This is an optimization exercise on Yosys and OpenROAD, whose aim is small area, not a production implementation. RTL that was checked went through simulation tests only; none was proved equivalent to the original. Some runs may be left out. An edit can pass the tests and still lose a function that they never use. Only the layout flow was run in runs 3 to 5; the RTL was not checked for function there. No driver is modelled on the clock port, so clock power and skew are understated where the tree is cut down; a real chip needs a root buffer or a tree. Treat power and IR drop as tool artefacts here; the default activity estimate runs too high for this design.

--- design.v ---
module uart_tx (
    input  logic clk,
    input  logic rst_n,
    input  logic tx_start,
    input  logic data_in,
    output logic tx_busy,
    output logic tx
);
    localparam logic [8:0] BAUD_TICK = 9'b001101000;
    localparam logic [8:0] BAUD_FULL = 9'b011010001;
    logic [8:0] baud;
    logic [3:0] bit_count;
    wire        tick = baud == BAUD_TICK;
    always_ff @(posedge clk or negedge rst_n) begin
        if (!rst_n) begin
            tx_busy <= 1'b0;
            tx      <= 1'b1;
        end else if (tx_start && !tx_busy) begin
            tx_busy <= 1'b1;
        end else if (tx_busy && tick) begin
            tx <= (bit_count == 4'd1 && data_in) || bit_count == 4'd9;
            if (bit_count == 4'd9)
                tx_busy <= 1'b0;
        end
    end
    always_ff @(posedge clk) begin
        if (!tx_busy) begin
            baud      <= BAUD_FULL;
            bit_count <= 4'd0;
        end else begin
            baud <= {baud[7:0], baud[8] ^ baud[4] ^ tick};
            if (tick)
                bit_count <= bit_count + 4'd1;
        end
    end
endmodule
module uart_rx (
    input  logic clk,
    input  logic rst_n,
    input  logic rx,
    output logic data_out,
    output logic data_valid
);
    localparam logic [8:0] BAUD_TICK = 9'b001101000;
    localparam logic [8:0] BAUD_HALF = 9'b110010100;
    logic [8:0] baud;
    logic [3:0] bit_count;
    logic       rx_active;
    logic       bit0;
    wire        tick = baud == BAUD_TICK;
    always_ff @(posedge clk or negedge rst_n) begin
        if (!rst_n) begin
            rx_active  <= 1'b0;
            data_valid <= 1'b0;
        end else begin
            if (!rx_active && !rx) begin
                rx_active <= 1'b1;
            end else if (rx_active) begin
                if (tick && bit_count == 4'd9) begin
                    rx_active  <= 1'b0;
                    data_valid <= 1'b1;
                end
            end else begin
                data_valid <= 1'b0;
            end
        end
    end
    always_ff @(posedge clk) begin
        if (!rx_active) begin
            baud      <= BAUD_HALF;
            bit_count <= 4'd0;
        end else begin
            baud <= {baud[7:0], baud[8] ^ baud[4] ^ tick};
            if (tick) begin
                bit_count <= bit_count + 4'd1;
                if (bit_count == 4'd1)
                    bit0 <= rx;
                if (bit_count == 4'd9)
                    data_out <= bit0;
            end
        end
    end
endmodule
module uart_edge_detection (
    input logic clk,           
    input logic rst_n,         
    input logic uart_rx,       
    output logic uart_tx,      
    output logic led_rx,       
    output logic led_tx,       
    output logic data_ready    
);
    parameter CLOCK_FREQ = 50000000;    
    parameter BAUD_RATE  = 115200;
    parameter BAUD_DIV   = CLOCK_FREQ / BAUD_RATE;
    parameter THRESHOLD  = 4;           
    logic rx_data;             
    logic rx_done;
    logic tx_start;
    logic tx_busy;
    logic tx_data;             
    logic [17:0] line_buf;     
    logic [35:0] results;
    logic [5:0]  counter;      
    localparam logic [1:0] IDLE = 2'd0, RECEIVE = 2'd1, PROCESS = 2'd2, SEND = 2'd3;
    logic [1:0] state, next_state;
    uart_rx uart_receiver (
        .clk(clk),
        .rst_n(rst_n),
        .rx(uart_rx),
        .data_out(rx_data),
        .data_valid(rx_done)
    );
    uart_tx uart_transmitter (
        .clk(clk),
        .rst_n(rst_n),
        .tx_start(tx_start),
        .data_in(tx_data),
        .tx_busy(tx_busy),
        .tx(uart_tx)
    );
    always_ff @(posedge clk or negedge rst_n) begin
        if (!rst_n)
            state <= IDLE;
        else
            state <= next_state;
    end
    always_comb begin
        case (state)
            IDLE:      next_state = (rx_done) ? RECEIVE : IDLE;
            RECEIVE:   next_state = (counter == 6'd63 && rx_done) ? PROCESS : RECEIVE;
            PROCESS:   next_state = SEND;
            SEND:      next_state = (counter == 6'd36 && !tx_busy) ? IDLE : SEND;
            default:   next_state = IDLE;
        endcase
    end
    wire take_pixel = (state == IDLE || state == RECEIVE) && rx_done;
    wire load_byte  = (state == SEND) && !tx_busy && !tx_start;
    logic [2:0] s, c;
    assign {c[0], s[0]} = rx_data + line_buf[0] + line_buf[1];
    assign {c[1], s[1]} = line_buf[7] + line_buf[8] + line_buf[9];
    assign {c[2], s[2]} = line_buf[15] + line_buf[16] + line_buf[17];
    wire window_set = (c[0] & c[1]) | (c[0] & c[2]) | (c[1] & c[2])
                    | ((c[0] | c[1] | c[2]) & ((s[0] & s[1]) | (s[0] & s[2]) | (s[1] & s[2])));
    wire window_done = (state == RECEIVE) && rx_done && counter[2:1] != 2'b00;
    always_ff @(posedge clk) begin
        if (state == IDLE)
            counter <= {5'd0, rx_done};
        else if ((state == RECEIVE && rx_done) || load_byte)
            counter <= counter + 6'd1;
    end
    always_ff @(posedge clk) begin
        if (take_pixel)
            line_buf <= {line_buf[16:0], rx_data};
        if (window_done || load_byte)
            results <= {results[34:0], window_set};
        if (load_byte)
            tx_data <= results[35];
    end
    always_ff @(posedge clk or negedge rst_n) begin
        if (!rst_n)
            tx_start <= 1'b0;
        else
            tx_start <= load_byte || (tx_start && !tx_busy);
    end
    assign led_tx = tx_start;
    always_ff @(posedge clk or negedge rst_n) begin
        if (!rst_n) begin
            led_rx <= 1'b0;
            data_ready <= 1'b0;
        end else begin
            led_rx <= (state == RECEIVE) ? rx_done : 1'b0;
            data_ready <= (state == SEND);
        end
    end
endmodule
--- run.sh ---
#!/bin/bash
# synth_recipe.tcl (not shown) runs the flow's synth.tcl, then flattens the netlist and writes it again
# the make line also repeats each setting of config.mk as NAME=value (left out here)
make -C /OpenROAD-flow-scripts/flow DESIGN_CONFIG=/design/flow/config.mk WORK_HOME=/design/flow/orfs CLKGATE_MAP_FILE= SYNTH_SCRIPT=/design/flow/synth_recipe.tcl finish
--- config.mk ---
export PLATFORM = sky130hd
export DESIGN_NAME = uart_edge_detection
export DESIGN_NICKNAME = uart_edge_detection
export VERILOG_FILES = /design/flow/design.v
export SDC_FILE = /design/flow/constraint.sdc
export NUM_CORES = 4
export LEC_CHECK = 0
export CAP_MARGIN = 20
export CORE_MARGIN = 2
export CORE_UTILIZATION = 40
export SLEW_MARGIN = 20
--- constraint.sdc ---
create_clock -name core_clock -period 20.0 [get_ports {clk}]
set_input_delay 4.0000 -clock core_clock [delete_from_list [all_inputs] [get_ports {clk}]]
set_output_delay 4.0000 -clock core_clock [all_outputs]
set_load 0.01 [all_outputs]
Figure 1. Cell placement (run 1).
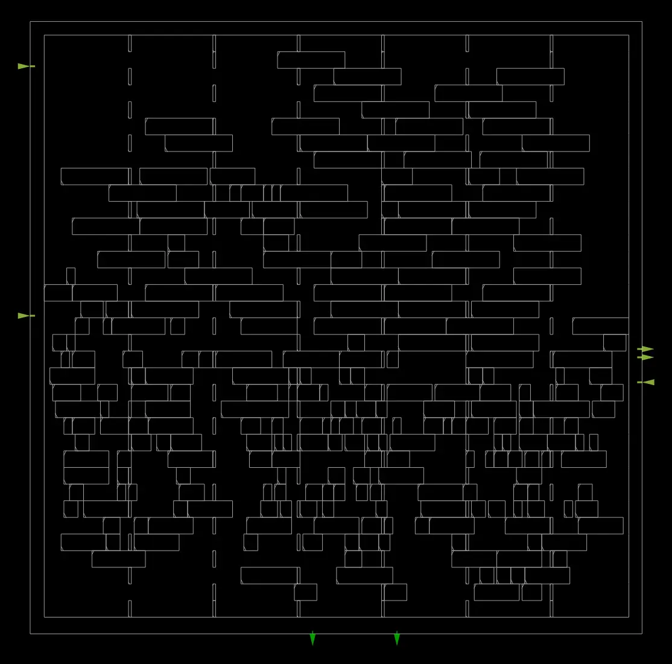
seq_cells: 98
Std-Cell Rows: 35

Figure 2. Register map, names as in the netlist (run 1).
Scale bar: 20 um.
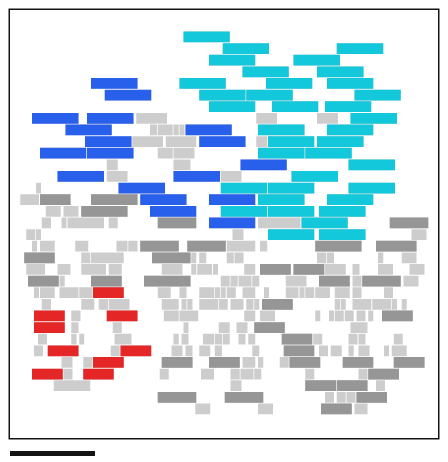
[line_buf] blue | sequential cells: 18
[uart_receiver.baud] red | sequential cells: 9 | where: lower left
[results] cyan | sequential cells: 36

==> results_dict.tcl, run 1 <==
set metrics [dict create \
    gp_congestion 0.740 \
    grt_max_degree 37 \
    max_stage_delay_ns 0.54 \
    synthArstFlopShare 0.0918 \
    dp_cells 363 \
    crit_fanout 2 \
    finalHoldViolCount 0 \
    cts_buffers 9 \
    synthFlopType "edfxtp_1" \
    num-fill-cells 845 \
    cts_tree "done" \
    drt-initial-drc-count 173 \
    grt_pass1_vias 1769 \
    final_common_cell "edfxtp_1" \
    slew_headroom 0.625 \
    placed_area_um2 3870 \
    yosys_warnings 3 \
    antenna_found_initial 0 \
    synth_common_cells "edfxtp_1, dfxtp_1, nand2_1" \
    first_pass_iters 4 \
    ys_ff_latch 98 \
    yosysTopAreaCellShare 0.471 \
    wl_met2_um 2360 \
    num_vias 1901 \
    ys_types 55 \
    core_region_area_um2 9110 \
    rsz0062_at_grt "false" \
    synth.largest_area_cell "edfxtp_1" \
    worstPathRequired_ns 16.00 \
    r2r_cells 3 \
    cpMaxStageDelayCell "dfstp_2" \
    path_class "register to primary output" \
    synth_most_common_cell "edfxtp_1" \
    design_area_um2 4080 \
    r2r-end "results[1]$_DFFE_PP_" \
    top_layer "met4" \
    min_period_ns 5.42 \
    syn_inst 254 \
    crit_path_end_kind "primary output" \
    crit_path_end "uart_tx" \
    cts.sinks 98 \
    grt_pass1_wl_um 9110 \
    antenna_cells 0 \
    critPathLaunchType "register" \
    hold_end "results[2]$_DFFE_PP_" \
    finalSetupViolCount 0 \
    critPathBufInv 1 \
    drive_gt1_frac 0.104 \
    max_cap_viol_count 0 \
    slew_viol_final 0 \
    cts_setup_buffers 0 \
    synthToLayoutAreaGrowth_pct 10.5 \
    ys_seq_area_frac 0.700 \
    fmax_mhz 184 \
    totalWireLength_um 5320 \
    tightest_slew_ns 0.563 \
    synth_enable_flop_cells 58 \
    regToRegStartpoint "uart_transmitter.tx_busy$_DFFE_PN0P_" \
    status "no timing/DRC/antenna violations" \
    syn-num-nets 266 \
    clock_path_buffers 2 \
    syn_area_per_cell_um2 14.6 \
    ant_nets 0 \
    grt_overflow 0 \
    synthTopCellsByArea "edfxtp_1, dfxtp_1, dfrtp_1" \
    cts_resized 0 \
    hold_depth 0 \
    fin_setup_tns_ns 0 \
    ios 7 \
    num-nets-final 276 \
    place_hpwl_um 3340 \
    die_y_um 100 \
    cts_htree_levels 3 \
    dieArea_um2 10000 \
    min_from "results[1]$_DFFE_PP_" \
    vias_per_cell 5.00 \
    initial_core_util 0.406 \
    rrSetupSlack_ns 17.93 \
    wl_per_cell_um 14.0 \
    cp-startpoint "uart_transmitter.tx$_DFFE_PN1P_" \
    instances_no_fill 380 \
    clock_skew_ns 0.00856 \
    crit_chain "clkdlybuf4s50_1" \
    synth.cell_area_um2 3700 \
    holdBufCountCts 0 \
    drc 0 \
    clk_pin_slew_ns 0.10 \
    post-route-period-util 0.271 \
    wl_met1_um 2730 \
    cp_top_family "flip-flops" \
    die_x_um 100 \
    worstPathArrival_ns 1.42 \
    track_usage 0.119 \
    dr_wl_met3_um 168 \
    cts-root-buf "clkbuf_8" \
    clk_latency_ns 0.35 \
    hold_class "register to register" \
    worstSetupPathDepth 1 \
    layout_common_cells "edfxtp_1, dfxtp_1, nand2_1, nand2b_1, and2_1" \
    port_buffers 6 \
]
Figure 3. Static IR drop (run 1).
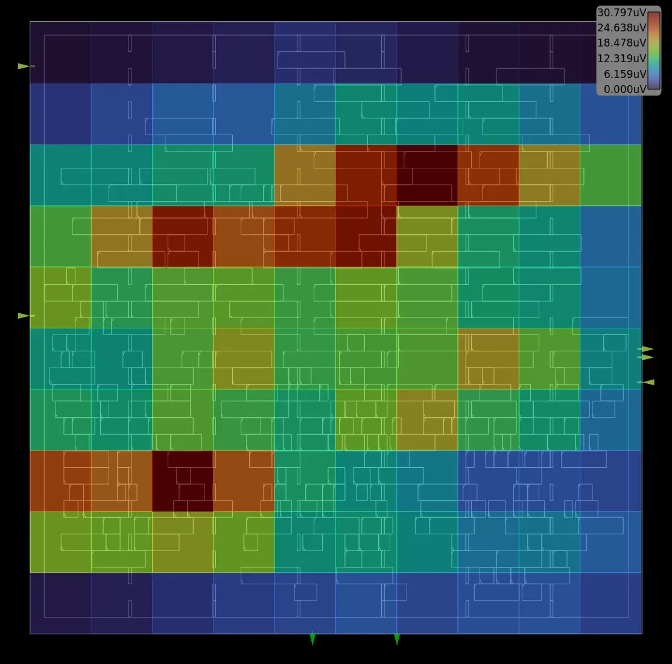

==> run 1: final cells by class <==
cell class              count  area, um^2  area share
clock buffers               9         124      0.0303
clock inverters             7        60.1      0.0147
inverters                  10        37.5     0.00919
multi-input cells         137        1040       0.255
flip-flops and latches     98        2590       0.634
well taps                 111         139      0.0340
repair buffers              8        95.1      0.0233
==> run 1: logic make-up (layout without fill, tap and decap cells) <==
| family | after synthesis | after routing | synth area share |
|---|---|---|---|
| AND/OR/NAND/NOR | 89 | 89 | 0.157 |
| AO/OA/AOI/OAI | 28 | 28 | 0.0548 |
| buffers and inverters | 19 | 34 | 0.0217 |
| adder cells (fa/ha/maj) | 11 | 11 | 0.0420 |
| flip-flops | 98 | 98 | 0.700 |
| multiplexers | 9 | 9 | 0.0244 |
==> run 1: worst register-to-register path: stages, from the launching register on <==
cell and delay (ns):
dfrtp_1 0.60, or3b_1 0.54, a21boi_4 0.41, buf_16 0.23
==> run 1: state kept, by name, indices dropped and copies added, names as in the netlist, 2 cells and up <==
signal / flops
uart_receiver.baud: 9
line_buf: 18
uart_transmitter.baud: 9
uart_receiver.bit_count: 4
counter: 6
results: 36
uart_transmitter.bit_count: 4
state: 2
==> run 1: through the flow <==
| step | hold slack, ns | setup slack [ns] | util |
|---|---|---|---|
| final | 0.422 | 14.58 | 0.448 |
| after global routing | 0.427 | 14.52 | 0.448 |
| after CTS | 0.428 | 14.54 | 0.445 |
| after detailed placement | 0.405 | 14.96 | 0.425 |
| after global placement | 0.402 | 14.97 | 0.425 |
| after floorplan | 0.400 | 15.04 | - |
==> run 1: layer usage <==
metal  global-route usage  vias to the layer above
li1                     -                      945
met1                0.174                      923
met2                0.164                       27
met3               0.0376                        6
met4               0.0474                        0
met5                    0                        -
--- run 2 (diff from run 1) ---
--- a/config.mk
+++ b/config.mk
@@ -8,4 +8,6 @@
 export CAP_MARGIN = 20
 export CORE_MARGIN = 2
 export CORE_UTILIZATION = 40
+export CTS_CLUSTER_DIAMETER = 200
+export CTS_CLUSTER_SIZE = 40
 export SLEW_MARGIN = 20
Figure 4. Placement by cell class (run 2).
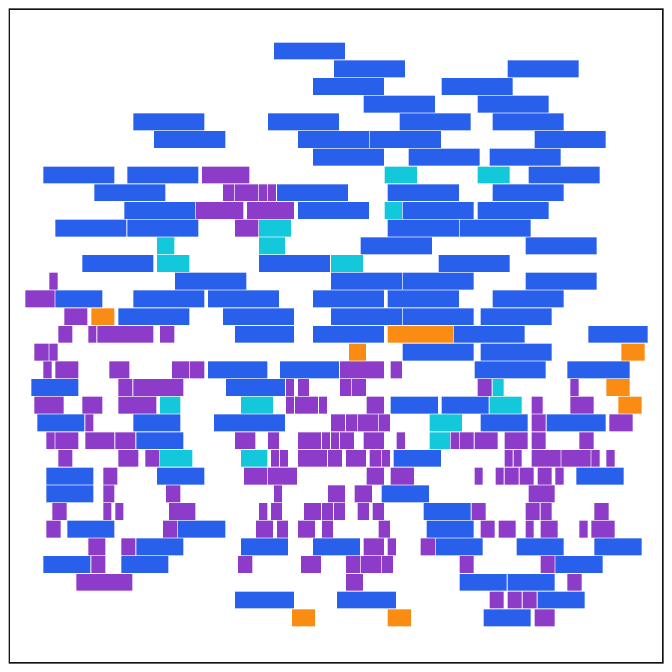
[clock drivers and dummy loads] cyan | cells: 16
[sequential cells] blue | cells: 98
[combinational and other logic] purple | cells: 147
[remaining buffers and delay cells] orange | cells: 8

==> results_dict.tcl, run 2 <==
set metrics [dict create \
    synth_enable_flop_cells 58 \
    critPathLaunchType "register" \
    gp_congestion 0.740 \
    crit_chain "clkdlybuf4s50_1" \
    critPathBufInv 1 \
    synthArstFlopShare 0.0918 \
    synth_most_common_cell "edfxtp_1" \
    cts-root-buf "clkbuf_8" \
    setup_slack_ns 14.58 \
    dieArea_um2 10000 \
    post-route-period-util 0.271 \
    die_x_um 100 \
    syn_inst 254 \
    core_region_area_um2 9110 \
    ant_nets 0 \
    crit_path_end_kind "primary output" \
    clk_pin_slew_ns 0.10 \
    grt_pass1_wl_um 9110 \
    hold_class "register to register" \
    syn-num-nets 266 \
    fin_setup_tns_ns 0 \
    pre_cts_ws_ns 14.96 \
    tightest_slew_ns 0.563 \
    cp_top_family "flip-flops" \
    ys_ff_latch 98 \
    drc 0 \
    fp-row-count 35 \
    holdBufCountCts 0 \
    initial_core_util 0.406 \
    clock_path_buffers 2 \
    finalHoldViolCount 0 \
    synthFlopType "edfxtp_1" \
    path_class "register to primary output" \
    fmax_mhz 184 \
    max_stage_delay_ns 0.54 \
    min_period_ns 5.42 \
    yosys_warnings 3 \
    die_y_um 100 \
    layout_common_cells "edfxtp_1, dfxtp_1, nand2_1, nand2b_1, and2_1" \
    grt_pass1_vias 1769 \
    cts_htree_levels 3 \
    max_cap_viol_count 0 \
    drt-initial-drc-count 173 \
    num-nets-final 276 \
    grt_overflow 0 \
    rsz0062_at_grt "false" \
    finalSetupViolCount 0 \
    worstPathRequired_ns 16.00 \
    synthTopCellsByArea "edfxtp_1, dfxtp_1, dfrtp_1" \
    grt_use_met3 0.0376 \
    clock_skew_ns 0.00856 \
    synthToLayoutAreaGrowth_pct 10.5 \
    cts_tree "done" \
    cts_buffers 9 \
    status "no timing/DRC/antenna violations" \
    slew_headroom 0.625 \
    synth.largest_area_cell "edfxtp_1" \
    cts.sinks 98 \
    crit_fanout 2 \
    grt_max_degree 37 \
    clk_latency_ns 0.35 \
    cpMaxStageDelayCell "dfstp_2" \
    port_buffers 6 \
    final_common_cell "edfxtp_1" \
    synth.cell_area_um2 3700 \
    reg_top3 "results: 36 flops, line_buf: 18 flops" \
    slew_viol_final 0 \
    cts_resized 0 \
    antenna_cells 0 \
    largest_reg_flops 36 \
    ys_types 55 \
    place_hpwl_um 3340 \
    first_pass_iters 4 \
    drive_gt1_frac 0.104 \
    grt.busiest_layer "met1" \
    syn_area_per_cell_um2 14.6 \
    worstPathArrival_ns 1.42 \
    top_register "results" \
    synth_common_cells "edfxtp_1, dfxtp_1, nand2_1" \
    use_met1 0.174 \
    met2_usage 0.164 \
    ys_seq_area_frac 0.700 \
    ios 7 \
    yosysTopAreaCellShare 0.471 \
    antenna_found_initial 0 \
    vias_per_cell 5.00 \
    cts_setup_buffers 0 \
]
Figure 5. Routed metal, one colour a layer (run 2).
Only two layers are drawn.
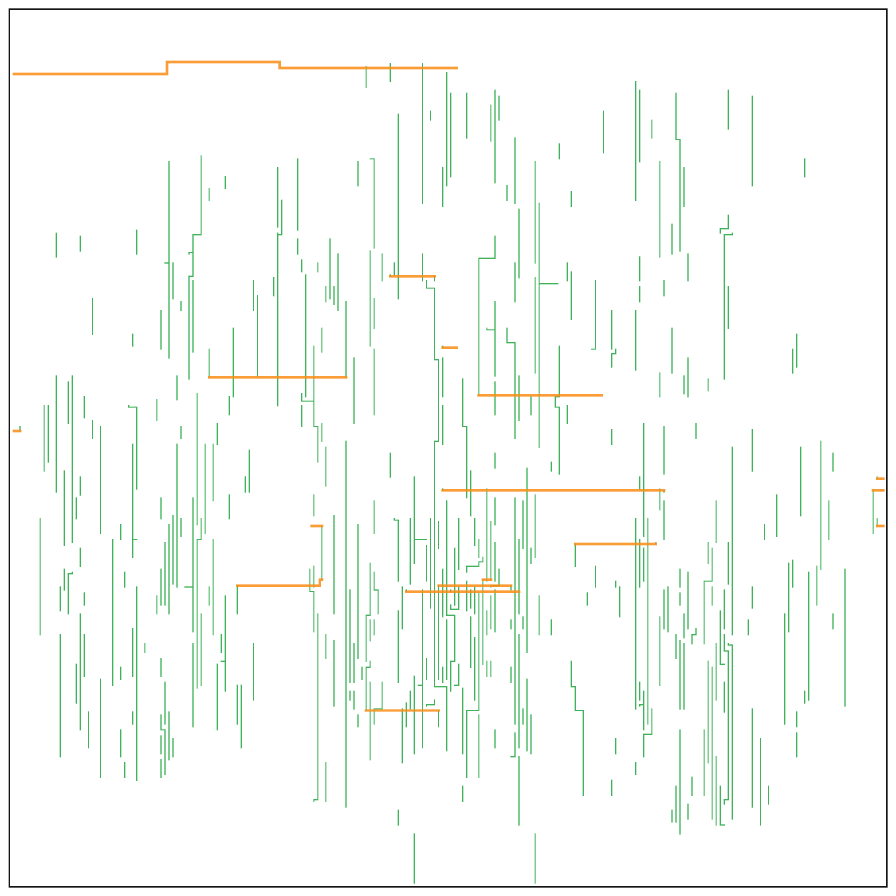
[metal 2] green | wire length: 2360 um
[metal 3] orange | wire length: 169 um
final wirelength: 5320 um
routed length per instance: 14.0 um
Overall Global Routing Usage: 0.119
vias: 1901

-- run 2: cell counts after synthesis --
No cell type changed its count.
-- run 2: path summary, 6_finish.rpt --
kind	cells after the start	startpoint	end	slack [ns]
max in group asynchronous	1	rst_n	uart_transmitter.tx$_DFFE_PN1P_	15.70
worst min-delay path	0	results[1]$_DFFE_PP_	results[2]$_DFFE_PP_	0.42
worst max register to register	3	uart_transmitter.tx_busy$_DFFE_PN0P_	results[1]$_DFFE_PP_	17.93
min in group asynchronous	1	rst_n	uart_transmitter.tx_busy$_DFFE_PN0P_	3.95
worst min register to register	0	results[1]$_DFFE_PP_	results[2]$_DFFE_PP_	0.42
worst max-delay path	1	uart_transmitter.tx$_DFFE_PN1P_	uart_tx	14.58
-- run 2: cell type report --
type	instances	area, um^2
repair buffers	8	95.1
flip-flops and latches	98	2590
inverters	10	37.5
multi-input cells	137	1040
clock inverters	7	60.1
fillers	845	5020
clock buffers	9	124
well taps	111	139
-- run 2: cell families after synthesis --
group | count (synthesis) | synth area share
AO/OA/AOI/OAI | 28 | 0.0548
adder cells (fa/ha/maj) | 11 | 0.0420
AND/OR/NAND/NOR | 89 | 0.157
flip-flops | 98 | 0.700
buffers and inverters | 19 | 0.0217
multiplexers | 9 | 0.0244
-- run 2: routing by layer --
layer / vias up / routed length, um / part of all wire
met3: 6 / 168 / 0.032
met2: 27 / 2360 / 0.44
met1: 923 / 2730 / 0.51
met5: - / 0 / 0
li1: 945 / - / -
met4: 0 / 65 / 0.012
-- run 2: metrics by stage --
stage | instances | area [um^2] | util | hold WS (ns)
after floorplan | 254 | 3700 | - | 0.400
final | 380 | 4080 | 0.448 | 0.422
after global placement | 363 | 3870 | 0.425 | 0.402
after detailed placement | 363 | 3870 | 0.425 | 0.405
after CTS | 379 | 4060 | 0.445 | 0.428
after global routing | 380 | 4080 | 0.448 | 0.427
--- run 3 (diff from run 2) ---
--- a/design.v
+++ b/design.v
@@ -12,16 +12,12 @@
     logic [3:0] bit_count;
     wire        tick = baud == BAUD_TICK;
     always_ff @(posedge clk or negedge rst_n) begin
-        if (!rst_n) begin
+        if (!rst_n)
             tx_busy <= 1'b0;
-            tx      <= 1'b1;
-        end else if (tx_start && !tx_busy) begin
+        else if (tx_start && !tx_busy)
             tx_busy <= 1'b1;
-        end else if (tx_busy && tick) begin
-            tx <= (bit_count == 4'd1 && data_in) || bit_count == 4'd9;
-            if (bit_count == 4'd9)
-                tx_busy <= 1'b0;
-        end
+        else if (tx_busy && tick && bit_count == 4'd9)
+            tx_busy <= 1'b0;
     end
     always_ff @(posedge clk) begin
         if (!tx_busy) begin
@@ -33,6 +29,7 @@
                 bit_count <= bit_count + 4'd1;
         end
     end
+    assign tx = !tx_busy || bit_count == 4'd0 || (bit_count == 4'd2 && data_in);
 endmodule
 module uart_rx (
     input  logic clk,
Figure 6. Placement by cell class (run 3).
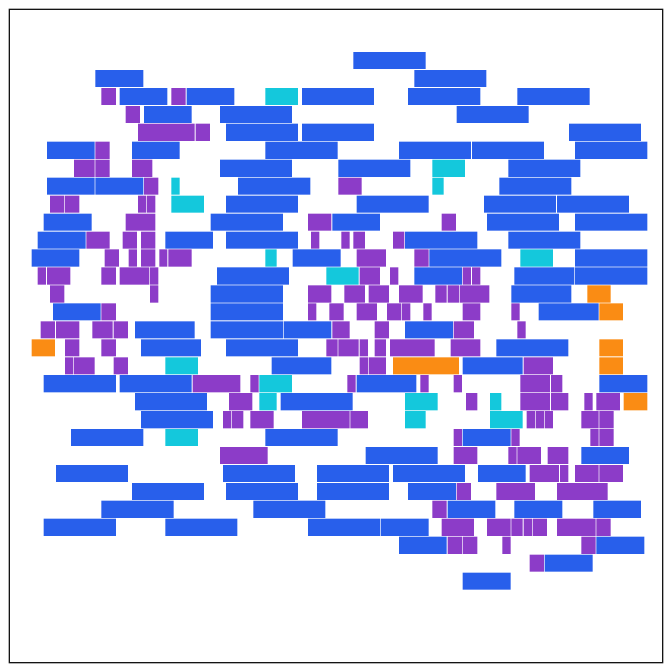
final core occ: 0.453
fraction of area in registers: 0.648
final instance area: 3950 um^2
Core Area: 8720 um^2
Std-Cell Rows: 34

Figure 7. Register map, names as in the netlist (run 3).
Scale bar: 20 um.
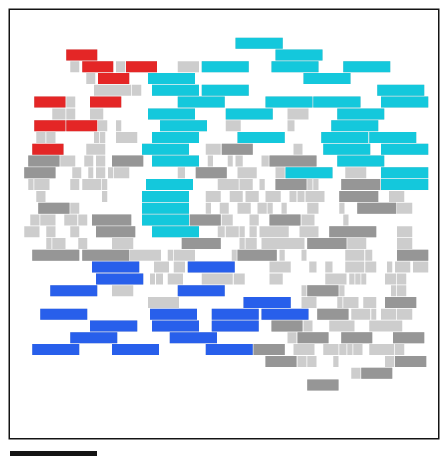
[results] cyan | sequential cells: 36
[uart_receiver.baud] red | sequential cells: 9 | where: upper left
[line_buf] blue | sequential cells: 18
not coloured: 34

Figure 8. Routed metal, one colour a layer (run 3).
Only two layers are drawn.
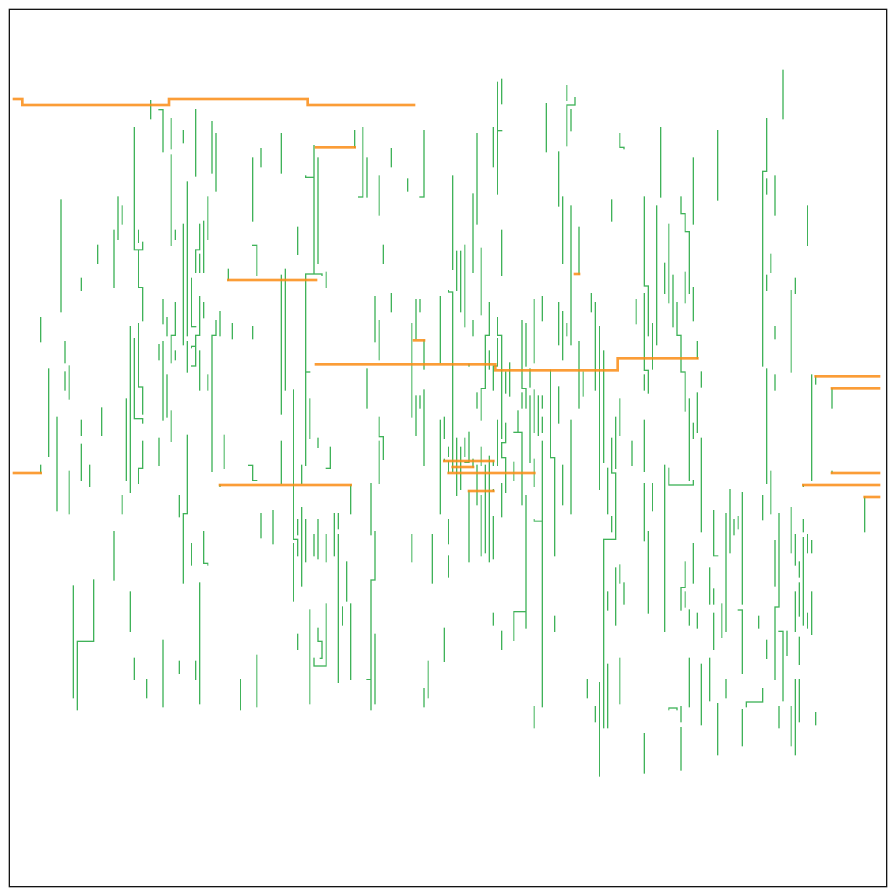
[metal 2] green | wire length: 2000 um
[metal 3] orange | wire length: 174 um

==> results_dict.tcl, run 3 <==
set metrics [dict create \
    status "no timing/DRC/antenna violations" \
    yosys.area_share.simple 0.143 \
    die_x_um 98.8 \
    totalWireLength_um 4770 \
    drc 0 \
    hold_class "register to register" \
    synth.cell_area_um2 3590 \
    clock_skew_ns 0.00748 \
    tightest_slew_ns 0.762 \
    synth_top_family_by_area "simple AND/OR/NAND/NOR gates" \
    top_register "results" \
    num-fill-cells 764 \
    path_class "register to primary output" \
    synthTopCellsByArea "edfxtp_1, dfxtp_1, dfrtp_1" \
    multi_input_area_um2 965 \
    slew_headroom 0.492 \
    regToRegStartpoint "state[1]$_DFF_PN0_" \
    grt_max_degree 37 \
    initial_core_util 0.412 \
    antenna_found_initial 0 \
    cpMaxStageDelayCell "clkdlybuf4s50_1" \
    cp-startpoint "uart_transmitter.bit_count[0]$_SDFFE_PN0N_" \
    reg_top3 "results: 36 flops, line_buf: 18 flops" \
    worstPathArrival_ns 1.81 \
    finalHoldViolCount 0 \
    cts_resized 0 \
    synth_most_common_cell "edfxtp_1" \
    clock_path_buffers 2 \
    syn-num-nets 252 \
    max_cap_viol_count 0 \
    rrSetupSlack_ns 17.37 \
    hold_depth 0 \
    antenna_cells 0 \
    min_from "results[21]$_DFFE_PP_" \
    track_usage 0.110 \
    r2r-end "results[17]$_DFFE_PP_" \
    hold_end "results[22]$_DFFE_PP_" \
    synth-compound-area-share 0.0414 \
    crit_fanout 5 \
    worstPathRequired_ns 16.00 \
    first_pass_iters 4 \
    largest_reg_flops 36 \
    r2r_cells 4 \
    cts-root-buf "clkbuf_8" \
    ys_seq_area_frac 0.713 \
    vias_per_cell 4.89 \
    syn_inst 238 \
    yosysTopAreaCellShare 0.485 \
    gp_congestion 0.731 \
    yosys_warnings 3 \
    holdBufCountCts 0 \
    post-route-period-util 0.291 \
    cp_top_family "buffers and inverters" \
    port_buffers 6 \
    synth_common_cells "edfxtp_1, dfxtp_1, nand2_1" \
    ys_types 46 \
    synth.largest_area_cell "edfxtp_1" \
    crit_chain "inv_1, ha_1, a21oi_1, o31ai_1, clkdlybuf4s50_1" \
    ant_nets 0 \
    die_y_um 98.8 \
    place_hpwl_um 2870 \
    ios 7 \
    synth_enable_flop_cells 58 \
    ys_ff_latch 97 \
    cts_setup_buffers 0 \
    clk_latency_ns 0.35 \
    num_vias 1764 \
    min_period_ns 5.81 \
    fmax_mhz 172 \
    critPathBufInv 2 \
    grt_overflow 0 \
    final_common_cell "edfxtp_1" \
    ff_latch_area_um2 2560 \
    synthXorXnorAreaFrac 0 \
    cts_htree_levels 3 \
    rsz0062_at_grt "false" \
    synthToLayoutAreaGrowth_pct 9.99 \
    finalSetupViolCount 0 \
    fin_setup_tns_ns 0 \
    synthArstFlopShare 0.0825 \
    dp_cells 344 \
    dieArea_um2 9760 \
    cts_buffers 9 \
    crit_path_end_kind "primary output" \
    grt_pass1_vias 1770 \
    cts.sinks 97 \
    muxShareOfSynthArea 0.0306 \
    drt-initial-drc-count 68 \
    max_stage_delay_ns 0.57 \
    drive_gt1_frac 0.107 \
    wl_per_cell_um 13.2 \
    layout_common_cells "edfxtp_1, dfxtp_1, nand2_1, nor2_1, nand2b_1" \
    cts_tree "done" \
    num-nets-final 262 \
    synthFlopType "edfxtp_1" \
    slew_viol_final 0 \
    syn_area_per_cell_um2 15.1 \
    yosys.area_share.adder 0.0501 \
    clk_pin_slew_ns 0.09 \
    grt_pass1_wl_um 8370 \
    critPathLaunchType "register" \
    instances_no_fill 361 \
]
-- run 3: changes by cell type in the layout (fill, tap and decap cells not counted), sizes merged, moves of 4 or more --
cell / change
nor4: -4
nand3: -8
o211ai: -4
nor2: +5
clkinv: +4
inv: -6
-- run 3: kinds of logic (layout without fill, tap and decap cells) --
| logic type | after synthesis | in the layout |
|---|---|---|
| adders and majority gates | 13 | 13 |
| muxes | 11 | 11 |
| buffers and inverters | 16 | 31 |
| AOI/OAI and AO/OA | 21 | 21 |
| DFF | 97 | 97 |
| and+or+nand+nor | 80 | 80 |
-- run 3: per-stage QoR --
stage | hold WS, ns | instance area [um^2] | util | setup slack (ns)
finish | 0.424 | 3950 | 0.453 | 14.19
global route | 0.438 | 3950 | 0.453 | 14.05
CTS | 0.427 | 3930 | 0.450 | 14.16
detailed placement | 0.405 | 3750 | 0.430 | 14.57
global placement | 0.404 | 3750 | 0.430 | 14.61
floorplan | 0.400 | 3590 | - | 15.06
-- run 3: area by class of cell --
cell class,count,share of cell area
multi-input cells,125,0.244
clock inverters,5,0.00791
flip-flops and latches,97,0.648
inverters,8,0.00760
well taps,108,0.0342
repair buffers,7,0.0222
clock buffers,11,0.0358
-- run 3: how the worst max path moves through the flow --
| stage | slack (ns) | cells past startpoint | end |
|---|---|---|---|
| floorplan | 15.06 | 4 | uart_tx |
| global placement | 14.61 | 5 | uart_tx |
| detailed placement | 14.57 | 5 | uart_tx |
| CTS | 14.16 | 5 | uart_tx |
| global route | 14.05 | 5 | uart_tx |
| finish | 14.19 | 5 | uart_tx |
-- run 3: per-layer routing --
metal  vias up  global-route usage  routed length (um)
met3         8              0.0390                 173
li1        876                   -                   -
met4         0              0.0474                  75
met5         -                   0                   0
met2        23               0.152                2000
met1       857               0.157                2520
--- run 4 (diff from run 3) ---
--- a/config.mk
+++ b/config.mk
@@ -8,6 +8,7 @@
 export CAP_MARGIN = 20
 export CORE_MARGIN = 2
 export CORE_UTILIZATION = 40
-export CTS_CLUSTER_DIAMETER = 200
-export CTS_CLUSTER_SIZE = 40
+export CTS_BUF_LIST = sky130_fd_sc_hd__clkbuf_16
+export CTS_CLUSTER_DIAMETER = 300
+export CTS_CLUSTER_SIZE = 50
 export SLEW_MARGIN = 20
Figure 9. Register map, names as in the netlist (run 4).
Scale bar: 20 um.
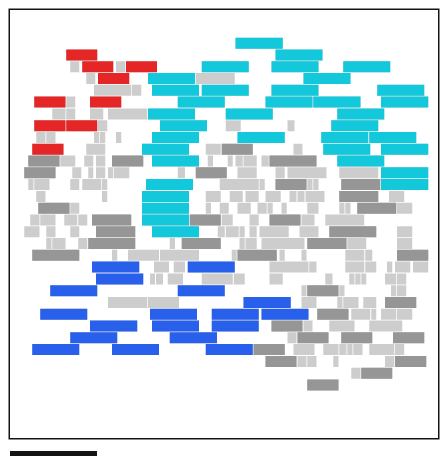
[line_buf] blue | sequential cells: 18
[uart_receiver.baud] red | sequential cells: 9 | where: upper left
[results] cyan | sequential cells: 36

Figure 10. Placement by cell class (run 4).
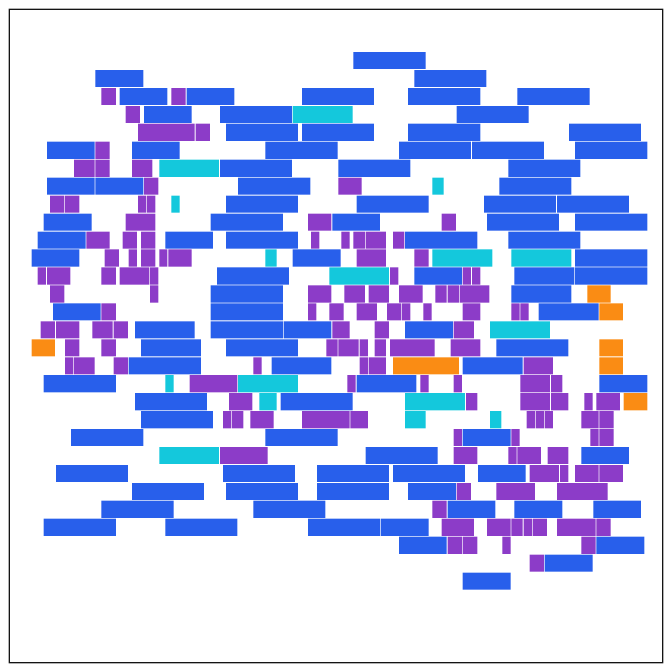
fraction of area in registers: 0.634
final core occ: 0.464

==> results_dict.tcl, run 4 <==
set metrics [dict create \
    status "no timing/DRC/antenna violations" \
    worstPathRequired_ns 16.00 \
    yosys_warnings 3 \
    syn_area_per_cell_um2 15.1 \
    dieArea_um2 9760 \
    design_area_um2 4040 \
    min_period_ns 5.78 \
    synth_top_family_by_area "simple AND/OR/NAND/NOR gates" \
    die_y_um 98.8 \
    fp-row-count 34 \
    port_buffers 6 \
    drc 0 \
    regToRegStartpoint "state[1]$_DFF_PN0_" \
    drt-initial-drc-count 71 \
    final_common_cell "edfxtp_1" \
    cts.sinks 97 \
    synth.largest_area_cell "edfxtp_1" \
    post-route-period-util 0.289 \
    tightest_slew_ns 0.750 \
    synth_enable_flop_cells 58 \
    num-nets-final 262 \
    synthTopCellsByArea "edfxtp_1, dfxtp_1, dfrtp_1" \
    dr_wl_met3_um 186 \
    fin_setup_tns_ns 0 \
    initial_core_util 0.412 \
    slew_headroom 0.500 \
    largest_reg_flops 36 \
    holdBufCountCts 0 \
    crit_path_end_kind "primary output" \
    wl_met1_um 2530 \
    top_layer "met4" \
    ys_ff_latch 97 \
    max_cap_viol_count 0 \
    synthFlopType "edfxtp_1" \
    drive_gt1_frac 0.103 \
    synth-compound-area-share 0.0414 \
    cp-startpoint "uart_transmitter.bit_count[0]$_SDFFE_PN0N_" \
    cts_buffers 9 \
    track_usage 0.110 \
    ios 7 \
    finalSetupViolCount 0 \
    synthXorXnorAreaFrac 0 \
    clock_path_buffers 2 \
    ant_nets 0 \
    cts_setup_buffers 0 \
    core_region_area_um2 8720 \
    crit_fanout 5 \
    totalWireLength_um 4740 \
    wl_per_cell_um 13.1 \
    place_hpwl_um 2870 \
    syn-num-nets 252 \
    grt_max_degree 37 \
    placed_area_um2 3750 \
    die_x_um 98.8 \
    hold_class "register to register" \
    crit_path_end "uart_tx" \
    rrSetupSlack_ns 17.38 \
    synthArstFlopShare 0.0825 \
    ys_seq_area_frac 0.713 \
    cts_htree_levels 3 \
    clock_skew_ns 0.00772 \
    grt_overflow 0 \
    reg_top3 "results: 36 flops, line_buf: 18 flops" \
    cts_resized 0 \
    num_vias 1757 \
    synth.cell_area_um2 3590 \
    min_from "line_buf[10]$_DFFE_PP_" \
    slew_viol_final 0 \
    top_register "results" \
    path_class "register to primary output" \
]
Figure 11. Routed metal, one colour a layer (run 4).
Only two layers are drawn.
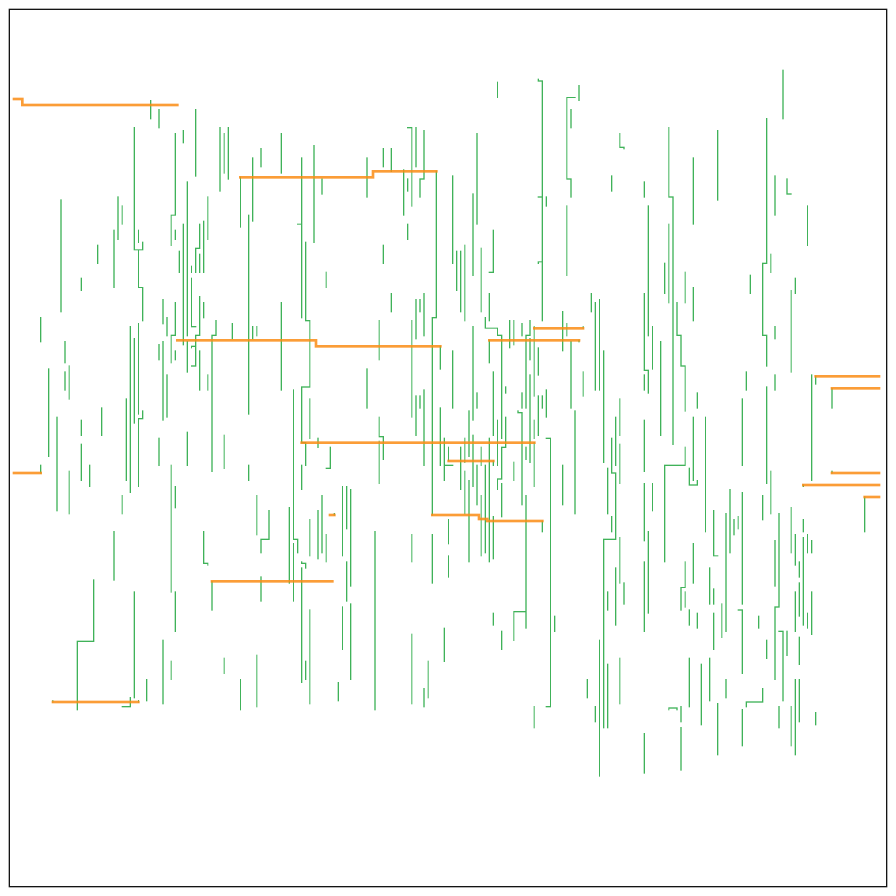
[metal 3] orange | wire length: 187 um
[metal 2] green | wire length: 2000 um

-- run 4: per-stage QoR --
stage	hold slack (ns)	instances	setup WS (ns)
final	0.420	361	14.22
after global routing	0.426	361	14.09
after CTS	0.421	360	14.20
after detailed placement	0.405	344	14.57
after global placement	0.404	344	14.61
after floorplan	0.400	238	15.06
-- run 4: layout make-up --
class | instances | area (um^2)
Clock inverter | 7 | 38.8
Timing Repair Buffer | 7 | 87.6
Clock buffer | 9 | 225
Inverter | 8 | 30.0
Fill cell | 750 | 4680
Sequential cell | 97 | 2560
Tap cell | 108 | 135
Multi-Input combinational cell | 125 | 965
-- run 4: worst max-delay path, cell delays in order, from the launching register on --
cell	delay [ns]
dfxtp_1	0.35
inv_1	0.11
ha_1	0.15
a21oi_1	0.06
o31ai_1	0.20
clkdlybuf4s50_1	0.57
-- run 4: worst min-delay path by stage --
| stage | end | slack [ns] | cells past startpoint |
|---|---|---|---|
| after global routing | results[19]$_DFFE_PP_ | 0.43 | 0 |
| after floorplan | line_buf[11]$_DFFE_PP_ | 0.40 | 0 |
| after CTS | results[29]$_DFFE_PP_ | 0.42 | 0 |
| after global placement | results[26]$_DFFE_PP_ | 0.40 | 0 |
| final | line_buf[11]$_DFFE_PP_ | 0.42 | 0 |
| after detailed placement | uart_receiver.data_out$_DFFE_PP_ | 0.41 | 0 |
-- run 4: layer usage --
layer,track usage,vias up
li1,-,876
met1,0.156,853
met2,0.149,24
met3,0.0433,4
met4,0.0485,0
met5,0,-
-- run 4: logic make-up (layout without fill, tap and decap cells) --
logic type,Yosys count,in the layout
compound gates,21,21
fa+ha+maj,13,13
buf+inv,16,31
flops,97,97
mux,11,11
simple gates,80,80
--- run 5 (diff from run 4) ---
--- a/config.mk
+++ b/config.mk
@@ -8,7 +8,5 @@
 export CAP_MARGIN = 20
 export CORE_MARGIN = 2
 export CORE_UTILIZATION = 40
-export CTS_BUF_LIST = sky130_fd_sc_hd__clkbuf_16
-export CTS_CLUSTER_DIAMETER = 300
-export CTS_CLUSTER_SIZE = 50
+export CTS_BUF_LIST = sky130_fd_sc_hd__clkbuf_4 sky130_fd_sc_hd__clkbuf_8
 export SLEW_MARGIN = 20
Figure 12. Placement by cell class (run 5).
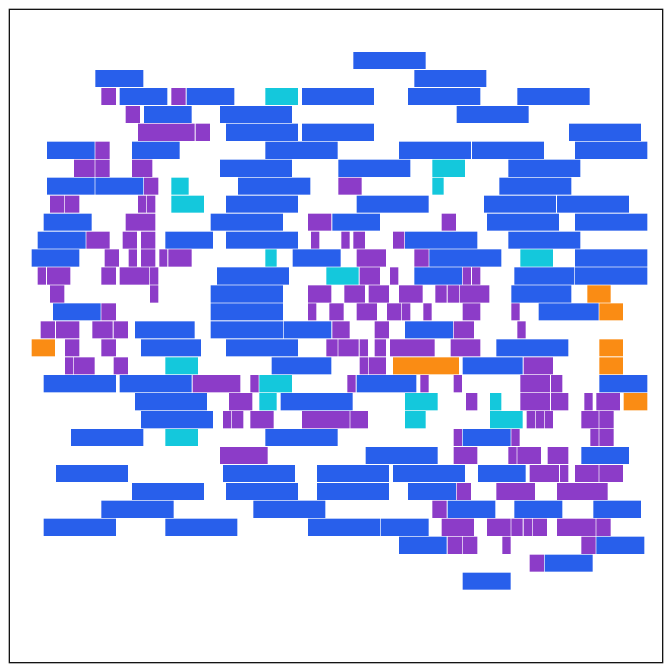
final instance area: 3960 um^2
final core occ: 0.454

==> results_dict.tcl, run 5 <==
set metrics [dict create \
    critPathLaunchType "register" \
    antenna_found_initial 0 \
    cts_tree "done" \
    ant_nets 0 \
    synthArstFlopShare 0.0825 \
    clk_pin_slew_ns 0.09 \
    drc 0 \
    synthTopCellsByArea "edfxtp_1, dfxtp_1, dfrtp_1" \
    synthFlopType "edfxtp_1" \
    num_vias 1764 \
    max_cap_viol_count 0 \
    min_from "results[21]$_DFFE_PP_" \
    grt_pass1_vias 1770 \
    core_region_area_um2 8720 \
    totalWireLength_um 4770 \
    yosysTopAreaCellShare 0.485 \
    synthToLayoutAreaGrowth_pct 10.1 \
    ys_seq_area_frac 0.713 \
    track_usage 0.110 \
    layout_common_cells "edfxtp_1, dfxtp_1, nand2_1, nor2_1, nand2b_1" \
    clk_latency_ns 0.35 \
    status "no timing/DRC/antenna violations" \
    path_class "register to primary output" \
    ys_types 46 \
    gp_congestion 0.731 \
    dieArea_um2 9760 \
    clock_skew_ns 0.00748 \
    clock_path_buffers 2 \
    grt_pass1_wl_um 8370 \
    num-nets-final 262 \
    synth_common_cells "edfxtp_1, dfxtp_1, nand2_1" \
    die_x_um 98.8 \
    top_register "results" \
    hold_end "results[22]$_DFFE_PP_" \
    synth_enable_flop_cells 58 \
    slew_headroom 0.492 \
    cts_resized 0 \
    synth_most_common_cell "edfxtp_1" \
    drt-initial-drc-count 68 \
    place_hpwl_um 2870 \
    worstSetupPathDepth 5 \
    initial_core_util 0.412 \
    synth.cell_area_um2 3590 \
    slew_viol_final 0 \
    cts-root-buf "clkbuf_8" \
    ys_ff_latch 97 \
    cts_htree_levels 3 \
    fmax_mhz 172 \
    tightest_slew_ns 0.762 \
    rrSetupSlack_ns 17.37 \
    crit_chain "inv_1, ha_1, a21oi_1, o31ai_1, clkdlybuf4s50_1" \
    drive_gt1_frac 0.111 \
    worstPathRequired_ns 16.00 \
    post-route-period-util 0.291 \
    worstPathArrival_ns 1.81 \
    rsz0062_at_grt "false" \
    yosys_warnings 3 \
    r2r-end "results[17]$_DFFE_PP_" \
    syn-num-nets 252 \
    cts_buffers 9 \
    reg_top3 "results: 36 flops, line_buf: 18 flops" \
    grt_max_degree 37 \
    r2r_cells 4 \
    max_stage_delay_ns 0.57 \
    min_period_ns 5.81 \
    hold_class "register to register" \
    placed_area_um2 3750 \
    regToRegStartpoint "state[1]$_DFF_PN0_" \
    fin_setup_tns_ns 0 \
    hold_depth 0 \
    crit_fanout 5 \
    vias_per_cell 4.89 \
    syn_inst 238 \
    syn_area_per_cell_um2 15.1 \
    synth.largest_area_cell "edfxtp_1" \
    critPathBufInv 2 \
    cp_top_family "buffers and inverters" \
    die_y_um 98.8 \
    final_common_cell "edfxtp_1" \
    crit_path_end_kind "primary output" \
    grt_overflow 0 \
    first_pass_iters 4 \
    largest_reg_flops 36 \
    finalHoldViolCount 0 \
    antenna_cells 0 \
    cpMaxStageDelayCell "clkdlybuf4s50_1" \
    wl_per_cell_um 13.2 \
    cts_setup_buffers 0 \
    ios 7 \
    port_buffers 6 \
    fp-row-count 34 \
    cts.sinks 97 \
    finalSetupViolCount 0 \
    holdBufCountCts 0 \
]
Figure 13. Register map, names as in the netlist (run 5).
Scale bar: 20 um.
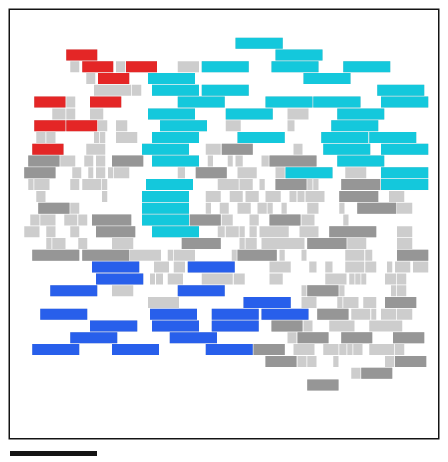
fraction of area in registers: 0.648
FF+latch area: 2560 um^2

==> run 5: cell counts after synthesis <==
No cell type changed its count.
==> run 5: cells by family (layout without fill, tap and decap cells) <==
kind of cell / count (synthesis) / count (layout) / share of synthesized area
compound gates: 21 / 21 / 0.0414
fa+ha+maj: 13 / 13 / 0.0501
buf+inv: 16 / 31 / 0.0216
flops: 97 / 97 / 0.713
mux: 11 / 11 / 0.0306
simple gates: 80 / 80 / 0.143
==> run 5: routing by layer <==
metal	routed length, um	GRT usage
met5	0	0
met2	2000	0.152
met4	75	0.0474
met3	173	0.0390
met1	2520	0.157
==> run 5: stage by stage <==
step	setup slack [ns]	utilization	instances	hold WS (ns)
4_1_cts	14.16	0.451	360	0.427
3_5_place_dp	14.57	0.430	344	0.405
3_3_place_gp	14.61	0.430	344	0.404
2_1_floorplan	15.06	-	238	0.400
6_report	14.19	0.454	361	0.424
5_1_grt	14.05	0.454	361	0.438
==> run 5: worst max-delay path by stage <==
stage                                                     startpoint  slack (ns)       to
after global routing      uart_transmitter.bit_count[0]$_SDFFE_PN0N_       14.05  uart_tx
final                     uart_transmitter.bit_count[0]$_SDFFE_PN0N_       14.19  uart_tx
after global placement    uart_transmitter.bit_count[0]$_SDFFE_PN0N_       14.61  uart_tx
after CTS                 uart_transmitter.bit_count[0]$_SDFFE_PN0N_       14.16  uart_tx
after detailed placement  uart_transmitter.bit_count[0]$_SDFFE_PN0N_       14.57  uart_tx
after floorplan           uart_transmitter.bit_count[0]$_SDFFE_PN0N_       15.06  uart_tx
==> run 5: area by class of cell <==
class / count / area (um^2)
Fill cell: 764 / 4760
Sequential cell: 97 / 2560
Multi-Input combinational cell: 125 / 965
Clock buffer: 11 / 145
Tap cell: 108 / 135
Timing Repair Buffer: 7 / 87.6
Clock inverter: 5 / 31.3
Inverter: 8 / 30.0
--- run 6 (diff from run 5) ---
--- a/design.v
+++ b/design.v
@@ -12,12 +12,16 @@
     logic [3:0] bit_count;
     wire        tick = baud == BAUD_TICK;
     always_ff @(posedge clk or negedge rst_n) begin
-        if (!rst_n)
+        if (!rst_n) begin
             tx_busy <= 1'b0;
-        else if (tx_start && !tx_busy)
+            tx      <= 1'b1;
+        end else if (tx_start && !tx_busy) begin
             tx_busy <= 1'b1;
-        else if (tx_busy && tick && bit_count == 4'd9)
-            tx_busy <= 1'b0;
+        end else if (tx_busy && tick) begin
+            tx <= (bit_count == 4'd1 && data_in) || bit_count == 4'd9;
+            if (bit_count == 4'd9)
+                tx_busy <= 1'b0;
+        end
     end
     always_ff @(posedge clk) begin
         if (!tx_busy) begin
@@ -29,7 +33,6 @@
                 bit_count <= bit_count + 4'd1;
         end
     end
-    assign tx = !tx_busy || bit_count == 4'd0 || (bit_count == 4'd2 && data_in);
 endmodule
 module uart_rx (
     input  logic clk,
==> flow/run.sh (new file) <==
#!/bin/bash
# Layout flow: standard.sh (standard synthesis unchanged), with
#  - the combinational logic of that synthesis re-mapped by ABC's area
#    mapper (flow/reopt.tcl); flip-flops are kept as synthesis made them;
#  - port buffers of buf_1 instead of the resizer's default pick;
#  - clock tree synthesis without dummy loads.
# Each tool's output goes to a log file here: synth_make.log, reopt_yosys.log,
# flow_make.log (ORFS also keeps per-step logs under orfs/logs).
set -euo pipefail
RES=orfs/results/$FLOW_PLATFORM/uart_edge_detection/base

bash standard.sh synth > synth_make.log 2>&1

cp $RES/1_2_yosys.v std_synth.v
export REOPT_DONT_USE="sky130_fd_sc_hd__probe_p_8 sky130_fd_sc_hd__probec_p_8 sky130_fd_sc_hd__lpflow_* sky130_fd_sc_hd__fill_*"
yosys -c flow/reopt.tcl > reopt_yosys.log 2>&1
cp reopt.v $RES/1_2_yosys.v
rm -f $RES/1_synth.odb

bash standard.sh \
  "BUFFER_PORTS_ARGS=-buffer_cell sky130_fd_sc_hd__buf_1" \
  "CTS_ARGS=-sink_clustering_enable -repair_clock_nets -dont_use_dummy_load" \
  finish > flow_make.log 2>&1
==> flow/area.abc (new file) <==
strash; dc2; dc2; dch; amap; topo; stime -c
==> flow/reopt.tcl (new file) <==
# Re-map the combinational logic of the standard synthesis for area.
# Reads std_synth.v (the standard synthesis netlist), keeps every flip-flop
# instance as it is (same name, same cell), turns the other cells back into
# logic and maps that logic again with ABC's area mapper. Writes reopt.v.
set lib $::env(FLOW_HOME)/platforms/sky130hd/lib/sky130_fd_sc_hd__tt_025C_1v80.lib
set dont_use {}
foreach c $::env(REOPT_DONT_USE) { lappend dont_use -dont_use $c }
yosys read_liberty -ignore_miss_func -ignore_miss_dir $lib
# flip-flops keep their hierarchy so that flatten and ABC leave them untouched
set flops {}
foreach m [split [exec grep -o {sky130_fd_sc_hd__e\?df[a-z0-9_]*} std_synth.v] "\n"] {
  if {[lsearch $flops $m] < 0} { lappend flops $m }
}
yosys setattr -mod -set keep_hierarchy 1 {*}$flops
yosys read_verilog std_synth.v
yosys hierarchy -top $::env(FLOW_TOP)
yosys flatten
yosys opt_clean -purge
yosys abc -liberty $lib {*}$dont_use -script flow/area.abc $::env(FLOW_TOP)
yosys opt_clean -purge
yosys hilomap -singleton -hicell sky130_fd_sc_hd__conb_1 HI -locell sky130_fd_sc_hd__conb_1 LO $::env(FLOW_TOP)
yosys insbuf -buf sky130_fd_sc_hd__buf_4 A X $::env(FLOW_TOP)
yosys opt_clean -purge
yosys stat -liberty $lib $::env(FLOW_TOP)
yosys select $::env(FLOW_TOP)
yosys write_verilog -noattr -nohex -nodec -selected reopt.v
==> standard.sh (new file) <==
#!/bin/bash
# synth_recipe.tcl (not shown) runs the flow's synth.tcl, then flattens the netlist and writes it again
# the make line also repeats each setting of config.mk as NAME=value (left out here)
make -C /OpenROAD-flow-scripts/flow DESIGN_CONFIG=/design/flow/config.mk WORK_HOME=/design/flow/orfs CLKGATE_MAP_FILE= SYNTH_SCRIPT=/design/flow/synth_recipe.tcl "${@:-finish}"
--- a/config.mk
+++ b/config.mk
@@ -8,5 +8,4 @@
 export CAP_MARGIN = 20
 export CORE_MARGIN = 2
 export CORE_UTILIZATION = 40
-export CTS_BUF_LIST = sky130_fd_sc_hd__clkbuf_4 sky130_fd_sc_hd__clkbuf_8
 export SLEW_MARGIN = 20
removed: run.sh
Figure 14. Routed metal, one colour a layer (run 6).
Only two layers are drawn.
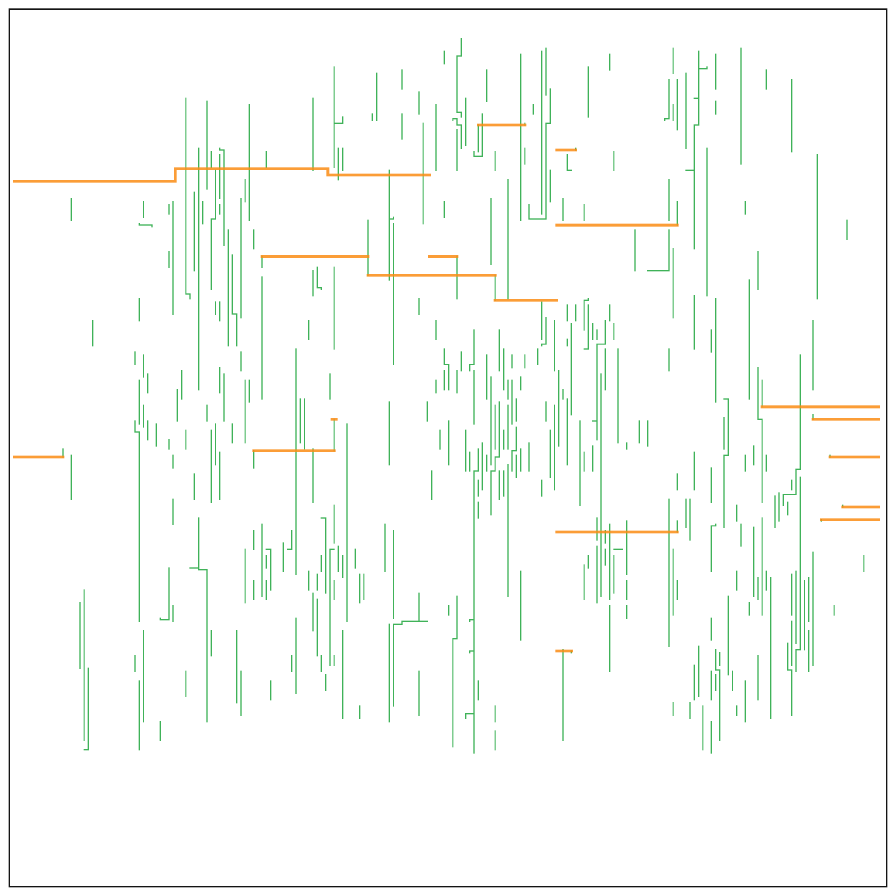
[metal 2] green | wire length: 1810 um
[metal 3] orange | wire length: 167 um
final wirelength: 4440 um
routed length per instance: 12.2 um
vias: 1740
Overall Global Routing Usage: 0.107

Figure 15. Register map, names as in the netlist (run 6).
Scale bar: 20 um.
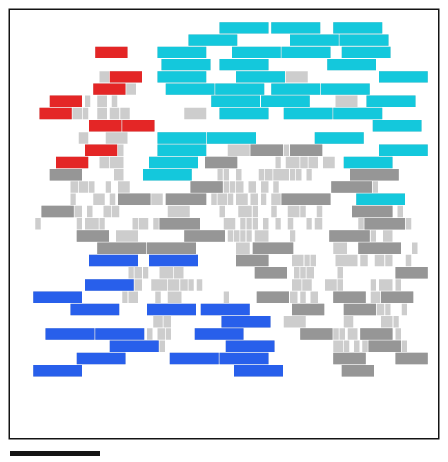
[line_buf] blue | sequential cells: 18
[uart_receiver.baud] red | sequential cells: 9 | where: upper left
[results] cyan | sequential cells: 36
fraction of area in registers: 0.716
final core occ: 0.444
FF+latch area: 2590 um^2

==> results_dict.tcl, run 6 <==
set metrics [dict create \
    multi_input_area_um2 632 \
    finalHoldViolCount 0 \
    status "no timing/DRC/antenna violations" \
    max_cap_viol_count 0 \
    synth.cell_area_um2 3320 \
    placed_area_um2 3490 \
    tightest_slew_ns 0.491 \
    cts_htree_levels 3 \
    ios 7 \
    clock_skew_ns 0.0170 \
    hold_class "register to register" \
    vias_per_cell 4.77 \
    r2r-end "uart_transmitter.bit_count[3]$_SDFFE_PN0N_" \
    clk_latency_ns 0.35 \
    grt_overflow 0 \
    num-nets-final 265 \
    fmax_mhz 199 \
    fin_setup_tns_ns 0 \
    grt_pass1_wl_um 7250 \
    crit_path_end_kind "primary output" \
    path_class "register to primary output" \
    antenna_found_initial 0 \
    design_area_um2 3610 \
    holdBufCountCts 0 \
    crit_path_end "uart_tx" \
    die_x_um 95.1 \
    clock_path_buffers 2 \
    antenna_cells 0 \
    cts_buffers 9 \
    layout_common_cells "edfxtp_1, nor2_1, dfxtp_1, clkinv_1, nand2_1" \
    ant_nets 0 \
    cts_setup_buffers 0 \
    clk_pin_slew_ns 0.08 \
    syn_area_per_cell_um2 13.7 \
    yosys_warnings 3 \
    crit_chain "buf_1" \
    min_period_ns 5.02 \
    fp-row-count 33 \
    port_buffers 6 \
    dieArea_um2 9040 \
    crit_fanout 2 \
    drive_gt1_frac 0.0500 \
    worstPathArrival_ns 1.02 \
    synthToLayoutAreaGrowth_pct 8.90 \
    grt_pass1_vias 1562 \
    regToRegStartpoint "uart_transmitter.baud[5]$_SDFF_PN0_" \
    place_hpwl_um 2780 \
    drt-initial-drc-count 89 \
    drc 0 \
    rrSetupSlack_ns 17.75 \
    top_register "results" \
    gp_congestion 0.784 \
    worstPathRequired_ns 16.00 \
    syn_inst 243 \
    slew_headroom 0.670 \
    cpMaxStageDelayCell "dfstp_2" \
    cts.sinks 98 \
    cts-root-buf "clkbuf_8" \
    critPathBufInv 1 \
    grt_max_degree 37 \
    critPathLaunchType "register" \
    reg_top3 "results: 36 flops, line_buf: 18 flops" \
    slew_viol_final 0 \
    final_common_cell "edfxtp_1" \
    hold_depth 2 \
    max_stage_delay_ns 0.53 \
    r2r_cells 8 \
    rsz0062_at_grt "false" \
    syn-num-nets 246 \
    largest_reg_flops 36 \
    cts_tree "done" \
    cp-startpoint "uart_transmitter.tx$_DFFE_PN1P_" \
    finalSetupViolCount 0 \
    post-route-period-util 0.251 \
    initial_core_util 0.408 \
    worstSetupPathDepth 1 \
    cts_resized 0 \
    cp_top_family "flip-flops" \
    die_y_um 95.1 \
    first_pass_iters 4 \
]
Figure 16. Cell placement (run 6).
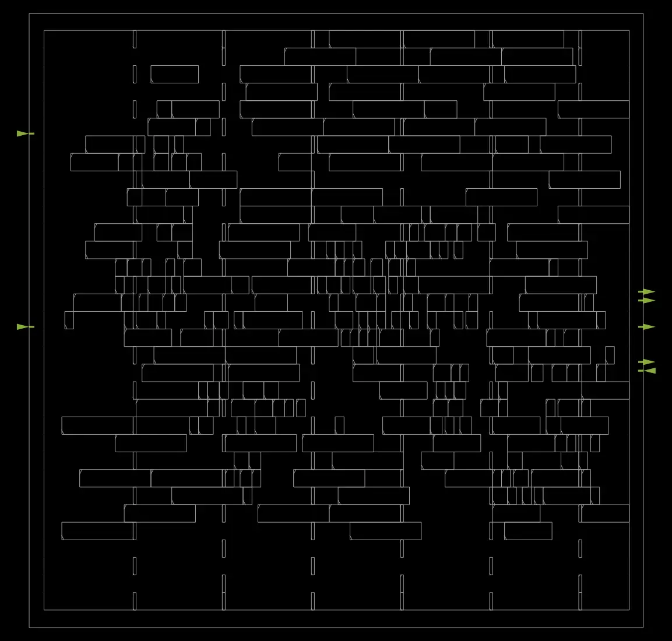
fillcell total: 732
Core Area: 8130 um^2

==> run 6: per-stage QoR <==
stage	setup WS (ns)	std cells	hold slack, ns
floorplan	15.47	243	0.398
global placement	15.35	356	0.403
detailed placement	15.35	356	0.405
CTS	14.95	365	0.405
global route	14.92	365	0.420
finish	14.98	365	0.404
==> run 6: routing by layer <==
layer | global-route usage | routed length (um)
met4 | 0.0507 | 80
met3 | 0.0435 | 166
met5 | 0 | 0
met2 | 0.141 | 1810
met1 | 0.153 | 2390
==> run 6: worst min path at each step <==
stage          slack, ns                                   to                                start
2_1_floorplan       0.40  uart_transmitter.baud[2]$_SDFF_PN0_  uart_transmitter.baud[1]$_SDFF_PN0_
3_3_place_gp        0.40                results[15]$_DFFE_PP_                results[14]$_DFFE_PP_
3_5_place_dp        0.40                results[20]$_DFFE_PP_                results[19]$_DFFE_PP_
4_1_cts             0.40  uart_transmitter.baud[3]$_SDFF_PN0_  uart_transmitter.baud[2]$_SDFF_PN0_
5_1_grt             0.42                results[23]$_DFFE_PP_                results[22]$_DFFE_PP_
6_report            0.40  uart_transmitter.baud[3]$_SDFF_PN0_  uart_transmitter.baud[2]$_SDFF_PN0_
==> run 6: cell type report <==
cell class                      count  share of cell area
Tap cell                          105              0.0363
Multi-Input combinational cell    118               0.175
Timing Repair Buffer                8              0.0104
Inverter                           27              0.0280
Sequential cell                    98               0.716
Clock buffer                        9              0.0343
Figure 17. Placement by cell class (run 6).
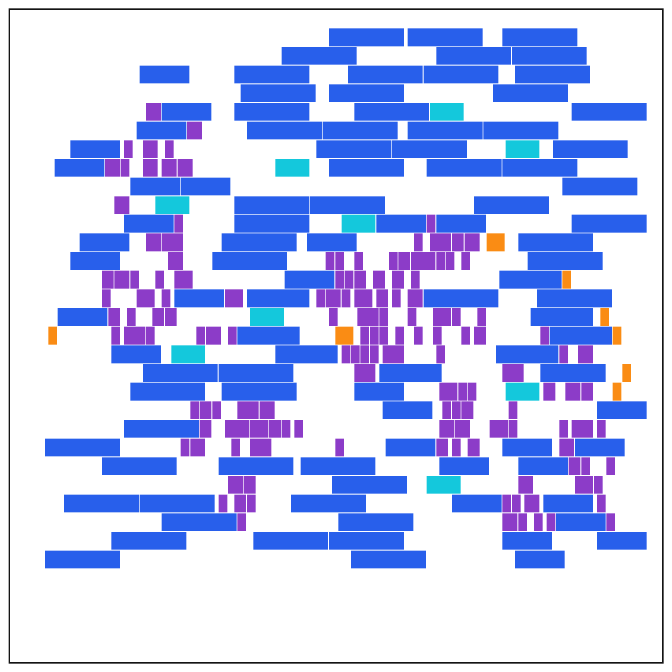

--- run 7 (diff from run 6) ---
==> design.v (replaced) <==
module uart_tx (
    input  logic clk,
    input  logic rst_n,
    input  logic tx_start,
    input  logic data_in,
    output logic tx_busy,
    output logic tx
);
    localparam logic [8:0] BAUD_TICK = 9'b001101000;
    localparam logic [8:0] BAUD_FULL = 9'b011010001;
    logic [8:0] baud;
    logic [3:0] bit_count;
    wire        tick      = baud == BAUD_TICK;
    wire        line_high = bit_count[2] && bit_count[1];
    wire        last_bit  = line_high && bit_count[0];
    always_ff @(posedge clk or negedge rst_n) begin
        if (!rst_n) begin
            tx_busy <= 1'b0;
            tx      <= 1'b1;
        end else if (tx_start && !tx_busy) begin
            tx_busy <= 1'b1;
        end else if (tx_busy && tick) begin
            tx <= line_high;
            if (last_bit)
                tx_busy <= 1'b0;
        end
    end
    always_ff @(posedge clk) begin
        if (!tx_busy) begin
            baud      <= BAUD_FULL;
            bit_count <= {2'b10, data_in, 1'b1};
        end else begin
            baud <= {baud[7:0], baud[8] ^ baud[4] ^ tick};
            if (tick)
                bit_count <= {bit_count[2:0], !bit_count[3] && (bit_count[1] || !bit_count[2])};
        end
    end
endmodule
module uart_rx (
    input  logic clk,
    input  logic rst_n,
    input  logic rx,
    output logic data_out,
    output logic data_valid
);
    localparam logic [8:0] BAUD_TICK = 9'b001101000;
    localparam logic [8:0] BAUD_HALF = 9'b110010100;
    logic [8:0] baud;
    logic [3:0] bit_count;
    logic       rx_active;
    logic       bit0;
    wire        tick      = baud == BAUD_TICK;
    wire        first_bit = !bit_count[3] && !bit_count[0];
    wire        last_slot = !bit_count[1] && !bit_count[0];
    always_ff @(posedge clk or negedge rst_n) begin
        if (!rst_n) begin
            rx_active  <= 1'b0;
            data_valid <= 1'b0;
        end else begin
            if (!rx_active && !rx) begin
                rx_active <= 1'b1;
            end else if (rx_active) begin
                if (tick && last_slot) begin
                    rx_active  <= 1'b0;
                    data_valid <= 1'b1;
                end
            end else begin
                data_valid <= 1'b0;
            end
        end
    end
    always_ff @(posedge clk) begin
        if (!rx_active) begin
            baud      <= BAUD_HALF;
            bit_count <= 4'b0011;
        end else begin
            baud <= {baud[7:0], baud[8] ^ baud[4] ^ tick};
            if (tick) begin
                bit_count <= {bit_count[2:0], bit_count[3] ^ bit_count[2]};
                if (first_bit)
                    bit0 <= rx;
                if (last_slot)
                    data_out <= bit0;
            end
        end
    end
endmodule
module uart_edge_detection (
    input logic clk,           
    input logic rst_n,         
    input logic uart_rx,       
    output logic uart_tx,      
    output logic led_rx,       
    output logic led_tx,       
    output logic data_ready    
);
    logic rx_data;             
    logic rx_done;
    logic tx_start;
    logic tx_busy;
    logic [17:0] line_buf;     
    logic [35:0] results;
    logic [5:0]  counter;      
    localparam logic [1:0] IDLE = 2'd0, RECEIVE = 2'd1, FIRST = 2'd2, SEND = 2'd3;
    logic [1:0] state, next_state;
    wire sending = state == SEND || (state == FIRST && !led_rx);
    uart_rx uart_receiver (
        .clk(clk),
        .rst_n(rst_n),
        .rx(uart_rx),
        .data_out(rx_data),
        .data_valid(rx_done)
    );
    uart_tx uart_transmitter (
        .clk(clk),
        .rst_n(rst_n),
        .tx_start(tx_start),
        .data_in(results[35]),
        .tx_busy(tx_busy),
        .tx(uart_tx)
    );
    always_ff @(posedge clk or negedge rst_n) begin
        if (!rst_n)
            state <= IDLE;
        else
            state <= next_state;
    end
    always_comb begin
        case (state)
            IDLE:      next_state = (rx_done) ? RECEIVE : IDLE;
            RECEIVE:   next_state = (counter == 6'd63 && rx_done) ? FIRST : RECEIVE;
            FIRST:     next_state = led_rx ? FIRST : SEND;
            SEND:      next_state = (counter == 6'd36 && !tx_busy) ? IDLE : SEND;
            default:   next_state = IDLE;
        endcase
    end
    wire take_pixel = (state == IDLE || state == RECEIVE) && rx_done;
    wire load_byte  = sending && !tx_busy && !tx_start;
    wire tx_takes   = tx_start && !tx_busy;
    logic [2:0] s, c;
    assign {c[0], s[0]} = rx_data + line_buf[0] + line_buf[1];
    assign {c[1], s[1]} = line_buf[7] + line_buf[8] + line_buf[9];
    assign {c[2], s[2]} = line_buf[15] + line_buf[16] + line_buf[17];
    wire window_set = (c[0] & c[1]) | (c[0] & c[2]) | (c[1] & c[2])
                    | ((c[0] | c[1] | c[2]) & ((s[0] & s[1]) | (s[0] & s[2]) | (s[1] & s[2])));
    wire window_done = (state == RECEIVE) && rx_done && counter[2:1] != 2'b00;
    always_ff @(posedge clk) begin
        if (state == IDLE)
            counter <= {5'd0, rx_done};
        else if ((state == RECEIVE && rx_done) || load_byte)
            counter <= counter + 6'd1;
    end
    always_ff @(posedge clk) begin
        if (take_pixel)
            line_buf <= {line_buf[16:0], rx_data};
        if (window_done || tx_takes)
            results <= {results[34:0], window_set};
    end
    always_ff @(posedge clk or negedge rst_n) begin
        if (!rst_n)
            tx_start <= 1'b0;
        else
            tx_start <= load_byte || (tx_start && !tx_busy);
    end
    always_ff @(posedge clk or negedge rst_n) begin
        if (!rst_n)
            led_rx <= 1'b0;
        else
            led_rx <= (state == RECEIVE) ? rx_done : 1'b0;
    end
    assign led_tx = tx_start;
    assign data_ready = state == SEND || (state == IDLE && tx_start);
endmodule
Figure 18. Placement by cell class (run 7).
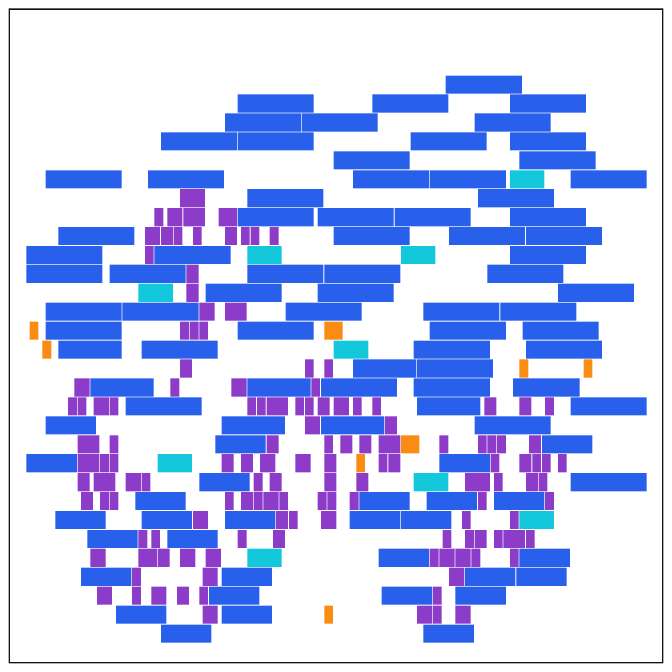
[sequential cells] blue | cells: 96
[combinational and other logic] purple | cells: 137
[clock drivers] cyan | cells: 9
[remaining buffers and delay cells] orange | cells: 8
final instance area: 3510 um^2
fraction of area in registers: 0.725
Std-Cell Rows: 32
final core occ: 0.452
Core Area: 7770 um^2

Figure 19. Routed metal, one colour a layer (run 7).
Only two layers are drawn.
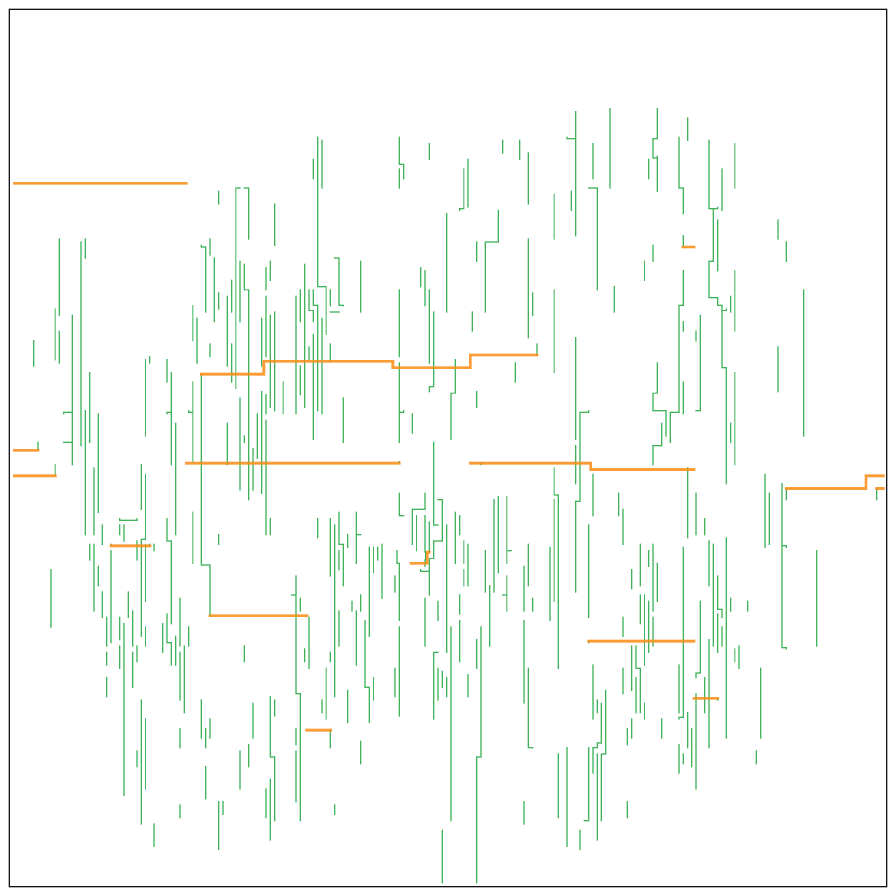
[metal 3] orange | wire length: 160 um
[metal 2] green | wire length: 1920 um
final wirelength: 4500 um
vias: 1707
Overall Global Routing Usage: 0.120

==> results_dict.tcl, run 7 <==
set metrics [dict create \
    grt_pass1_wl_um 7830 \
    ios 7 \
    placed_area_um2 3390 \
    rsz0062_at_grt "false" \
    num-fill-cells 717 \
    grt_max_degree 37 \
    cts_tree "done" \
    cts.sinks 96 \
    critPathLaunchType "register" \
    hold_class "register to register" \
    clock_skew_ns 0.0113 \
    post-route-period-util 0.280 \
    top_register "results" \
    cts_buffers 9 \
    min_from "results[25]$_DFFE_PP_" \
    crit_chain "nor2_1, clkinv_1, o21ai_0, buf_1" \
    max_stage_delay_ns 0.42 \
    wl_per_cell_um 12.8 \
    antenna_found_initial 0 \
    clk_pin_slew_ns 0.08 \
    grt_overflow 0 \
    min_period_ns 5.61 \
    num-nets-final 255 \
    yosys_warnings 3 \
    path_class "register to primary output" \
    reg_top3 "results: 36 flops, line_buf: 18 flops" \
    worstPathArrival_ns 1.61 \
    layout_common_cells "edfxtp_1, nor2_1, dfxtp_1, clkinv_1, nand2_1" \
    crit_path_end_kind "primary output" \
    cp-startpoint "state[1]$_DFF_PN0_" \
    place_hpwl_um 2890 \
    cts_htree_levels 3 \
    first_pass_iters 4 \
    worstSetupPathDepth 4 \
    cts_resized 0 \
    syn-num-nets 236 \
    finalSetupViolCount 0 \
    max_cap_viol_count 0 \
    drive_gt1_frac 0.0520 \
    synth.cell_area_um2 3220 \
    r2r_cells 8 \
    die_x_um 93.7 \
    critPathBufInv 2 \
    crit_fanout 8 \
    synthToLayoutAreaGrowth_pct 9.10 \
    clock_path_buffers 2 \
    status "no timing/DRC/antenna violations" \
    initial_core_util 0.414 \
    cpMaxStageDelayCell "dfrtp_1" \
    vias_per_cell 4.85 \
    finalHoldViolCount 0 \
    hold_slack_ns 0.410 \
    slew_viol_final 0 \
    dp_cells 343 \
    die_y_um 93.7 \
    clk_latency_ns 0.36 \
    instances_no_fill 352 \
    ant_nets 0 \
    worstPathRequired_ns 16.00 \
    cts_setup_buffers 0 \
    tightest_slew_ns 0.491 \
    gp_congestion 0.750 \
    rrSetupSlack_ns 17.95 \
    final_common_cell "edfxtp_1" \
    antenna_cells 0 \
    cts-root-buf "clkbuf_8" \
    syn_area_per_cell_um2 13.8 \
    drt-initial-drc-count 61 \
    fmax_mhz 178 \
]
Figure 20. Register map, names as in the netlist (run 7).
Scale bar: 20 um.
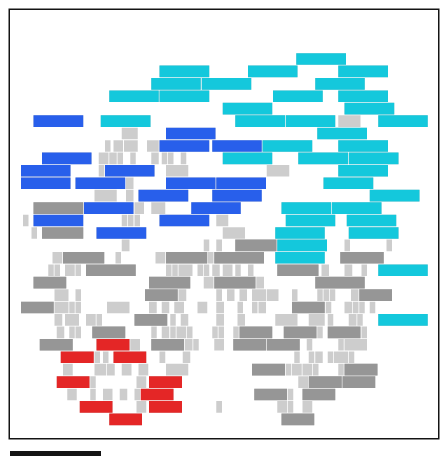
[results] cyan | sequential cells: 36
[line_buf] blue | sequential cells: 18
[uart_receiver.baud] red | sequential cells: 9 | where: lower left
FF+latch area: 2540 um^2

-- run 7: routing by layer --
layer  up-vias  track usage  routed length [um]
met4         0       0.0688                 100
met2        18        0.167                1920
met3        10       0.0409                 159
met5         -            0                   0
li1        868            -                   -
met1       811        0.162                2320
-- run 7: worst min path at each step --
stage                                     endpoint  slack [ns]  cells after the start
6_report                     results[26]$_DFFE_PP_        0.41                      0
5_1_grt                      results[10]$_DFFE_PP_        0.42                      0
4_1_cts                      results[10]$_DFFE_PP_        0.42                      0
3_5_place_dp                 results[16]$_DFFE_PP_        0.40                      0
3_3_place_gp                 results[25]$_DFFE_PP_        0.40                      0
2_1_floorplan  uart_transmitter.baud[8]$_SDFF_PN0_        0.40                      2
-- run 7: layout make-up --
type                            instances  area (um^2)  share of cell area
Clock buffer                            9          124              0.0353
Timing Repair Buffer                    8         37.5              0.0107
Sequential cell                        96         2540               0.725
Tap cell                              102          128              0.0364
Inverter                               26         97.6              0.0278
Multi-Input combinational cell        111          579               0.165
-- run 7: per-stage QoR --
stage | setup slack [ns] | util
2_1_floorplan | 14.97 | -
6_report | 14.39 | 0.452
3_5_place_dp | 14.72 | 0.436
4_1_cts | 14.33 | 0.452
5_1_grt | 14.26 | 0.452
3_3_place_gp | 14.78 | 0.436
--- run 8 (diff from run 7) ---
--- a/flow/run.sh
+++ b/flow/run.sh
@@ -1,9 +1,12 @@
 #!/bin/bash
 # Layout flow: standard.sh (standard synthesis unchanged), with
-#  - the combinational logic of that synthesis re-mapped by ABC's area
-#    mapper (flow/reopt.tcl); flip-flops are kept as synthesis made them;
+#  - the combinational logic of that synthesis re-mapped by ABC for area
+#    (flow/reopt.tcl, flow/area.abc); flip-flops are kept as synthesis made
+#    them, same instances, names and cells;
 #  - port buffers of buf_1 instead of the resizer's default pick;
-#  - clock tree synthesis without dummy loads.
+#  - clock tree synthesis without dummy loads; afterwards leaf clusters are
+#    merged up to 20 registers and the root buffer is a clkbuf_2
+#    (flow/post_cts.tcl).
 # Each tool's output goes to a log file here: synth_make.log, reopt_yosys.log,
 # flow_make.log (ORFS also keeps per-step logs under orfs/logs).
 set -euo pipefail
@@ -20,4 +23,6 @@
 bash standard.sh \
   "BUFFER_PORTS_ARGS=-buffer_cell sky130_fd_sc_hd__buf_1" \
   "CTS_ARGS=-sink_clustering_enable -repair_clock_nets -dont_use_dummy_load" \
+  "POST_CTS_TCL=$PWD/flow/post_cts.tcl" CLK_LEAF_MAX=20 CLK_LEAF_SPAN=120 \
+  CLK_ROOT_CELL=sky130_fd_sc_hd__clkbuf_2 \
   finish > flow_make.log 2>&1
==> flow/area.abc (replaced) <==
strash; &get -n; &st; &dc2; &syn3; &put; dc2; dch; if -K 6 -a; mfs2; strash; dch; amap; topo; stime -c
==> flow/post_cts.tcl (new file) <==
# Runs after TritonCTS (POST_CTS_TCL). TritonCTS splits the registers into
# leaf clusters of at most 15 sinks, each driven by its own clkbuf_8. Here
# clusters are merged, smallest pair of neighbours first, while a merged
# cluster stays at most $max_sinks registers: the clock then reaches the
# registers through fewer leaf buffers. The merged buffer moves to the middle
# of its registers, and the placement is legalized again.
set max_sinks [expr {[info exists ::env(CLK_LEAF_MAX)] ? $::env(CLK_LEAF_MAX) : 20}]
set max_span [expr {[info exists ::env(CLK_LEAF_SPAN)] ? $::env(CLK_LEAF_SPAN) : 120.0}]
set block [ord::get_db_block]
set dbu [$block getDbUnitsPerMicron]

proc is_reg_clk {iterm} {
  set m [[$iterm getInst] getMaster]
  return [expr {[string match "*__*df*" [$m getName]] && [[$iterm getMTerm] getName] eq "CLK"}]
}

# leaf buffer -> list of register clock iterms it drives
proc leaves {} {
  set out {}
  foreach inst [[ord::get_db_block] getInsts] {
    if {![string match "sky130_fd_sc_hd__clkbuf_*" [[$inst getMaster] getName]]} { continue }
    set onet [[$inst findITerm X] getNet]
    if {$onet eq "NULL"} { continue }
    set sinks {}
    set other 0
    foreach it [$onet getITerms] {
      if {[$it isOutputSignal]} { continue }
      if {[is_reg_clk $it]} { lappend sinks $it } else { incr other }
    }
    if {[llength $sinks] > 0 && $other == 0} { lappend out [list $inst $sinks] }
  }
  return $out
}

proc centroid {sinks} {
  set x 0; set y 0
  foreach it $sinks {
    set bb [[$it getInst] getBBox]
    set x [expr {$x + ([$bb xMin] + [$bb xMax]) / 2.0}]
    set y [expr {$y + ([$bb yMin] + [$bb yMax]) / 2.0}]
  }
  set n [llength $sinks]
  return [list [expr {$x / $n}] [expr {$y / $n}]]
}

while {1} {
  set ls [leaves]
  set best {}
  set best_cost 1e18
  for {set i 0} {$i < [llength $ls]} {incr i} {
    for {set j [expr {$i + 1}]} {$j < [llength $ls]} {incr j} {
      set a [lindex $ls $i]; set b [lindex $ls $j]
      set n [expr {[llength [lindex $a 1]] + [llength [lindex $b 1]]}]
      if {$n > $max_sinks} { continue }
      set all [concat [lindex $a 1] [lindex $b 1]]
      # span of the merged cluster, in um
      set xs {}; set ys {}
      foreach it $all {
        set bb [[$it getInst] getBBox]
        lappend xs [$bb xMin]; lappend ys [$bb yMin]
      }
      set span [expr {(([tcl::mathfunc::max {*}$xs] - [tcl::mathfunc::min {*}$xs]) + ([tcl::mathfunc::max {*}$ys] - [tcl::mathfunc::min {*}$ys])) / double($dbu)}]
      if {$span > $max_span} { continue }
      set cost [expr {$n * 1000 + $span}]
      if {$cost < $best_cost} { set best_cost $cost; set best [list $a $b] }
    }
  }
  if {$best eq {}} { break }
  lassign $best a b
  set keep [lindex $a 0]; set drop [lindex $b 0]
  set knet [[$keep findITerm X] getNet]
  set dnet [[$drop findITerm X] getNet]
  set inet [[$drop findITerm A] getNet]
  puts "post_cts: merging [$drop getName] ([llength [lindex $b 1]] sinks) into [$keep getName] ([llength [lindex $a 1]] sinks)"
  foreach it [lindex $b 1] {
    set pin "[[$it getInst] getName]/CLK"
    disconnect_pin [$dnet getName] $pin
    connect_pin [$knet getName] $pin
  }
  disconnect_pin [$inet getName] "[$drop getName]/A"
  disconnect_pin [$dnet getName] "[$drop getName]/X"
  delete_instance [$drop getName]
  delete_net [$dnet getName]
  lassign [centroid [concat [lindex $a 1] [lindex $b 1]]] cx cy
  $keep setLocation [expr {int($cx)}] [expr {int($cy)}]
  $keep setPlacementStatus PLACED
}
detailed_placement
check_placement -verbose

# The root buffer drives only the leaf buffers' inputs; a smaller cell
# is enough for that load.
if {[info exists ::env(CLK_ROOT_CELL)]} {
  foreach inst [[ord::get_db_block] getInsts] {
    if {![string match "sky130_fd_sc_hd__clkbuf_*" [[$inst getMaster] getName]]} { continue }
    set onet [[$inst findITerm X] getNet]
    if {$onet eq "NULL"} { continue }
    set only_bufs 1
    foreach it [$onet getITerms] {
      if {[$it isOutputSignal]} { continue }
      if {![string match "sky130_fd_sc_hd__clkbuf_*" [[[$it getInst] getMaster] getName]]} { set only_bufs 0 }
    }
    if {$only_bufs} {
      puts "post_cts: root [$inst getName] -> $::env(CLK_ROOT_CELL)"
      replace_cell [$inst getName] $::env(CLK_ROOT_CELL)
    }
  }
  detailed_placement
  check_placement -verbose
}
Figure 21. Cell placement (run 8).
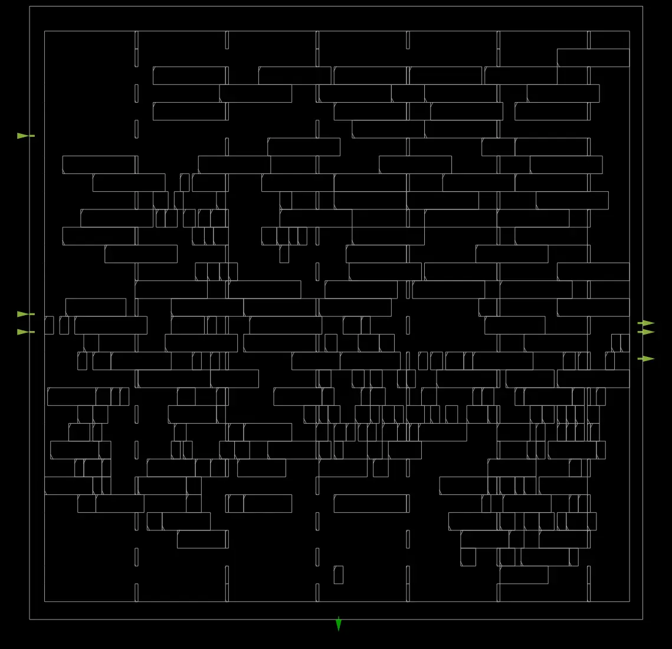
seq_cells: 96
fraction of area in registers: 0.734
Tapcell Cnt: 102
final core occ: 0.446
final std cells w/o fill: 349

Figure 22. Routed metal, one colour a layer (run 8).
Only two layers are drawn.
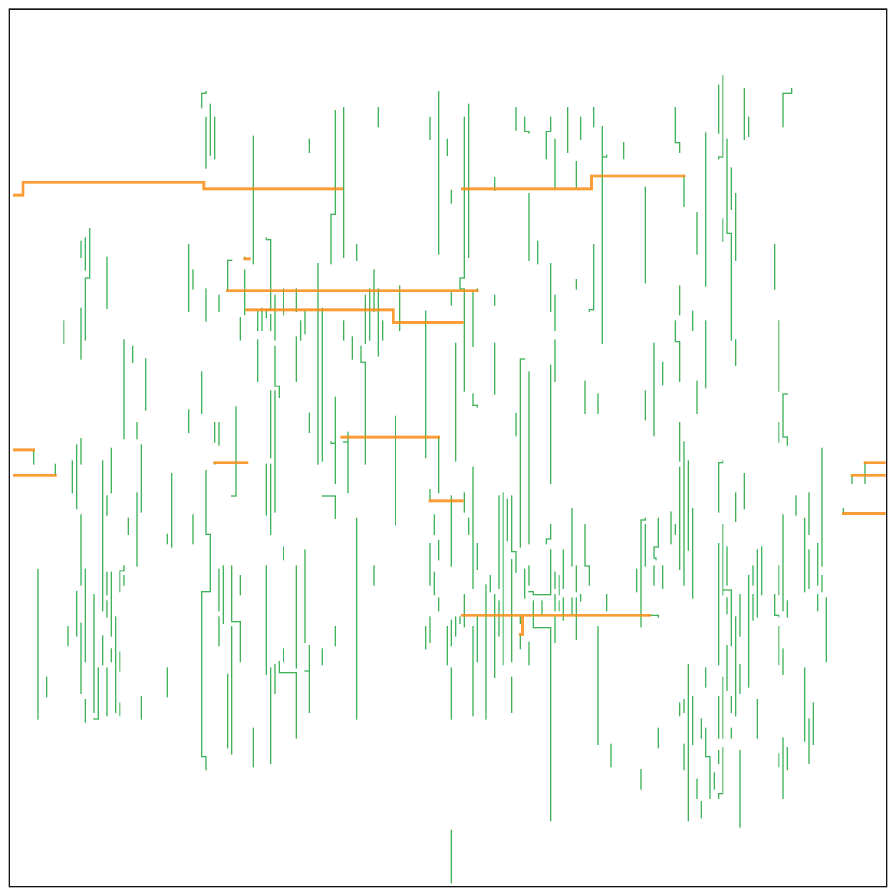
Overall Global Routing Usage: 0.112
routed length per instance: 12.7 um
vias: 1662
final wirelength: 4420 um

Figure 23. Static IR drop (run 8).
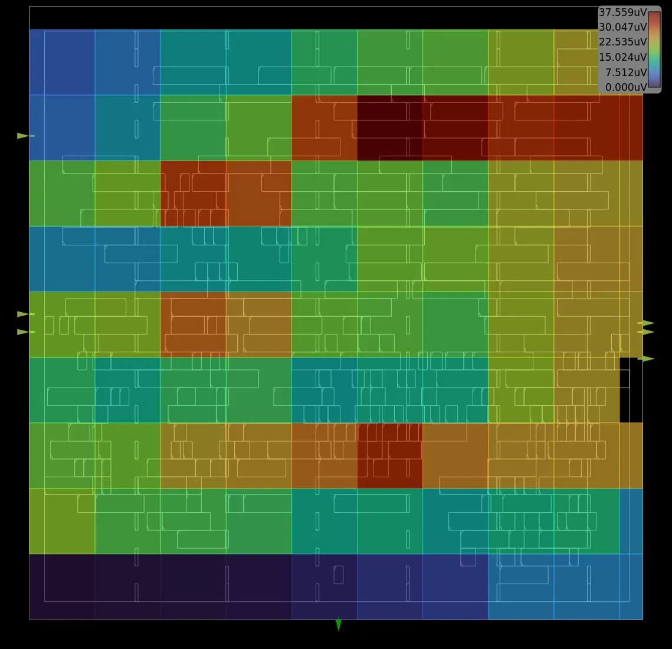

==> results_dict.tcl, run 8 <==
set metrics [dict create \
    status "no timing/DRC/antenna violations" \
    critPathLaunchType "register" \
    worstSetupPathDepth 4 \
    worstPathRequired_ns 16.00 \
    r2r_cells 5 \
    max_stage_delay_ns 0.44 \
    fmax_mhz 170 \
    synthToLayoutAreaGrowth_pct 8.00 \
    grt_pass1_wl_um 7340 \
    placed_area_um2 3380 \
    grt.busiest_layer "met1" \
    met2_usage 0.150 \
    yosys_warnings 3 \
    synth.cell_area_um2 3210 \
    drt-initial-drc-count 62 \
    clk_latency_ns 0.50 \
    use_met1 0.160 \
    worstPathArrival_ns 1.88 \
    grt_overflow 0 \
    max_cap_viol_count 0 \
    min_period_ns 5.88 \
    fp-row-count 32 \
    die_x_um 93.6 \
    hold_class "register to register" \
    port_buffers 6 \
    reg_top3 "results: 36 flops, line_buf: 18 flops" \
    post-route-period-util 0.294 \
    crit_fanout 8 \
    num-fill-cells 702 \
    first_pass_iters 6 \
    regToRegStartpoint "uart_receiver.data_valid$_DFFE_PN0P_" \
    rsz0062_at_grt "false" \
    die_y_um 93.6 \
    cts.sinks 96 \
    hold_slack_ns 0.421 \
    num-nets-final 252 \
    ant_nets 0 \
    vias_per_cell 4.76 \
    top_register "results" \
    rrSetupSlack_ns 18.09 \
    path_class "register to primary output" \
    critPathBufInv 2 \
    dieArea_um2 8750 \
    slew_viol_final 0 \
    crit_chain "nor2_1, clkinv_1, o21ai_0, buf_1" \
    design_area_um2 3460 \
    drive_gt1_frac 0.0445 \
    clock_skew_ns 0.0266 \
    final_common_cell "edfxtp_1" \
    crit_path_end "data_ready" \
    core_region_area_um2 7770 \
    grt_pass1_vias 1547 \
    antenna_found_initial 0 \
    syn_area_per_cell_um2 13.8 \
    cp-startpoint "state[1]$_DFF_PN0_" \
    grt_max_degree 37 \
    clk_pin_slew_ns 0.10 \
    r2r-end "results[1]$_DFFE_PP_" \
    cpMaxStageDelayCell "dfrtp_1" \
    largest_reg_flops 36 \
    place_hpwl_um 2830 \
    drc 0 \
    antenna_cells 0 \
    finalHoldViolCount 0 \
    cp_top_family "flip-flops" \
    syn-num-nets 235 \
    ios 7 \
    finalSetupViolCount 0 \
    crit_path_end_kind "primary output" \
    initial_core_util 0.413 \
    tightest_slew_ns 0.514 \
    grt_use_met3 0.0387 \
    layout_common_cells "edfxtp_1, dfxtp_1, nor2_1, clkinv_1, nand2_1" \
    fin_setup_tns_ns 0 \
    slew_headroom 0.657 \
    gp_congestion 0.809 \
    syn_inst 232 \
]
-- run 8: worst min path at each step --
stage	from	end	slack [ns]	cells past startpoint
after global placement	line_buf[14]$_DFFE_PP_	line_buf[15]$_DFFE_PP_	0.40	0
after global routing	results[9]$_DFFE_PP_	results[10]$_DFFE_PP_	0.43	0
after detailed placement	results[21]$_DFFE_PP_	results[22]$_DFFE_PP_	0.40	0
final	results[29]$_DFFE_PP_	results[30]$_DFFE_PP_	0.42	0
after floorplan	uart_transmitter.baud[0]$_SDFF_PN1_	uart_transmitter.baud[1]$_SDFF_PN0_	0.40	2
-- run 8: metal layers --
metal,routed length (um),vias to the layer above
met5,0,-
met4,93,0
met3,169,9
met2,1780,15
met1,2380,782
li1,-,856
-- run 8: per-stage QoR --
| stage | setup slack (ns) | cells |
|---|---|---|
| floorplan | 14.90 | 232 |
| global placement | 14.66 | 342 |
| detailed placement | 14.63 | 342 |
| global route | 13.96 | 349 |
| finish | 14.12 | 349 |
-- run 8: cell type report --
type	instances	area [um^2]	area share
Inverter	22	82.6	0.0238
Clock buffer	7	87.6	0.0253
Timing Repair Buffer	8	37.5	0.0108
Tap cell	102	128	0.0368
Sequential cell	96	2540	0.734
Multi-Input combinational cell	114	586	0.169
--- run 9 (diff from run 8) ---
--- a/design.v
+++ b/design.v
@@ -99,7 +99,7 @@
     logic tx_start;
     logic tx_busy;
     logic [17:0] line_buf;     
-    logic [35:0] results;
+    logic [29:0] results;
     logic [5:0]  counter;      
     localparam logic [1:0] IDLE = 2'd0, RECEIVE = 2'd1, FIRST = 2'd2, SEND = 2'd3;
     logic [1:0] state, next_state;
@@ -115,7 +115,7 @@
         .clk(clk),
         .rst_n(rst_n),
         .tx_start(tx_start),
-        .data_in(results[35]),
+        .data_in(results[29]),
         .tx_busy(tx_busy),
         .tx(uart_tx)
     );
@@ -143,7 +143,10 @@
     assign {c[2], s[2]} = line_buf[15] + line_buf[16] + line_buf[17];
     wire window_set = (c[0] & c[1]) | (c[0] & c[2]) | (c[1] & c[2])
                     | ((c[0] | c[1] | c[2]) & ((s[0] & s[1]) | (s[0] & s[2]) | (s[1] & s[2])));
-    wire window_done = (state == RECEIVE) && rx_done && counter[2:1] != 2'b00;
+    wire window = (state == RECEIVE) && rx_done && counter[2:1] != 2'b00;
+    wire last_row = counter[5:3] == 3'd7;
+    wire window_done = window && !last_row;
+    wire window_last = window && last_row;
     always_ff @(posedge clk) begin
         if (state == IDLE)
             counter <= {5'd0, rx_done};
@@ -151,10 +154,11 @@
             counter <= counter + 6'd1;
     end
     always_ff @(posedge clk) begin
-        if (take_pixel)
-            line_buf <= {line_buf[16:0], rx_data};
+        if (take_pixel || tx_takes)
+            line_buf <= {line_buf[16:2], window_last ? window_set : line_buf[1],
+                         line_buf[0], rx_data};
         if (window_done || tx_takes)
-            results <= {results[34:0], window_set};
+            results <= {results[28:0], tx_takes ? line_buf[7] : window_set};
     end
     always_ff @(posedge clk or negedge rst_n) begin
         if (!rst_n)
Figure 24. Register map, names as in the netlist (run 9).
Scale bar: 20 um.
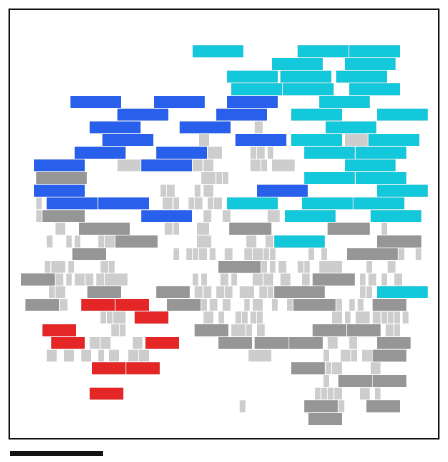
[line_buf] blue | sequential cells: 18
[results] cyan | sequential cells: 30
[uart_receiver.baud] red | sequential cells: 9 | where: lower left
not coloured: 33
fraction of area in registers: 0.707
FF+latch area: 2360 um^2
final core occ: 0.439

Figure 25. Placement by cell class (run 9).
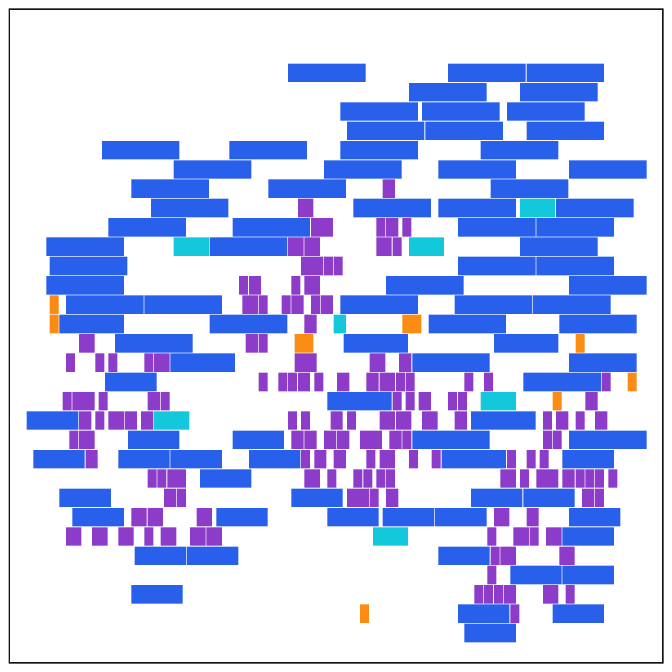
Core Area: 7610 um^2
final instance area: 3340 um^2

==> results_dict.tcl, run 9 <==
set metrics [dict create \
    reg_top3 "results: 30 flops, line_buf: 18 flops" \
    max_stage_delay_ns 0.43 \
    synth.cell_area_um2 3080 \
    drive_gt1_frac 0.0433 \
    finalSetupViolCount 0 \
    clk_pin_slew_ns 0.10 \
    num-nets-final 259 \
    antenna_found_initial 0 \
    hold_slack_ns 0.399 \
    critPathBufInv 2 \
    place_hpwl_um 2890 \
    clk_latency_ns 0.48 \
    final_common_cell "edfxtp_1" \
    worstPathRequired_ns 16.00 \
    totalWireLength_um 4440 \
    syn-num-nets 242 \
    syn_area_per_cell_um2 12.9 \
    critPathLaunchType "register" \
    pre_cts_ws_ns 14.62 \
    grt_max_degree 31 \
    fin_setup_tns_ns 0 \
    max_cap_viol_count 0 \
    initial_core_util 0.405 \
    regToRegStartpoint "uart_receiver.data_valid$_DFFE_PN0P_" \
    die_y_um 91.8 \
    rrSetupSlack_ns 17.99 \
    first_pass_iters 4 \
    dp_cells 349 \
    placed_area_um2 3250 \
    grt_pass1_wl_um 7530 \
    post-route-period-util 0.294 \
    clock_skew_ns 0.0289 \
    gp_congestion 0.812 \
    syn_inst 239 \
    worstSetupPathDepth 4 \
    grt_pass1_vias 1612 \
    grt_overflow 0 \
    slew_headroom 0.663 \
    cts.sinks 90 \
    tightest_slew_ns 0.505 \
    drt-initial-drc-count 47 \
    num-fill-cells 724 \
    layout_common_cells "edfxtp_1, nor2_1, dfxtp_1, clkinv_1, a21oi_1" \
    crit_fanout 6 \
    largest_reg_flops 30 \
    dieArea_um2 8430 \
    setup_slack_ns 14.12 \
    vias_per_cell 4.89 \
    crit_path_end_kind "primary output" \
    drc 0 \
    slew_viol_final 0 \
    worstPathArrival_ns 1.88 \
    cpMaxStageDelayCell "dfrtp_1" \
    status "no timing/DRC/antenna violations" \
    crit_chain "nor2_1, clkinv_1, o22ai_1, buf_1" \
    r2r-end "results[10]$_DFFE_PP_" \
    min_period_ns 5.88 \
    die_x_um 91.8 \
    rsz0062_at_grt "false" \
    ant_nets 0 \
    instances_no_fill 356 \
    cp-startpoint "state[1]$_DFF_PN0_" \
    ios 7 \
    synthToLayoutAreaGrowth_pct 8.32 \
    crit_path_end "data_ready" \
    r2r_cells 5 \
    cp_top_family "flip-flops" \
    antenna_cells 0 \
    port_buffers 6 \
    yosys_warnings 3 \
    path_class "register to primary output" \
    fp-row-count 32 \
    finalHoldViolCount 0 \
    fmax_mhz 170 \
    top_register "results" \
    hold_class "register to register" \
]
Figure 26. Routed metal, one colour a layer (run 9).
Only two layers are drawn.
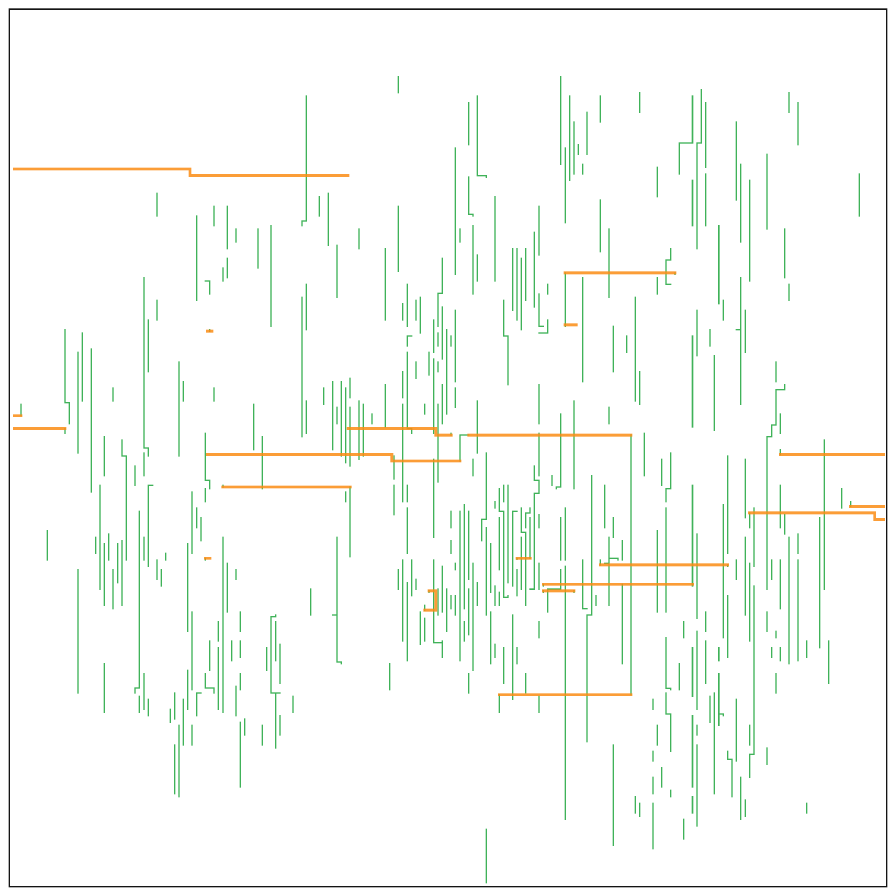
routed length per instance: 12.5 um
vias: 1741
Overall Global Routing Usage: 0.116

[run 9: worst min path at each step]
stage / end / cells after the start / start
after floorplan: uart_transmitter.baud[3]$_SDFF_PN0_ / 2 / uart_transmitter.baud[2]$_SDFF_PN0_
after global placement: results[1]$_DFFE_PP_ / 0 / results[0]$_DFFE_PP_
after detailed placement: results[27]$_DFFE_PP_ / 0 / results[26]$_DFFE_PP_
after global routing: results[13]$_DFFE_PP_ / 0 / results[12]$_DFFE_PP_
final: results[4]$_DFFE_PP_ / 0 / results[3]$_DFFE_PP_
[run 9: final cells by class]
| cell class | instances | area, um^2 | area share |
|---|---|---|---|
| Sequential cell | 90 | 2360 | 0.707 |
| Multi-Input combinational cell | 120 | 616 | 0.184 |
| Tap cell | 102 | 128 | 0.0382 |
| Inverter | 29 | 109 | 0.0326 |
| Clock buffer | 7 | 87.6 | 0.0262 |
| Timing Repair Buffer | 8 | 37.5 | 0.0112 |
[run 9: per-layer routing]
metal,track usage,part of all wire
met3,0.0411,0.046
met4,0.0560,0.014
met5,0,0
met2,0.156,0.42
met1,0.165,0.52
[run 9: worst register-to-register path, cell delays in order, from the launching register on]
cell	delay, ns
dfrtp_1	0.37
clkinv_1	0.16
nor3_1	0.38
o21ai_0	0.23
o21ai_2	0.17
buf_4	0.34
--- run 10 (diff from run 9) ---
--- a/design.v
+++ b/design.v
@@ -8,8 +8,10 @@
 );
     localparam logic [8:0] BAUD_TICK = 9'b001101000;
     localparam logic [8:0] BAUD_FULL = 9'b011010001;
-    logic [8:0] baud;
-    logic [3:0] bit_count;
+    logic [8:0] baud_q;
+    wire  [8:0] baud = baud_q ^ BAUD_FULL;
+    logic [3:0] bit_count_q;   
+    wire  [3:0] bit_count = bit_count_q ^ 4'b1001;
     wire        tick      = baud == BAUD_TICK;
     wire        line_high = bit_count[2] && bit_count[1];
     wire        last_bit  = line_high && bit_count[0];
@@ -27,12 +29,12 @@
     end
     always_ff @(posedge clk) begin
         if (!tx_busy) begin
-            baud      <= BAUD_FULL;
-            bit_count <= {2'b10, data_in, 1'b1};
+            baud_q    <= 9'd0;
+            bit_count_q <= {2'b00, data_in, 1'b0};
         end else begin
-            baud <= {baud[7:0], baud[8] ^ baud[4] ^ tick};
+            baud_q <= {baud[7:0], baud[8] ^ baud[4] ^ tick} ^ BAUD_FULL;
             if (tick)
-                bit_count <= {bit_count[2:0], !bit_count[3] && (bit_count[1] || !bit_count[2])};
+                bit_count_q <= {bit_count[2:0], !bit_count[3] && (bit_count[1] || !bit_count[2])} ^ 4'b1001;
         end
     end
 endmodule
@@ -45,8 +47,10 @@
 );
     localparam logic [8:0] BAUD_TICK = 9'b001101000;
     localparam logic [8:0] BAUD_HALF = 9'b110010100;
-    logic [8:0] baud;
-    logic [3:0] bit_count;
+    logic [8:0] baud_q;
+    wire  [8:0] baud = baud_q ^ BAUD_HALF;
+    logic [3:0] bit_count_q;   
+    wire  [3:0] bit_count = bit_count_q ^ 4'b0011;
     logic       rx_active;
     logic       bit0;
     wire        tick      = baud == BAUD_TICK;
@@ -71,12 +75,12 @@
     end
     always_ff @(posedge clk) begin
         if (!rx_active) begin
-            baud      <= BAUD_HALF;
-            bit_count <= 4'b0011;
+            baud_q    <= 9'd0;
+            bit_count_q <= 4'd0;
         end else begin
-            baud <= {baud[7:0], baud[8] ^ baud[4] ^ tick};
+            baud_q <= {baud[7:0], baud[8] ^ baud[4] ^ tick} ^ BAUD_HALF;
             if (tick) begin
-                bit_count <= {bit_count[2:0], bit_count[3] ^ bit_count[2]};
+                bit_count_q <= {bit_count[2:0], bit_count[3] ^ bit_count[2]} ^ 4'b0011;
                 if (first_bit)
                     bit0 <= rx;
                 if (last_slot)
--- a/flow/run.sh
+++ b/flow/run.sh
@@ -4,9 +4,9 @@
 #    (flow/reopt.tcl, flow/area.abc); flip-flops are kept as synthesis made
 #    them, same instances, names and cells;
 #  - port buffers of buf_1 instead of the resizer's default pick;
-#  - clock tree synthesis without dummy loads; afterwards leaf clusters are
-#    merged up to 20 registers and the root buffer is a clkbuf_2
-#    (flow/post_cts.tcl).
+#  - clock tree synthesis without dummy loads; afterwards the registers are
+#    split again into 5 even groups by x, each driven by one leaf buffer,
+#    and the root buffer is a clkbuf_2 (flow/post_cts.tcl).
 # Each tool's output goes to a log file here: synth_make.log, reopt_yosys.log,
 # flow_make.log (ORFS also keeps per-step logs under orfs/logs).
 set -euo pipefail
@@ -23,6 +23,6 @@
 bash standard.sh \
   "BUFFER_PORTS_ARGS=-buffer_cell sky130_fd_sc_hd__buf_1" \
   "CTS_ARGS=-sink_clustering_enable -repair_clock_nets -dont_use_dummy_load" \
-  "POST_CTS_TCL=$PWD/flow/post_cts.tcl" CLK_LEAF_MAX=20 CLK_LEAF_SPAN=120 \
+  "POST_CTS_TCL=$PWD/flow/post_cts.tcl" CLK_LEAF_NX=5 CLK_LEAF_NY=1 \
   CLK_ROOT_CELL=sky130_fd_sc_hd__clkbuf_2 \
   finish > flow_make.log 2>&1
==> flow/area.abc (replaced) <==
strash; &get -n; &st; &syn2; &put; dc2; dch; if -K 4 -a; mfs2; strash; dch; amap; topo; stime -c
==> flow/post_cts.tcl (replaced) <==
# Runs after TritonCTS (POST_CTS_TCL). TritonCTS drives the registers from
# leaf buffers of at most 15 registers each, placed on an H-tree, and the
# clusters come out uneven. Here the registers are split again into
# CLK_LEAF_NX x CLK_LEAF_NY groups of (nearly) equal size, by x and then by
# y, each driven by one of the existing leaf buffers, moved to the middle of
# its group; leaf buffers left over are removed. The root buffer, which
# then drives only the leaf buffers' inputs, becomes CLK_ROOT_CELL.
# The placement is legalized afterwards.
set nx $::env(CLK_LEAF_NX)
set ny $::env(CLK_LEAF_NY)
set block [ord::get_db_block]

proc is_reg_clk {iterm} {
  set m [[$iterm getInst] getMaster]
  return [expr {[string match "*__*df*" [$m getName]] && [[$iterm getMTerm] getName] eq "CLK"}]
}

proc pin_xy {iterm} {
  set bb [[$iterm getInst] getBBox]
  return [list [expr {([$bb xMin] + [$bb xMax]) / 2}] [expr {([$bb yMin] + [$bb yMax]) / 2}]]
}

# leaf buffers and the register clock pins they drive; the root
set leaves {}
set sinks {}
set root ""
foreach inst [$block getInsts] {
  if {![string match "sky130_fd_sc_hd__clkbuf_*" [[$inst getMaster] getName]]} { continue }
  set onet [[$inst findITerm X] getNet]
  if {$onet eq "NULL"} { continue }
  set regs {}
  set other 0
  foreach it [$onet getITerms] {
    if {[$it isOutputSignal]} { continue }
    if {[is_reg_clk $it]} { lappend regs $it } else { incr other }
  }
  if {[llength $regs] > 0 && $other == 0} {
    lappend leaves $inst
    foreach it $regs { lappend sinks [list $it {*}[pin_xy $it]] }
  } elseif {[llength $regs] == 0 && $other > 0} {
    set root $inst
  }
}
set k [expr {$nx * $ny}]
puts "post_cts: [llength $leaves] leaf buffers, [llength $sinks] registers, root [expr {$root eq "" ? "none" : [$root getName]}]"
if {$root ne "" && [llength $leaves] > $k} {
  # split into nx columns of equal size by x, each into ny groups by y
  set groups {}
  set byx [lsort -integer -index 1 $sinks]
  set n [llength $byx]
  for {set i 0} {$i < $nx} {incr i} {
    set a [expr {($n * $i) / $nx}]
    set b [expr {($n * ($i + 1)) / $nx - 1}]
    set col [lsort -integer -index 2 [lrange $byx $a $b]]
    set m [llength $col]
    for {set j 0} {$j < $ny} {incr j} {
      set c [expr {($m * $j) / $ny}]
      set d [expr {($m * ($j + 1)) / $ny - 1}]
      lappend groups [lrange $col $c $d]
    }
  }
  # rewire: group g is driven by leaf buffer g
  for {set g 0} {$g < $k} {incr g} {
    set buf [lindex $leaves $g]
    set net [[$buf findITerm X] getNet]
    set sx 0; set sy 0
    foreach s [lindex $groups $g] {
      lassign $s it x y
      set sx [expr {$sx + $x}]; set sy [expr {$sy + $y}]
      set cur [$it getNet]
      if {$cur ne $net} {
        set pin "[[$it getInst] getName]/CLK"
        disconnect_pin [$cur getName] $pin
        connect_pin [$net getName] $pin
      }
    }
    set cnt [llength [lindex $groups $g]]
    $buf setLocation [expr {$sx / $cnt}] [expr {$sy / $cnt}]
    $buf setPlacementStatus PLACED
    puts "post_cts: [$buf getName] drives $cnt registers"
  }
  # remove the leaf buffers left over
  set rnet [[$root findITerm X] getNet]
  foreach buf [lrange $leaves $k end] {
    set net [[$buf findITerm X] getNet]
    puts "post_cts: removing [$buf getName]"
    disconnect_pin [$rnet getName] "[$buf getName]/A"
    disconnect_pin [$net getName] "[$buf getName]/X"
    delete_instance [$buf getName]
    delete_net [$net getName]
  }
  if {[info exists ::env(CLK_ROOT_CELL)]} {
    puts "post_cts: root [$root getName] -> $::env(CLK_ROOT_CELL)"
    replace_cell [$root getName] $::env(CLK_ROOT_CELL)
  }
  detailed_placement
  check_placement -verbose
}
==> results_dict.tcl, run 10 <==
set metrics [dict create \
    max_stage_delay_ns 0.43 \
    worstPathRequired_ns 16.00 \
    rsz0062_at_grt "false" \
    slew_headroom 0.704 \
    fin_setup_tns_ns 0 \
    cts.sinks 90 \
    first_pass_iters 4 \
    ant_nets 0 \
    ios 7 \
    grt_overflow 0 \
    final_common_cell "edfxtp_1" \
    finalHoldViolCount 0 \
    status "no timing/DRC/antenna violations" \
    clk_latency_ns 0.40 \
    grt_max_degree 31 \
    clk_pin_slew_ns 0.11 \
    cpMaxStageDelayCell "dfrtp_1" \
    antenna_found_initial 0 \
    port_buffers 6 \
    largest_reg_flops 30 \
    path_class "register to primary output" \
    finalSetupViolCount 0 \
    dp_cells 340 \
    min_from "uart_transmitter.baud_q[3]$_SDFF_PN0_" \
    grt_pass1_wl_um 7090 \
    tightest_slew_ns 0.443 \
    reg_top3 "results: 30 flops, line_buf: 18 flops" \
    crit_path_end_kind "primary output" \
    clock_skew_ns 0.00825 \
    antenna_cells 0 \
    vias_per_cell 4.82 \
    top_register "results" \
    core_region_area_um2 7290 \
    initial_core_util 0.417 \
    drt-initial-drc-count 50 \
    min_period_ns 5.80 \
    post-route-period-util 0.290 \
    crit_fanout 6 \
    dieArea_um2 8310 \
    placed_area_um2 3210 \
    max_cap_viol_count 0 \
    critPathLaunchType "register" \
    yosys_warnings 3 \
    worstPathArrival_ns 1.80 \
    synthToLayoutAreaGrowth_pct 7.94 \
    syn-num-nets 236 \
    die_y_um 91.2 \
    slew_viol_final 0 \
    hold_slack_ns 0.405 \
    crit_chain "nor2_1, clkinv_1, o21ai_0, buf_1" \
    fp-row-count 31 \
    regToRegStartpoint "uart_receiver.baud_q[0]$_SDFF_PN0_" \
    syn_area_per_cell_um2 13.0 \
    num-nets-final 252 \
    track_usage 0.106 \
    layout_common_cells "edfxtp_1, nor2_1, dfxtp_1, clkinv_1, o21ai_0" \
    place_hpwl_um 2700 \
    cp-startpoint "state[1]$_DFF_PN0_" \
    instances_no_fill 346 \
    design_area_um2 3280 \
    totalWireLength_um 4180 \
    grt_pass1_vias 1553 \
    gp_congestion 0.884 \
    hold_class "register to register" \
    num-fill-cells 686 \
    drc 0 \
    syn_inst 233 \
    setup_slack_ns 14.21 \
    pre_cts_ws_ns 14.66 \
    drive_gt1_frac 0.0405 \
    synth.cell_area_um2 3040 \
    fmax_mhz 173 \
    die_x_um 91.2 \
]
run 10: metal layers:
layer  track usage  vias to the layer above  part of all wire
li1              -                      852                 -
met1         0.144                      788              0.52
met2         0.165                       26              0.43
met3        0.0373                        2             0.039
met4        0.0278                        0            0.0074
met5             0                        -                 0
run 10: worst paths after layout:
check                           cells after the start  slack (ns)                                     to
worst max-delay path                                4       14.21                             data_ready
worst min-delay path                                1        0.41  uart_transmitter.baud_q[4]$_SDFF_PN0_
worst max register to register                      6       17.94       uart_receiver.data_out$_DFFE_PP_
worst min register to register                      1        0.41  uart_transmitter.baud_q[4]$_SDFF_PN0_
max in group asynchronous                           1       16.19        uart_transmitter.tx$_DFFE_PN1P_
min in group asynchronous                           1        3.49                       led_rx$_DFF_PN0_
run 10: layout make-up:
cell class / instances / area [um^2] / share of cell area
Tap cell: 99 / 124 / 0.0377
Sequential cell: 90 / 2360 / 0.720
Timing Repair Buffer: 8 / 37.5 / 0.0114
Clock buffer: 6 / 73.8 / 0.0225
Multi-Input combinational cell: 120 / 597 / 0.182
Inverter: 23 / 86.3 / 0.0263
run 10: critical path: cells and delay by family, from the launching register on:
family | cells | cell delay, ns
buf+inv | 2 | 0.43
simple gates | 1 | 0.34
flops | 1 | 0.43
compound gates | 1 | 0.20
Figure 27. Placement by cell class (run 10).
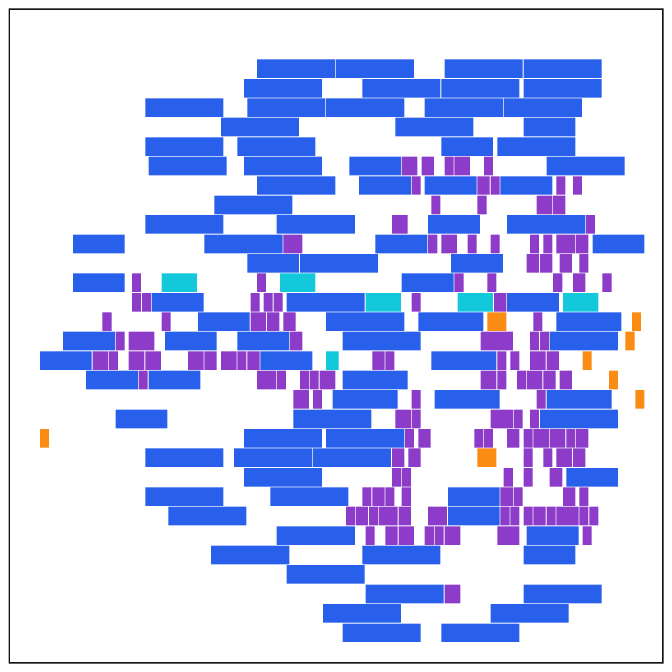
[clock drivers] cyan | cells: 6
[combinational and other logic] purple | cells: 143
[sequential cells] blue | cells: 90
[remaining buffers and delay cells] orange | cells: 8
fraction of area in registers: 0.720
final core occ: 0.450

Figure 28. Register map, names as in the netlist (run 10).
Scale bar: 20 um.
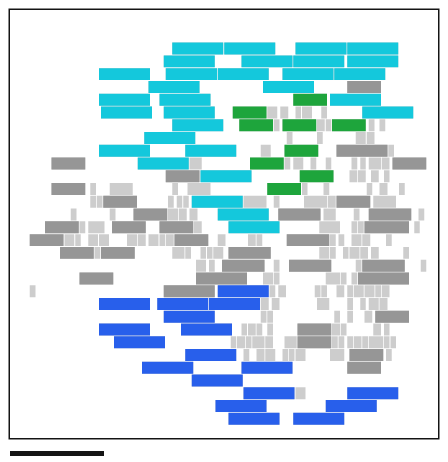

Figure 29. Routed metal, one colour a layer (run 10).
Only two layers are drawn.
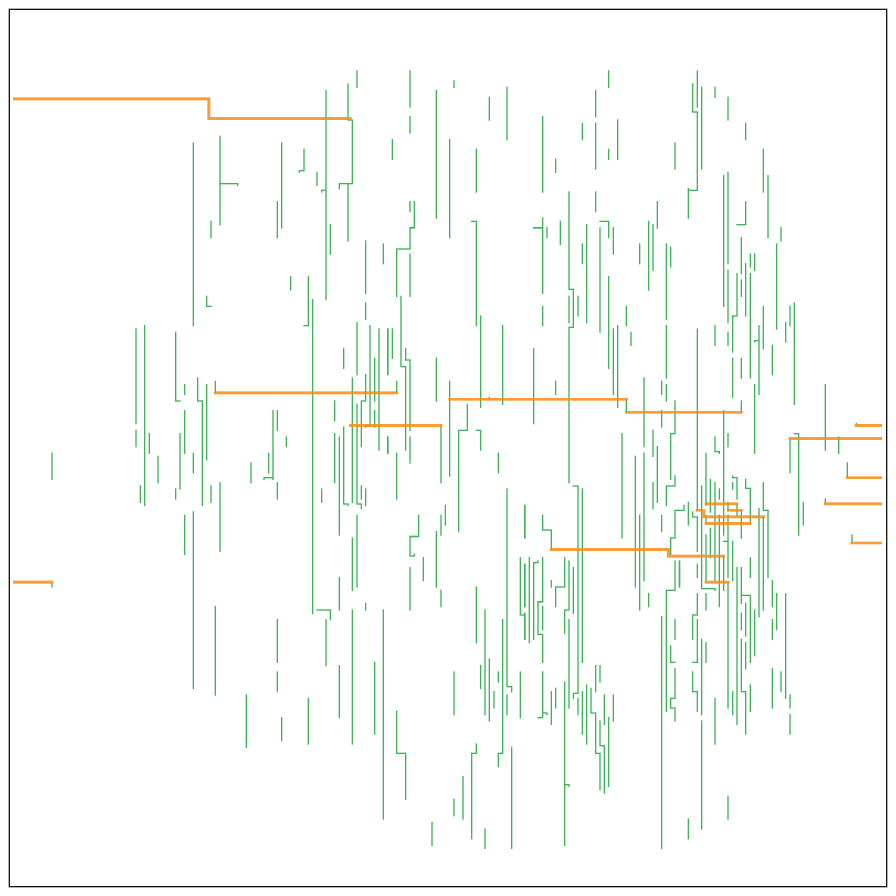
[metal 2] green | wire length: 1820 um
[metal 3] orange | wire length: 161 um
routed length per instance: 12.1 um
vias: 1668

[what the ideal ports hide]
The results above use ideal ports. As a check the final layouts listed here were re-extracted and re-timed, cells and wires unchanged. Step 1 sets driving cells, clkbuf_16 on the clock port and buf_2 on the other inputs (assumed; they add their load-dependent delay and slew). Step 2 moves the port delays by t, midway between the first and last clock arrival at a register: inputs arrive t later, outputs are due t later. That takes back most of the time a late clock gives input paths. Slacks: ideal ports / drivers / drivers and shift; pairs: ideal ports / drivers.
run	t (ns)	setup slack, ns	worst setup path at the end
run 1	0.378	14.578 / 14.549 / 14.926	register to output
run 2	0.378	14.578 / 14.549 / 14.926	register to output
run 3	0.376	14.188 / 14.160 / 14.536	register to output
run 4	0.362	14.220 / 14.185 / 14.548	register to output
run 5	0.376	14.188 / 14.160 / 14.536	register to output
run 6	0.369	14.979 / 14.952 / 15.321	register to output
run 7	0.379	14.391 / 14.362 / 14.741	register to output
run 8	0.518	14.121 / 14.095 / 14.612	register to output
run 9	0.487	14.118 / 14.093 / 14.581	register to output
run 10	0.424	14.205 / 14.177 / 14.601	register to output
After both steps setup and hold are still met in every run listed.
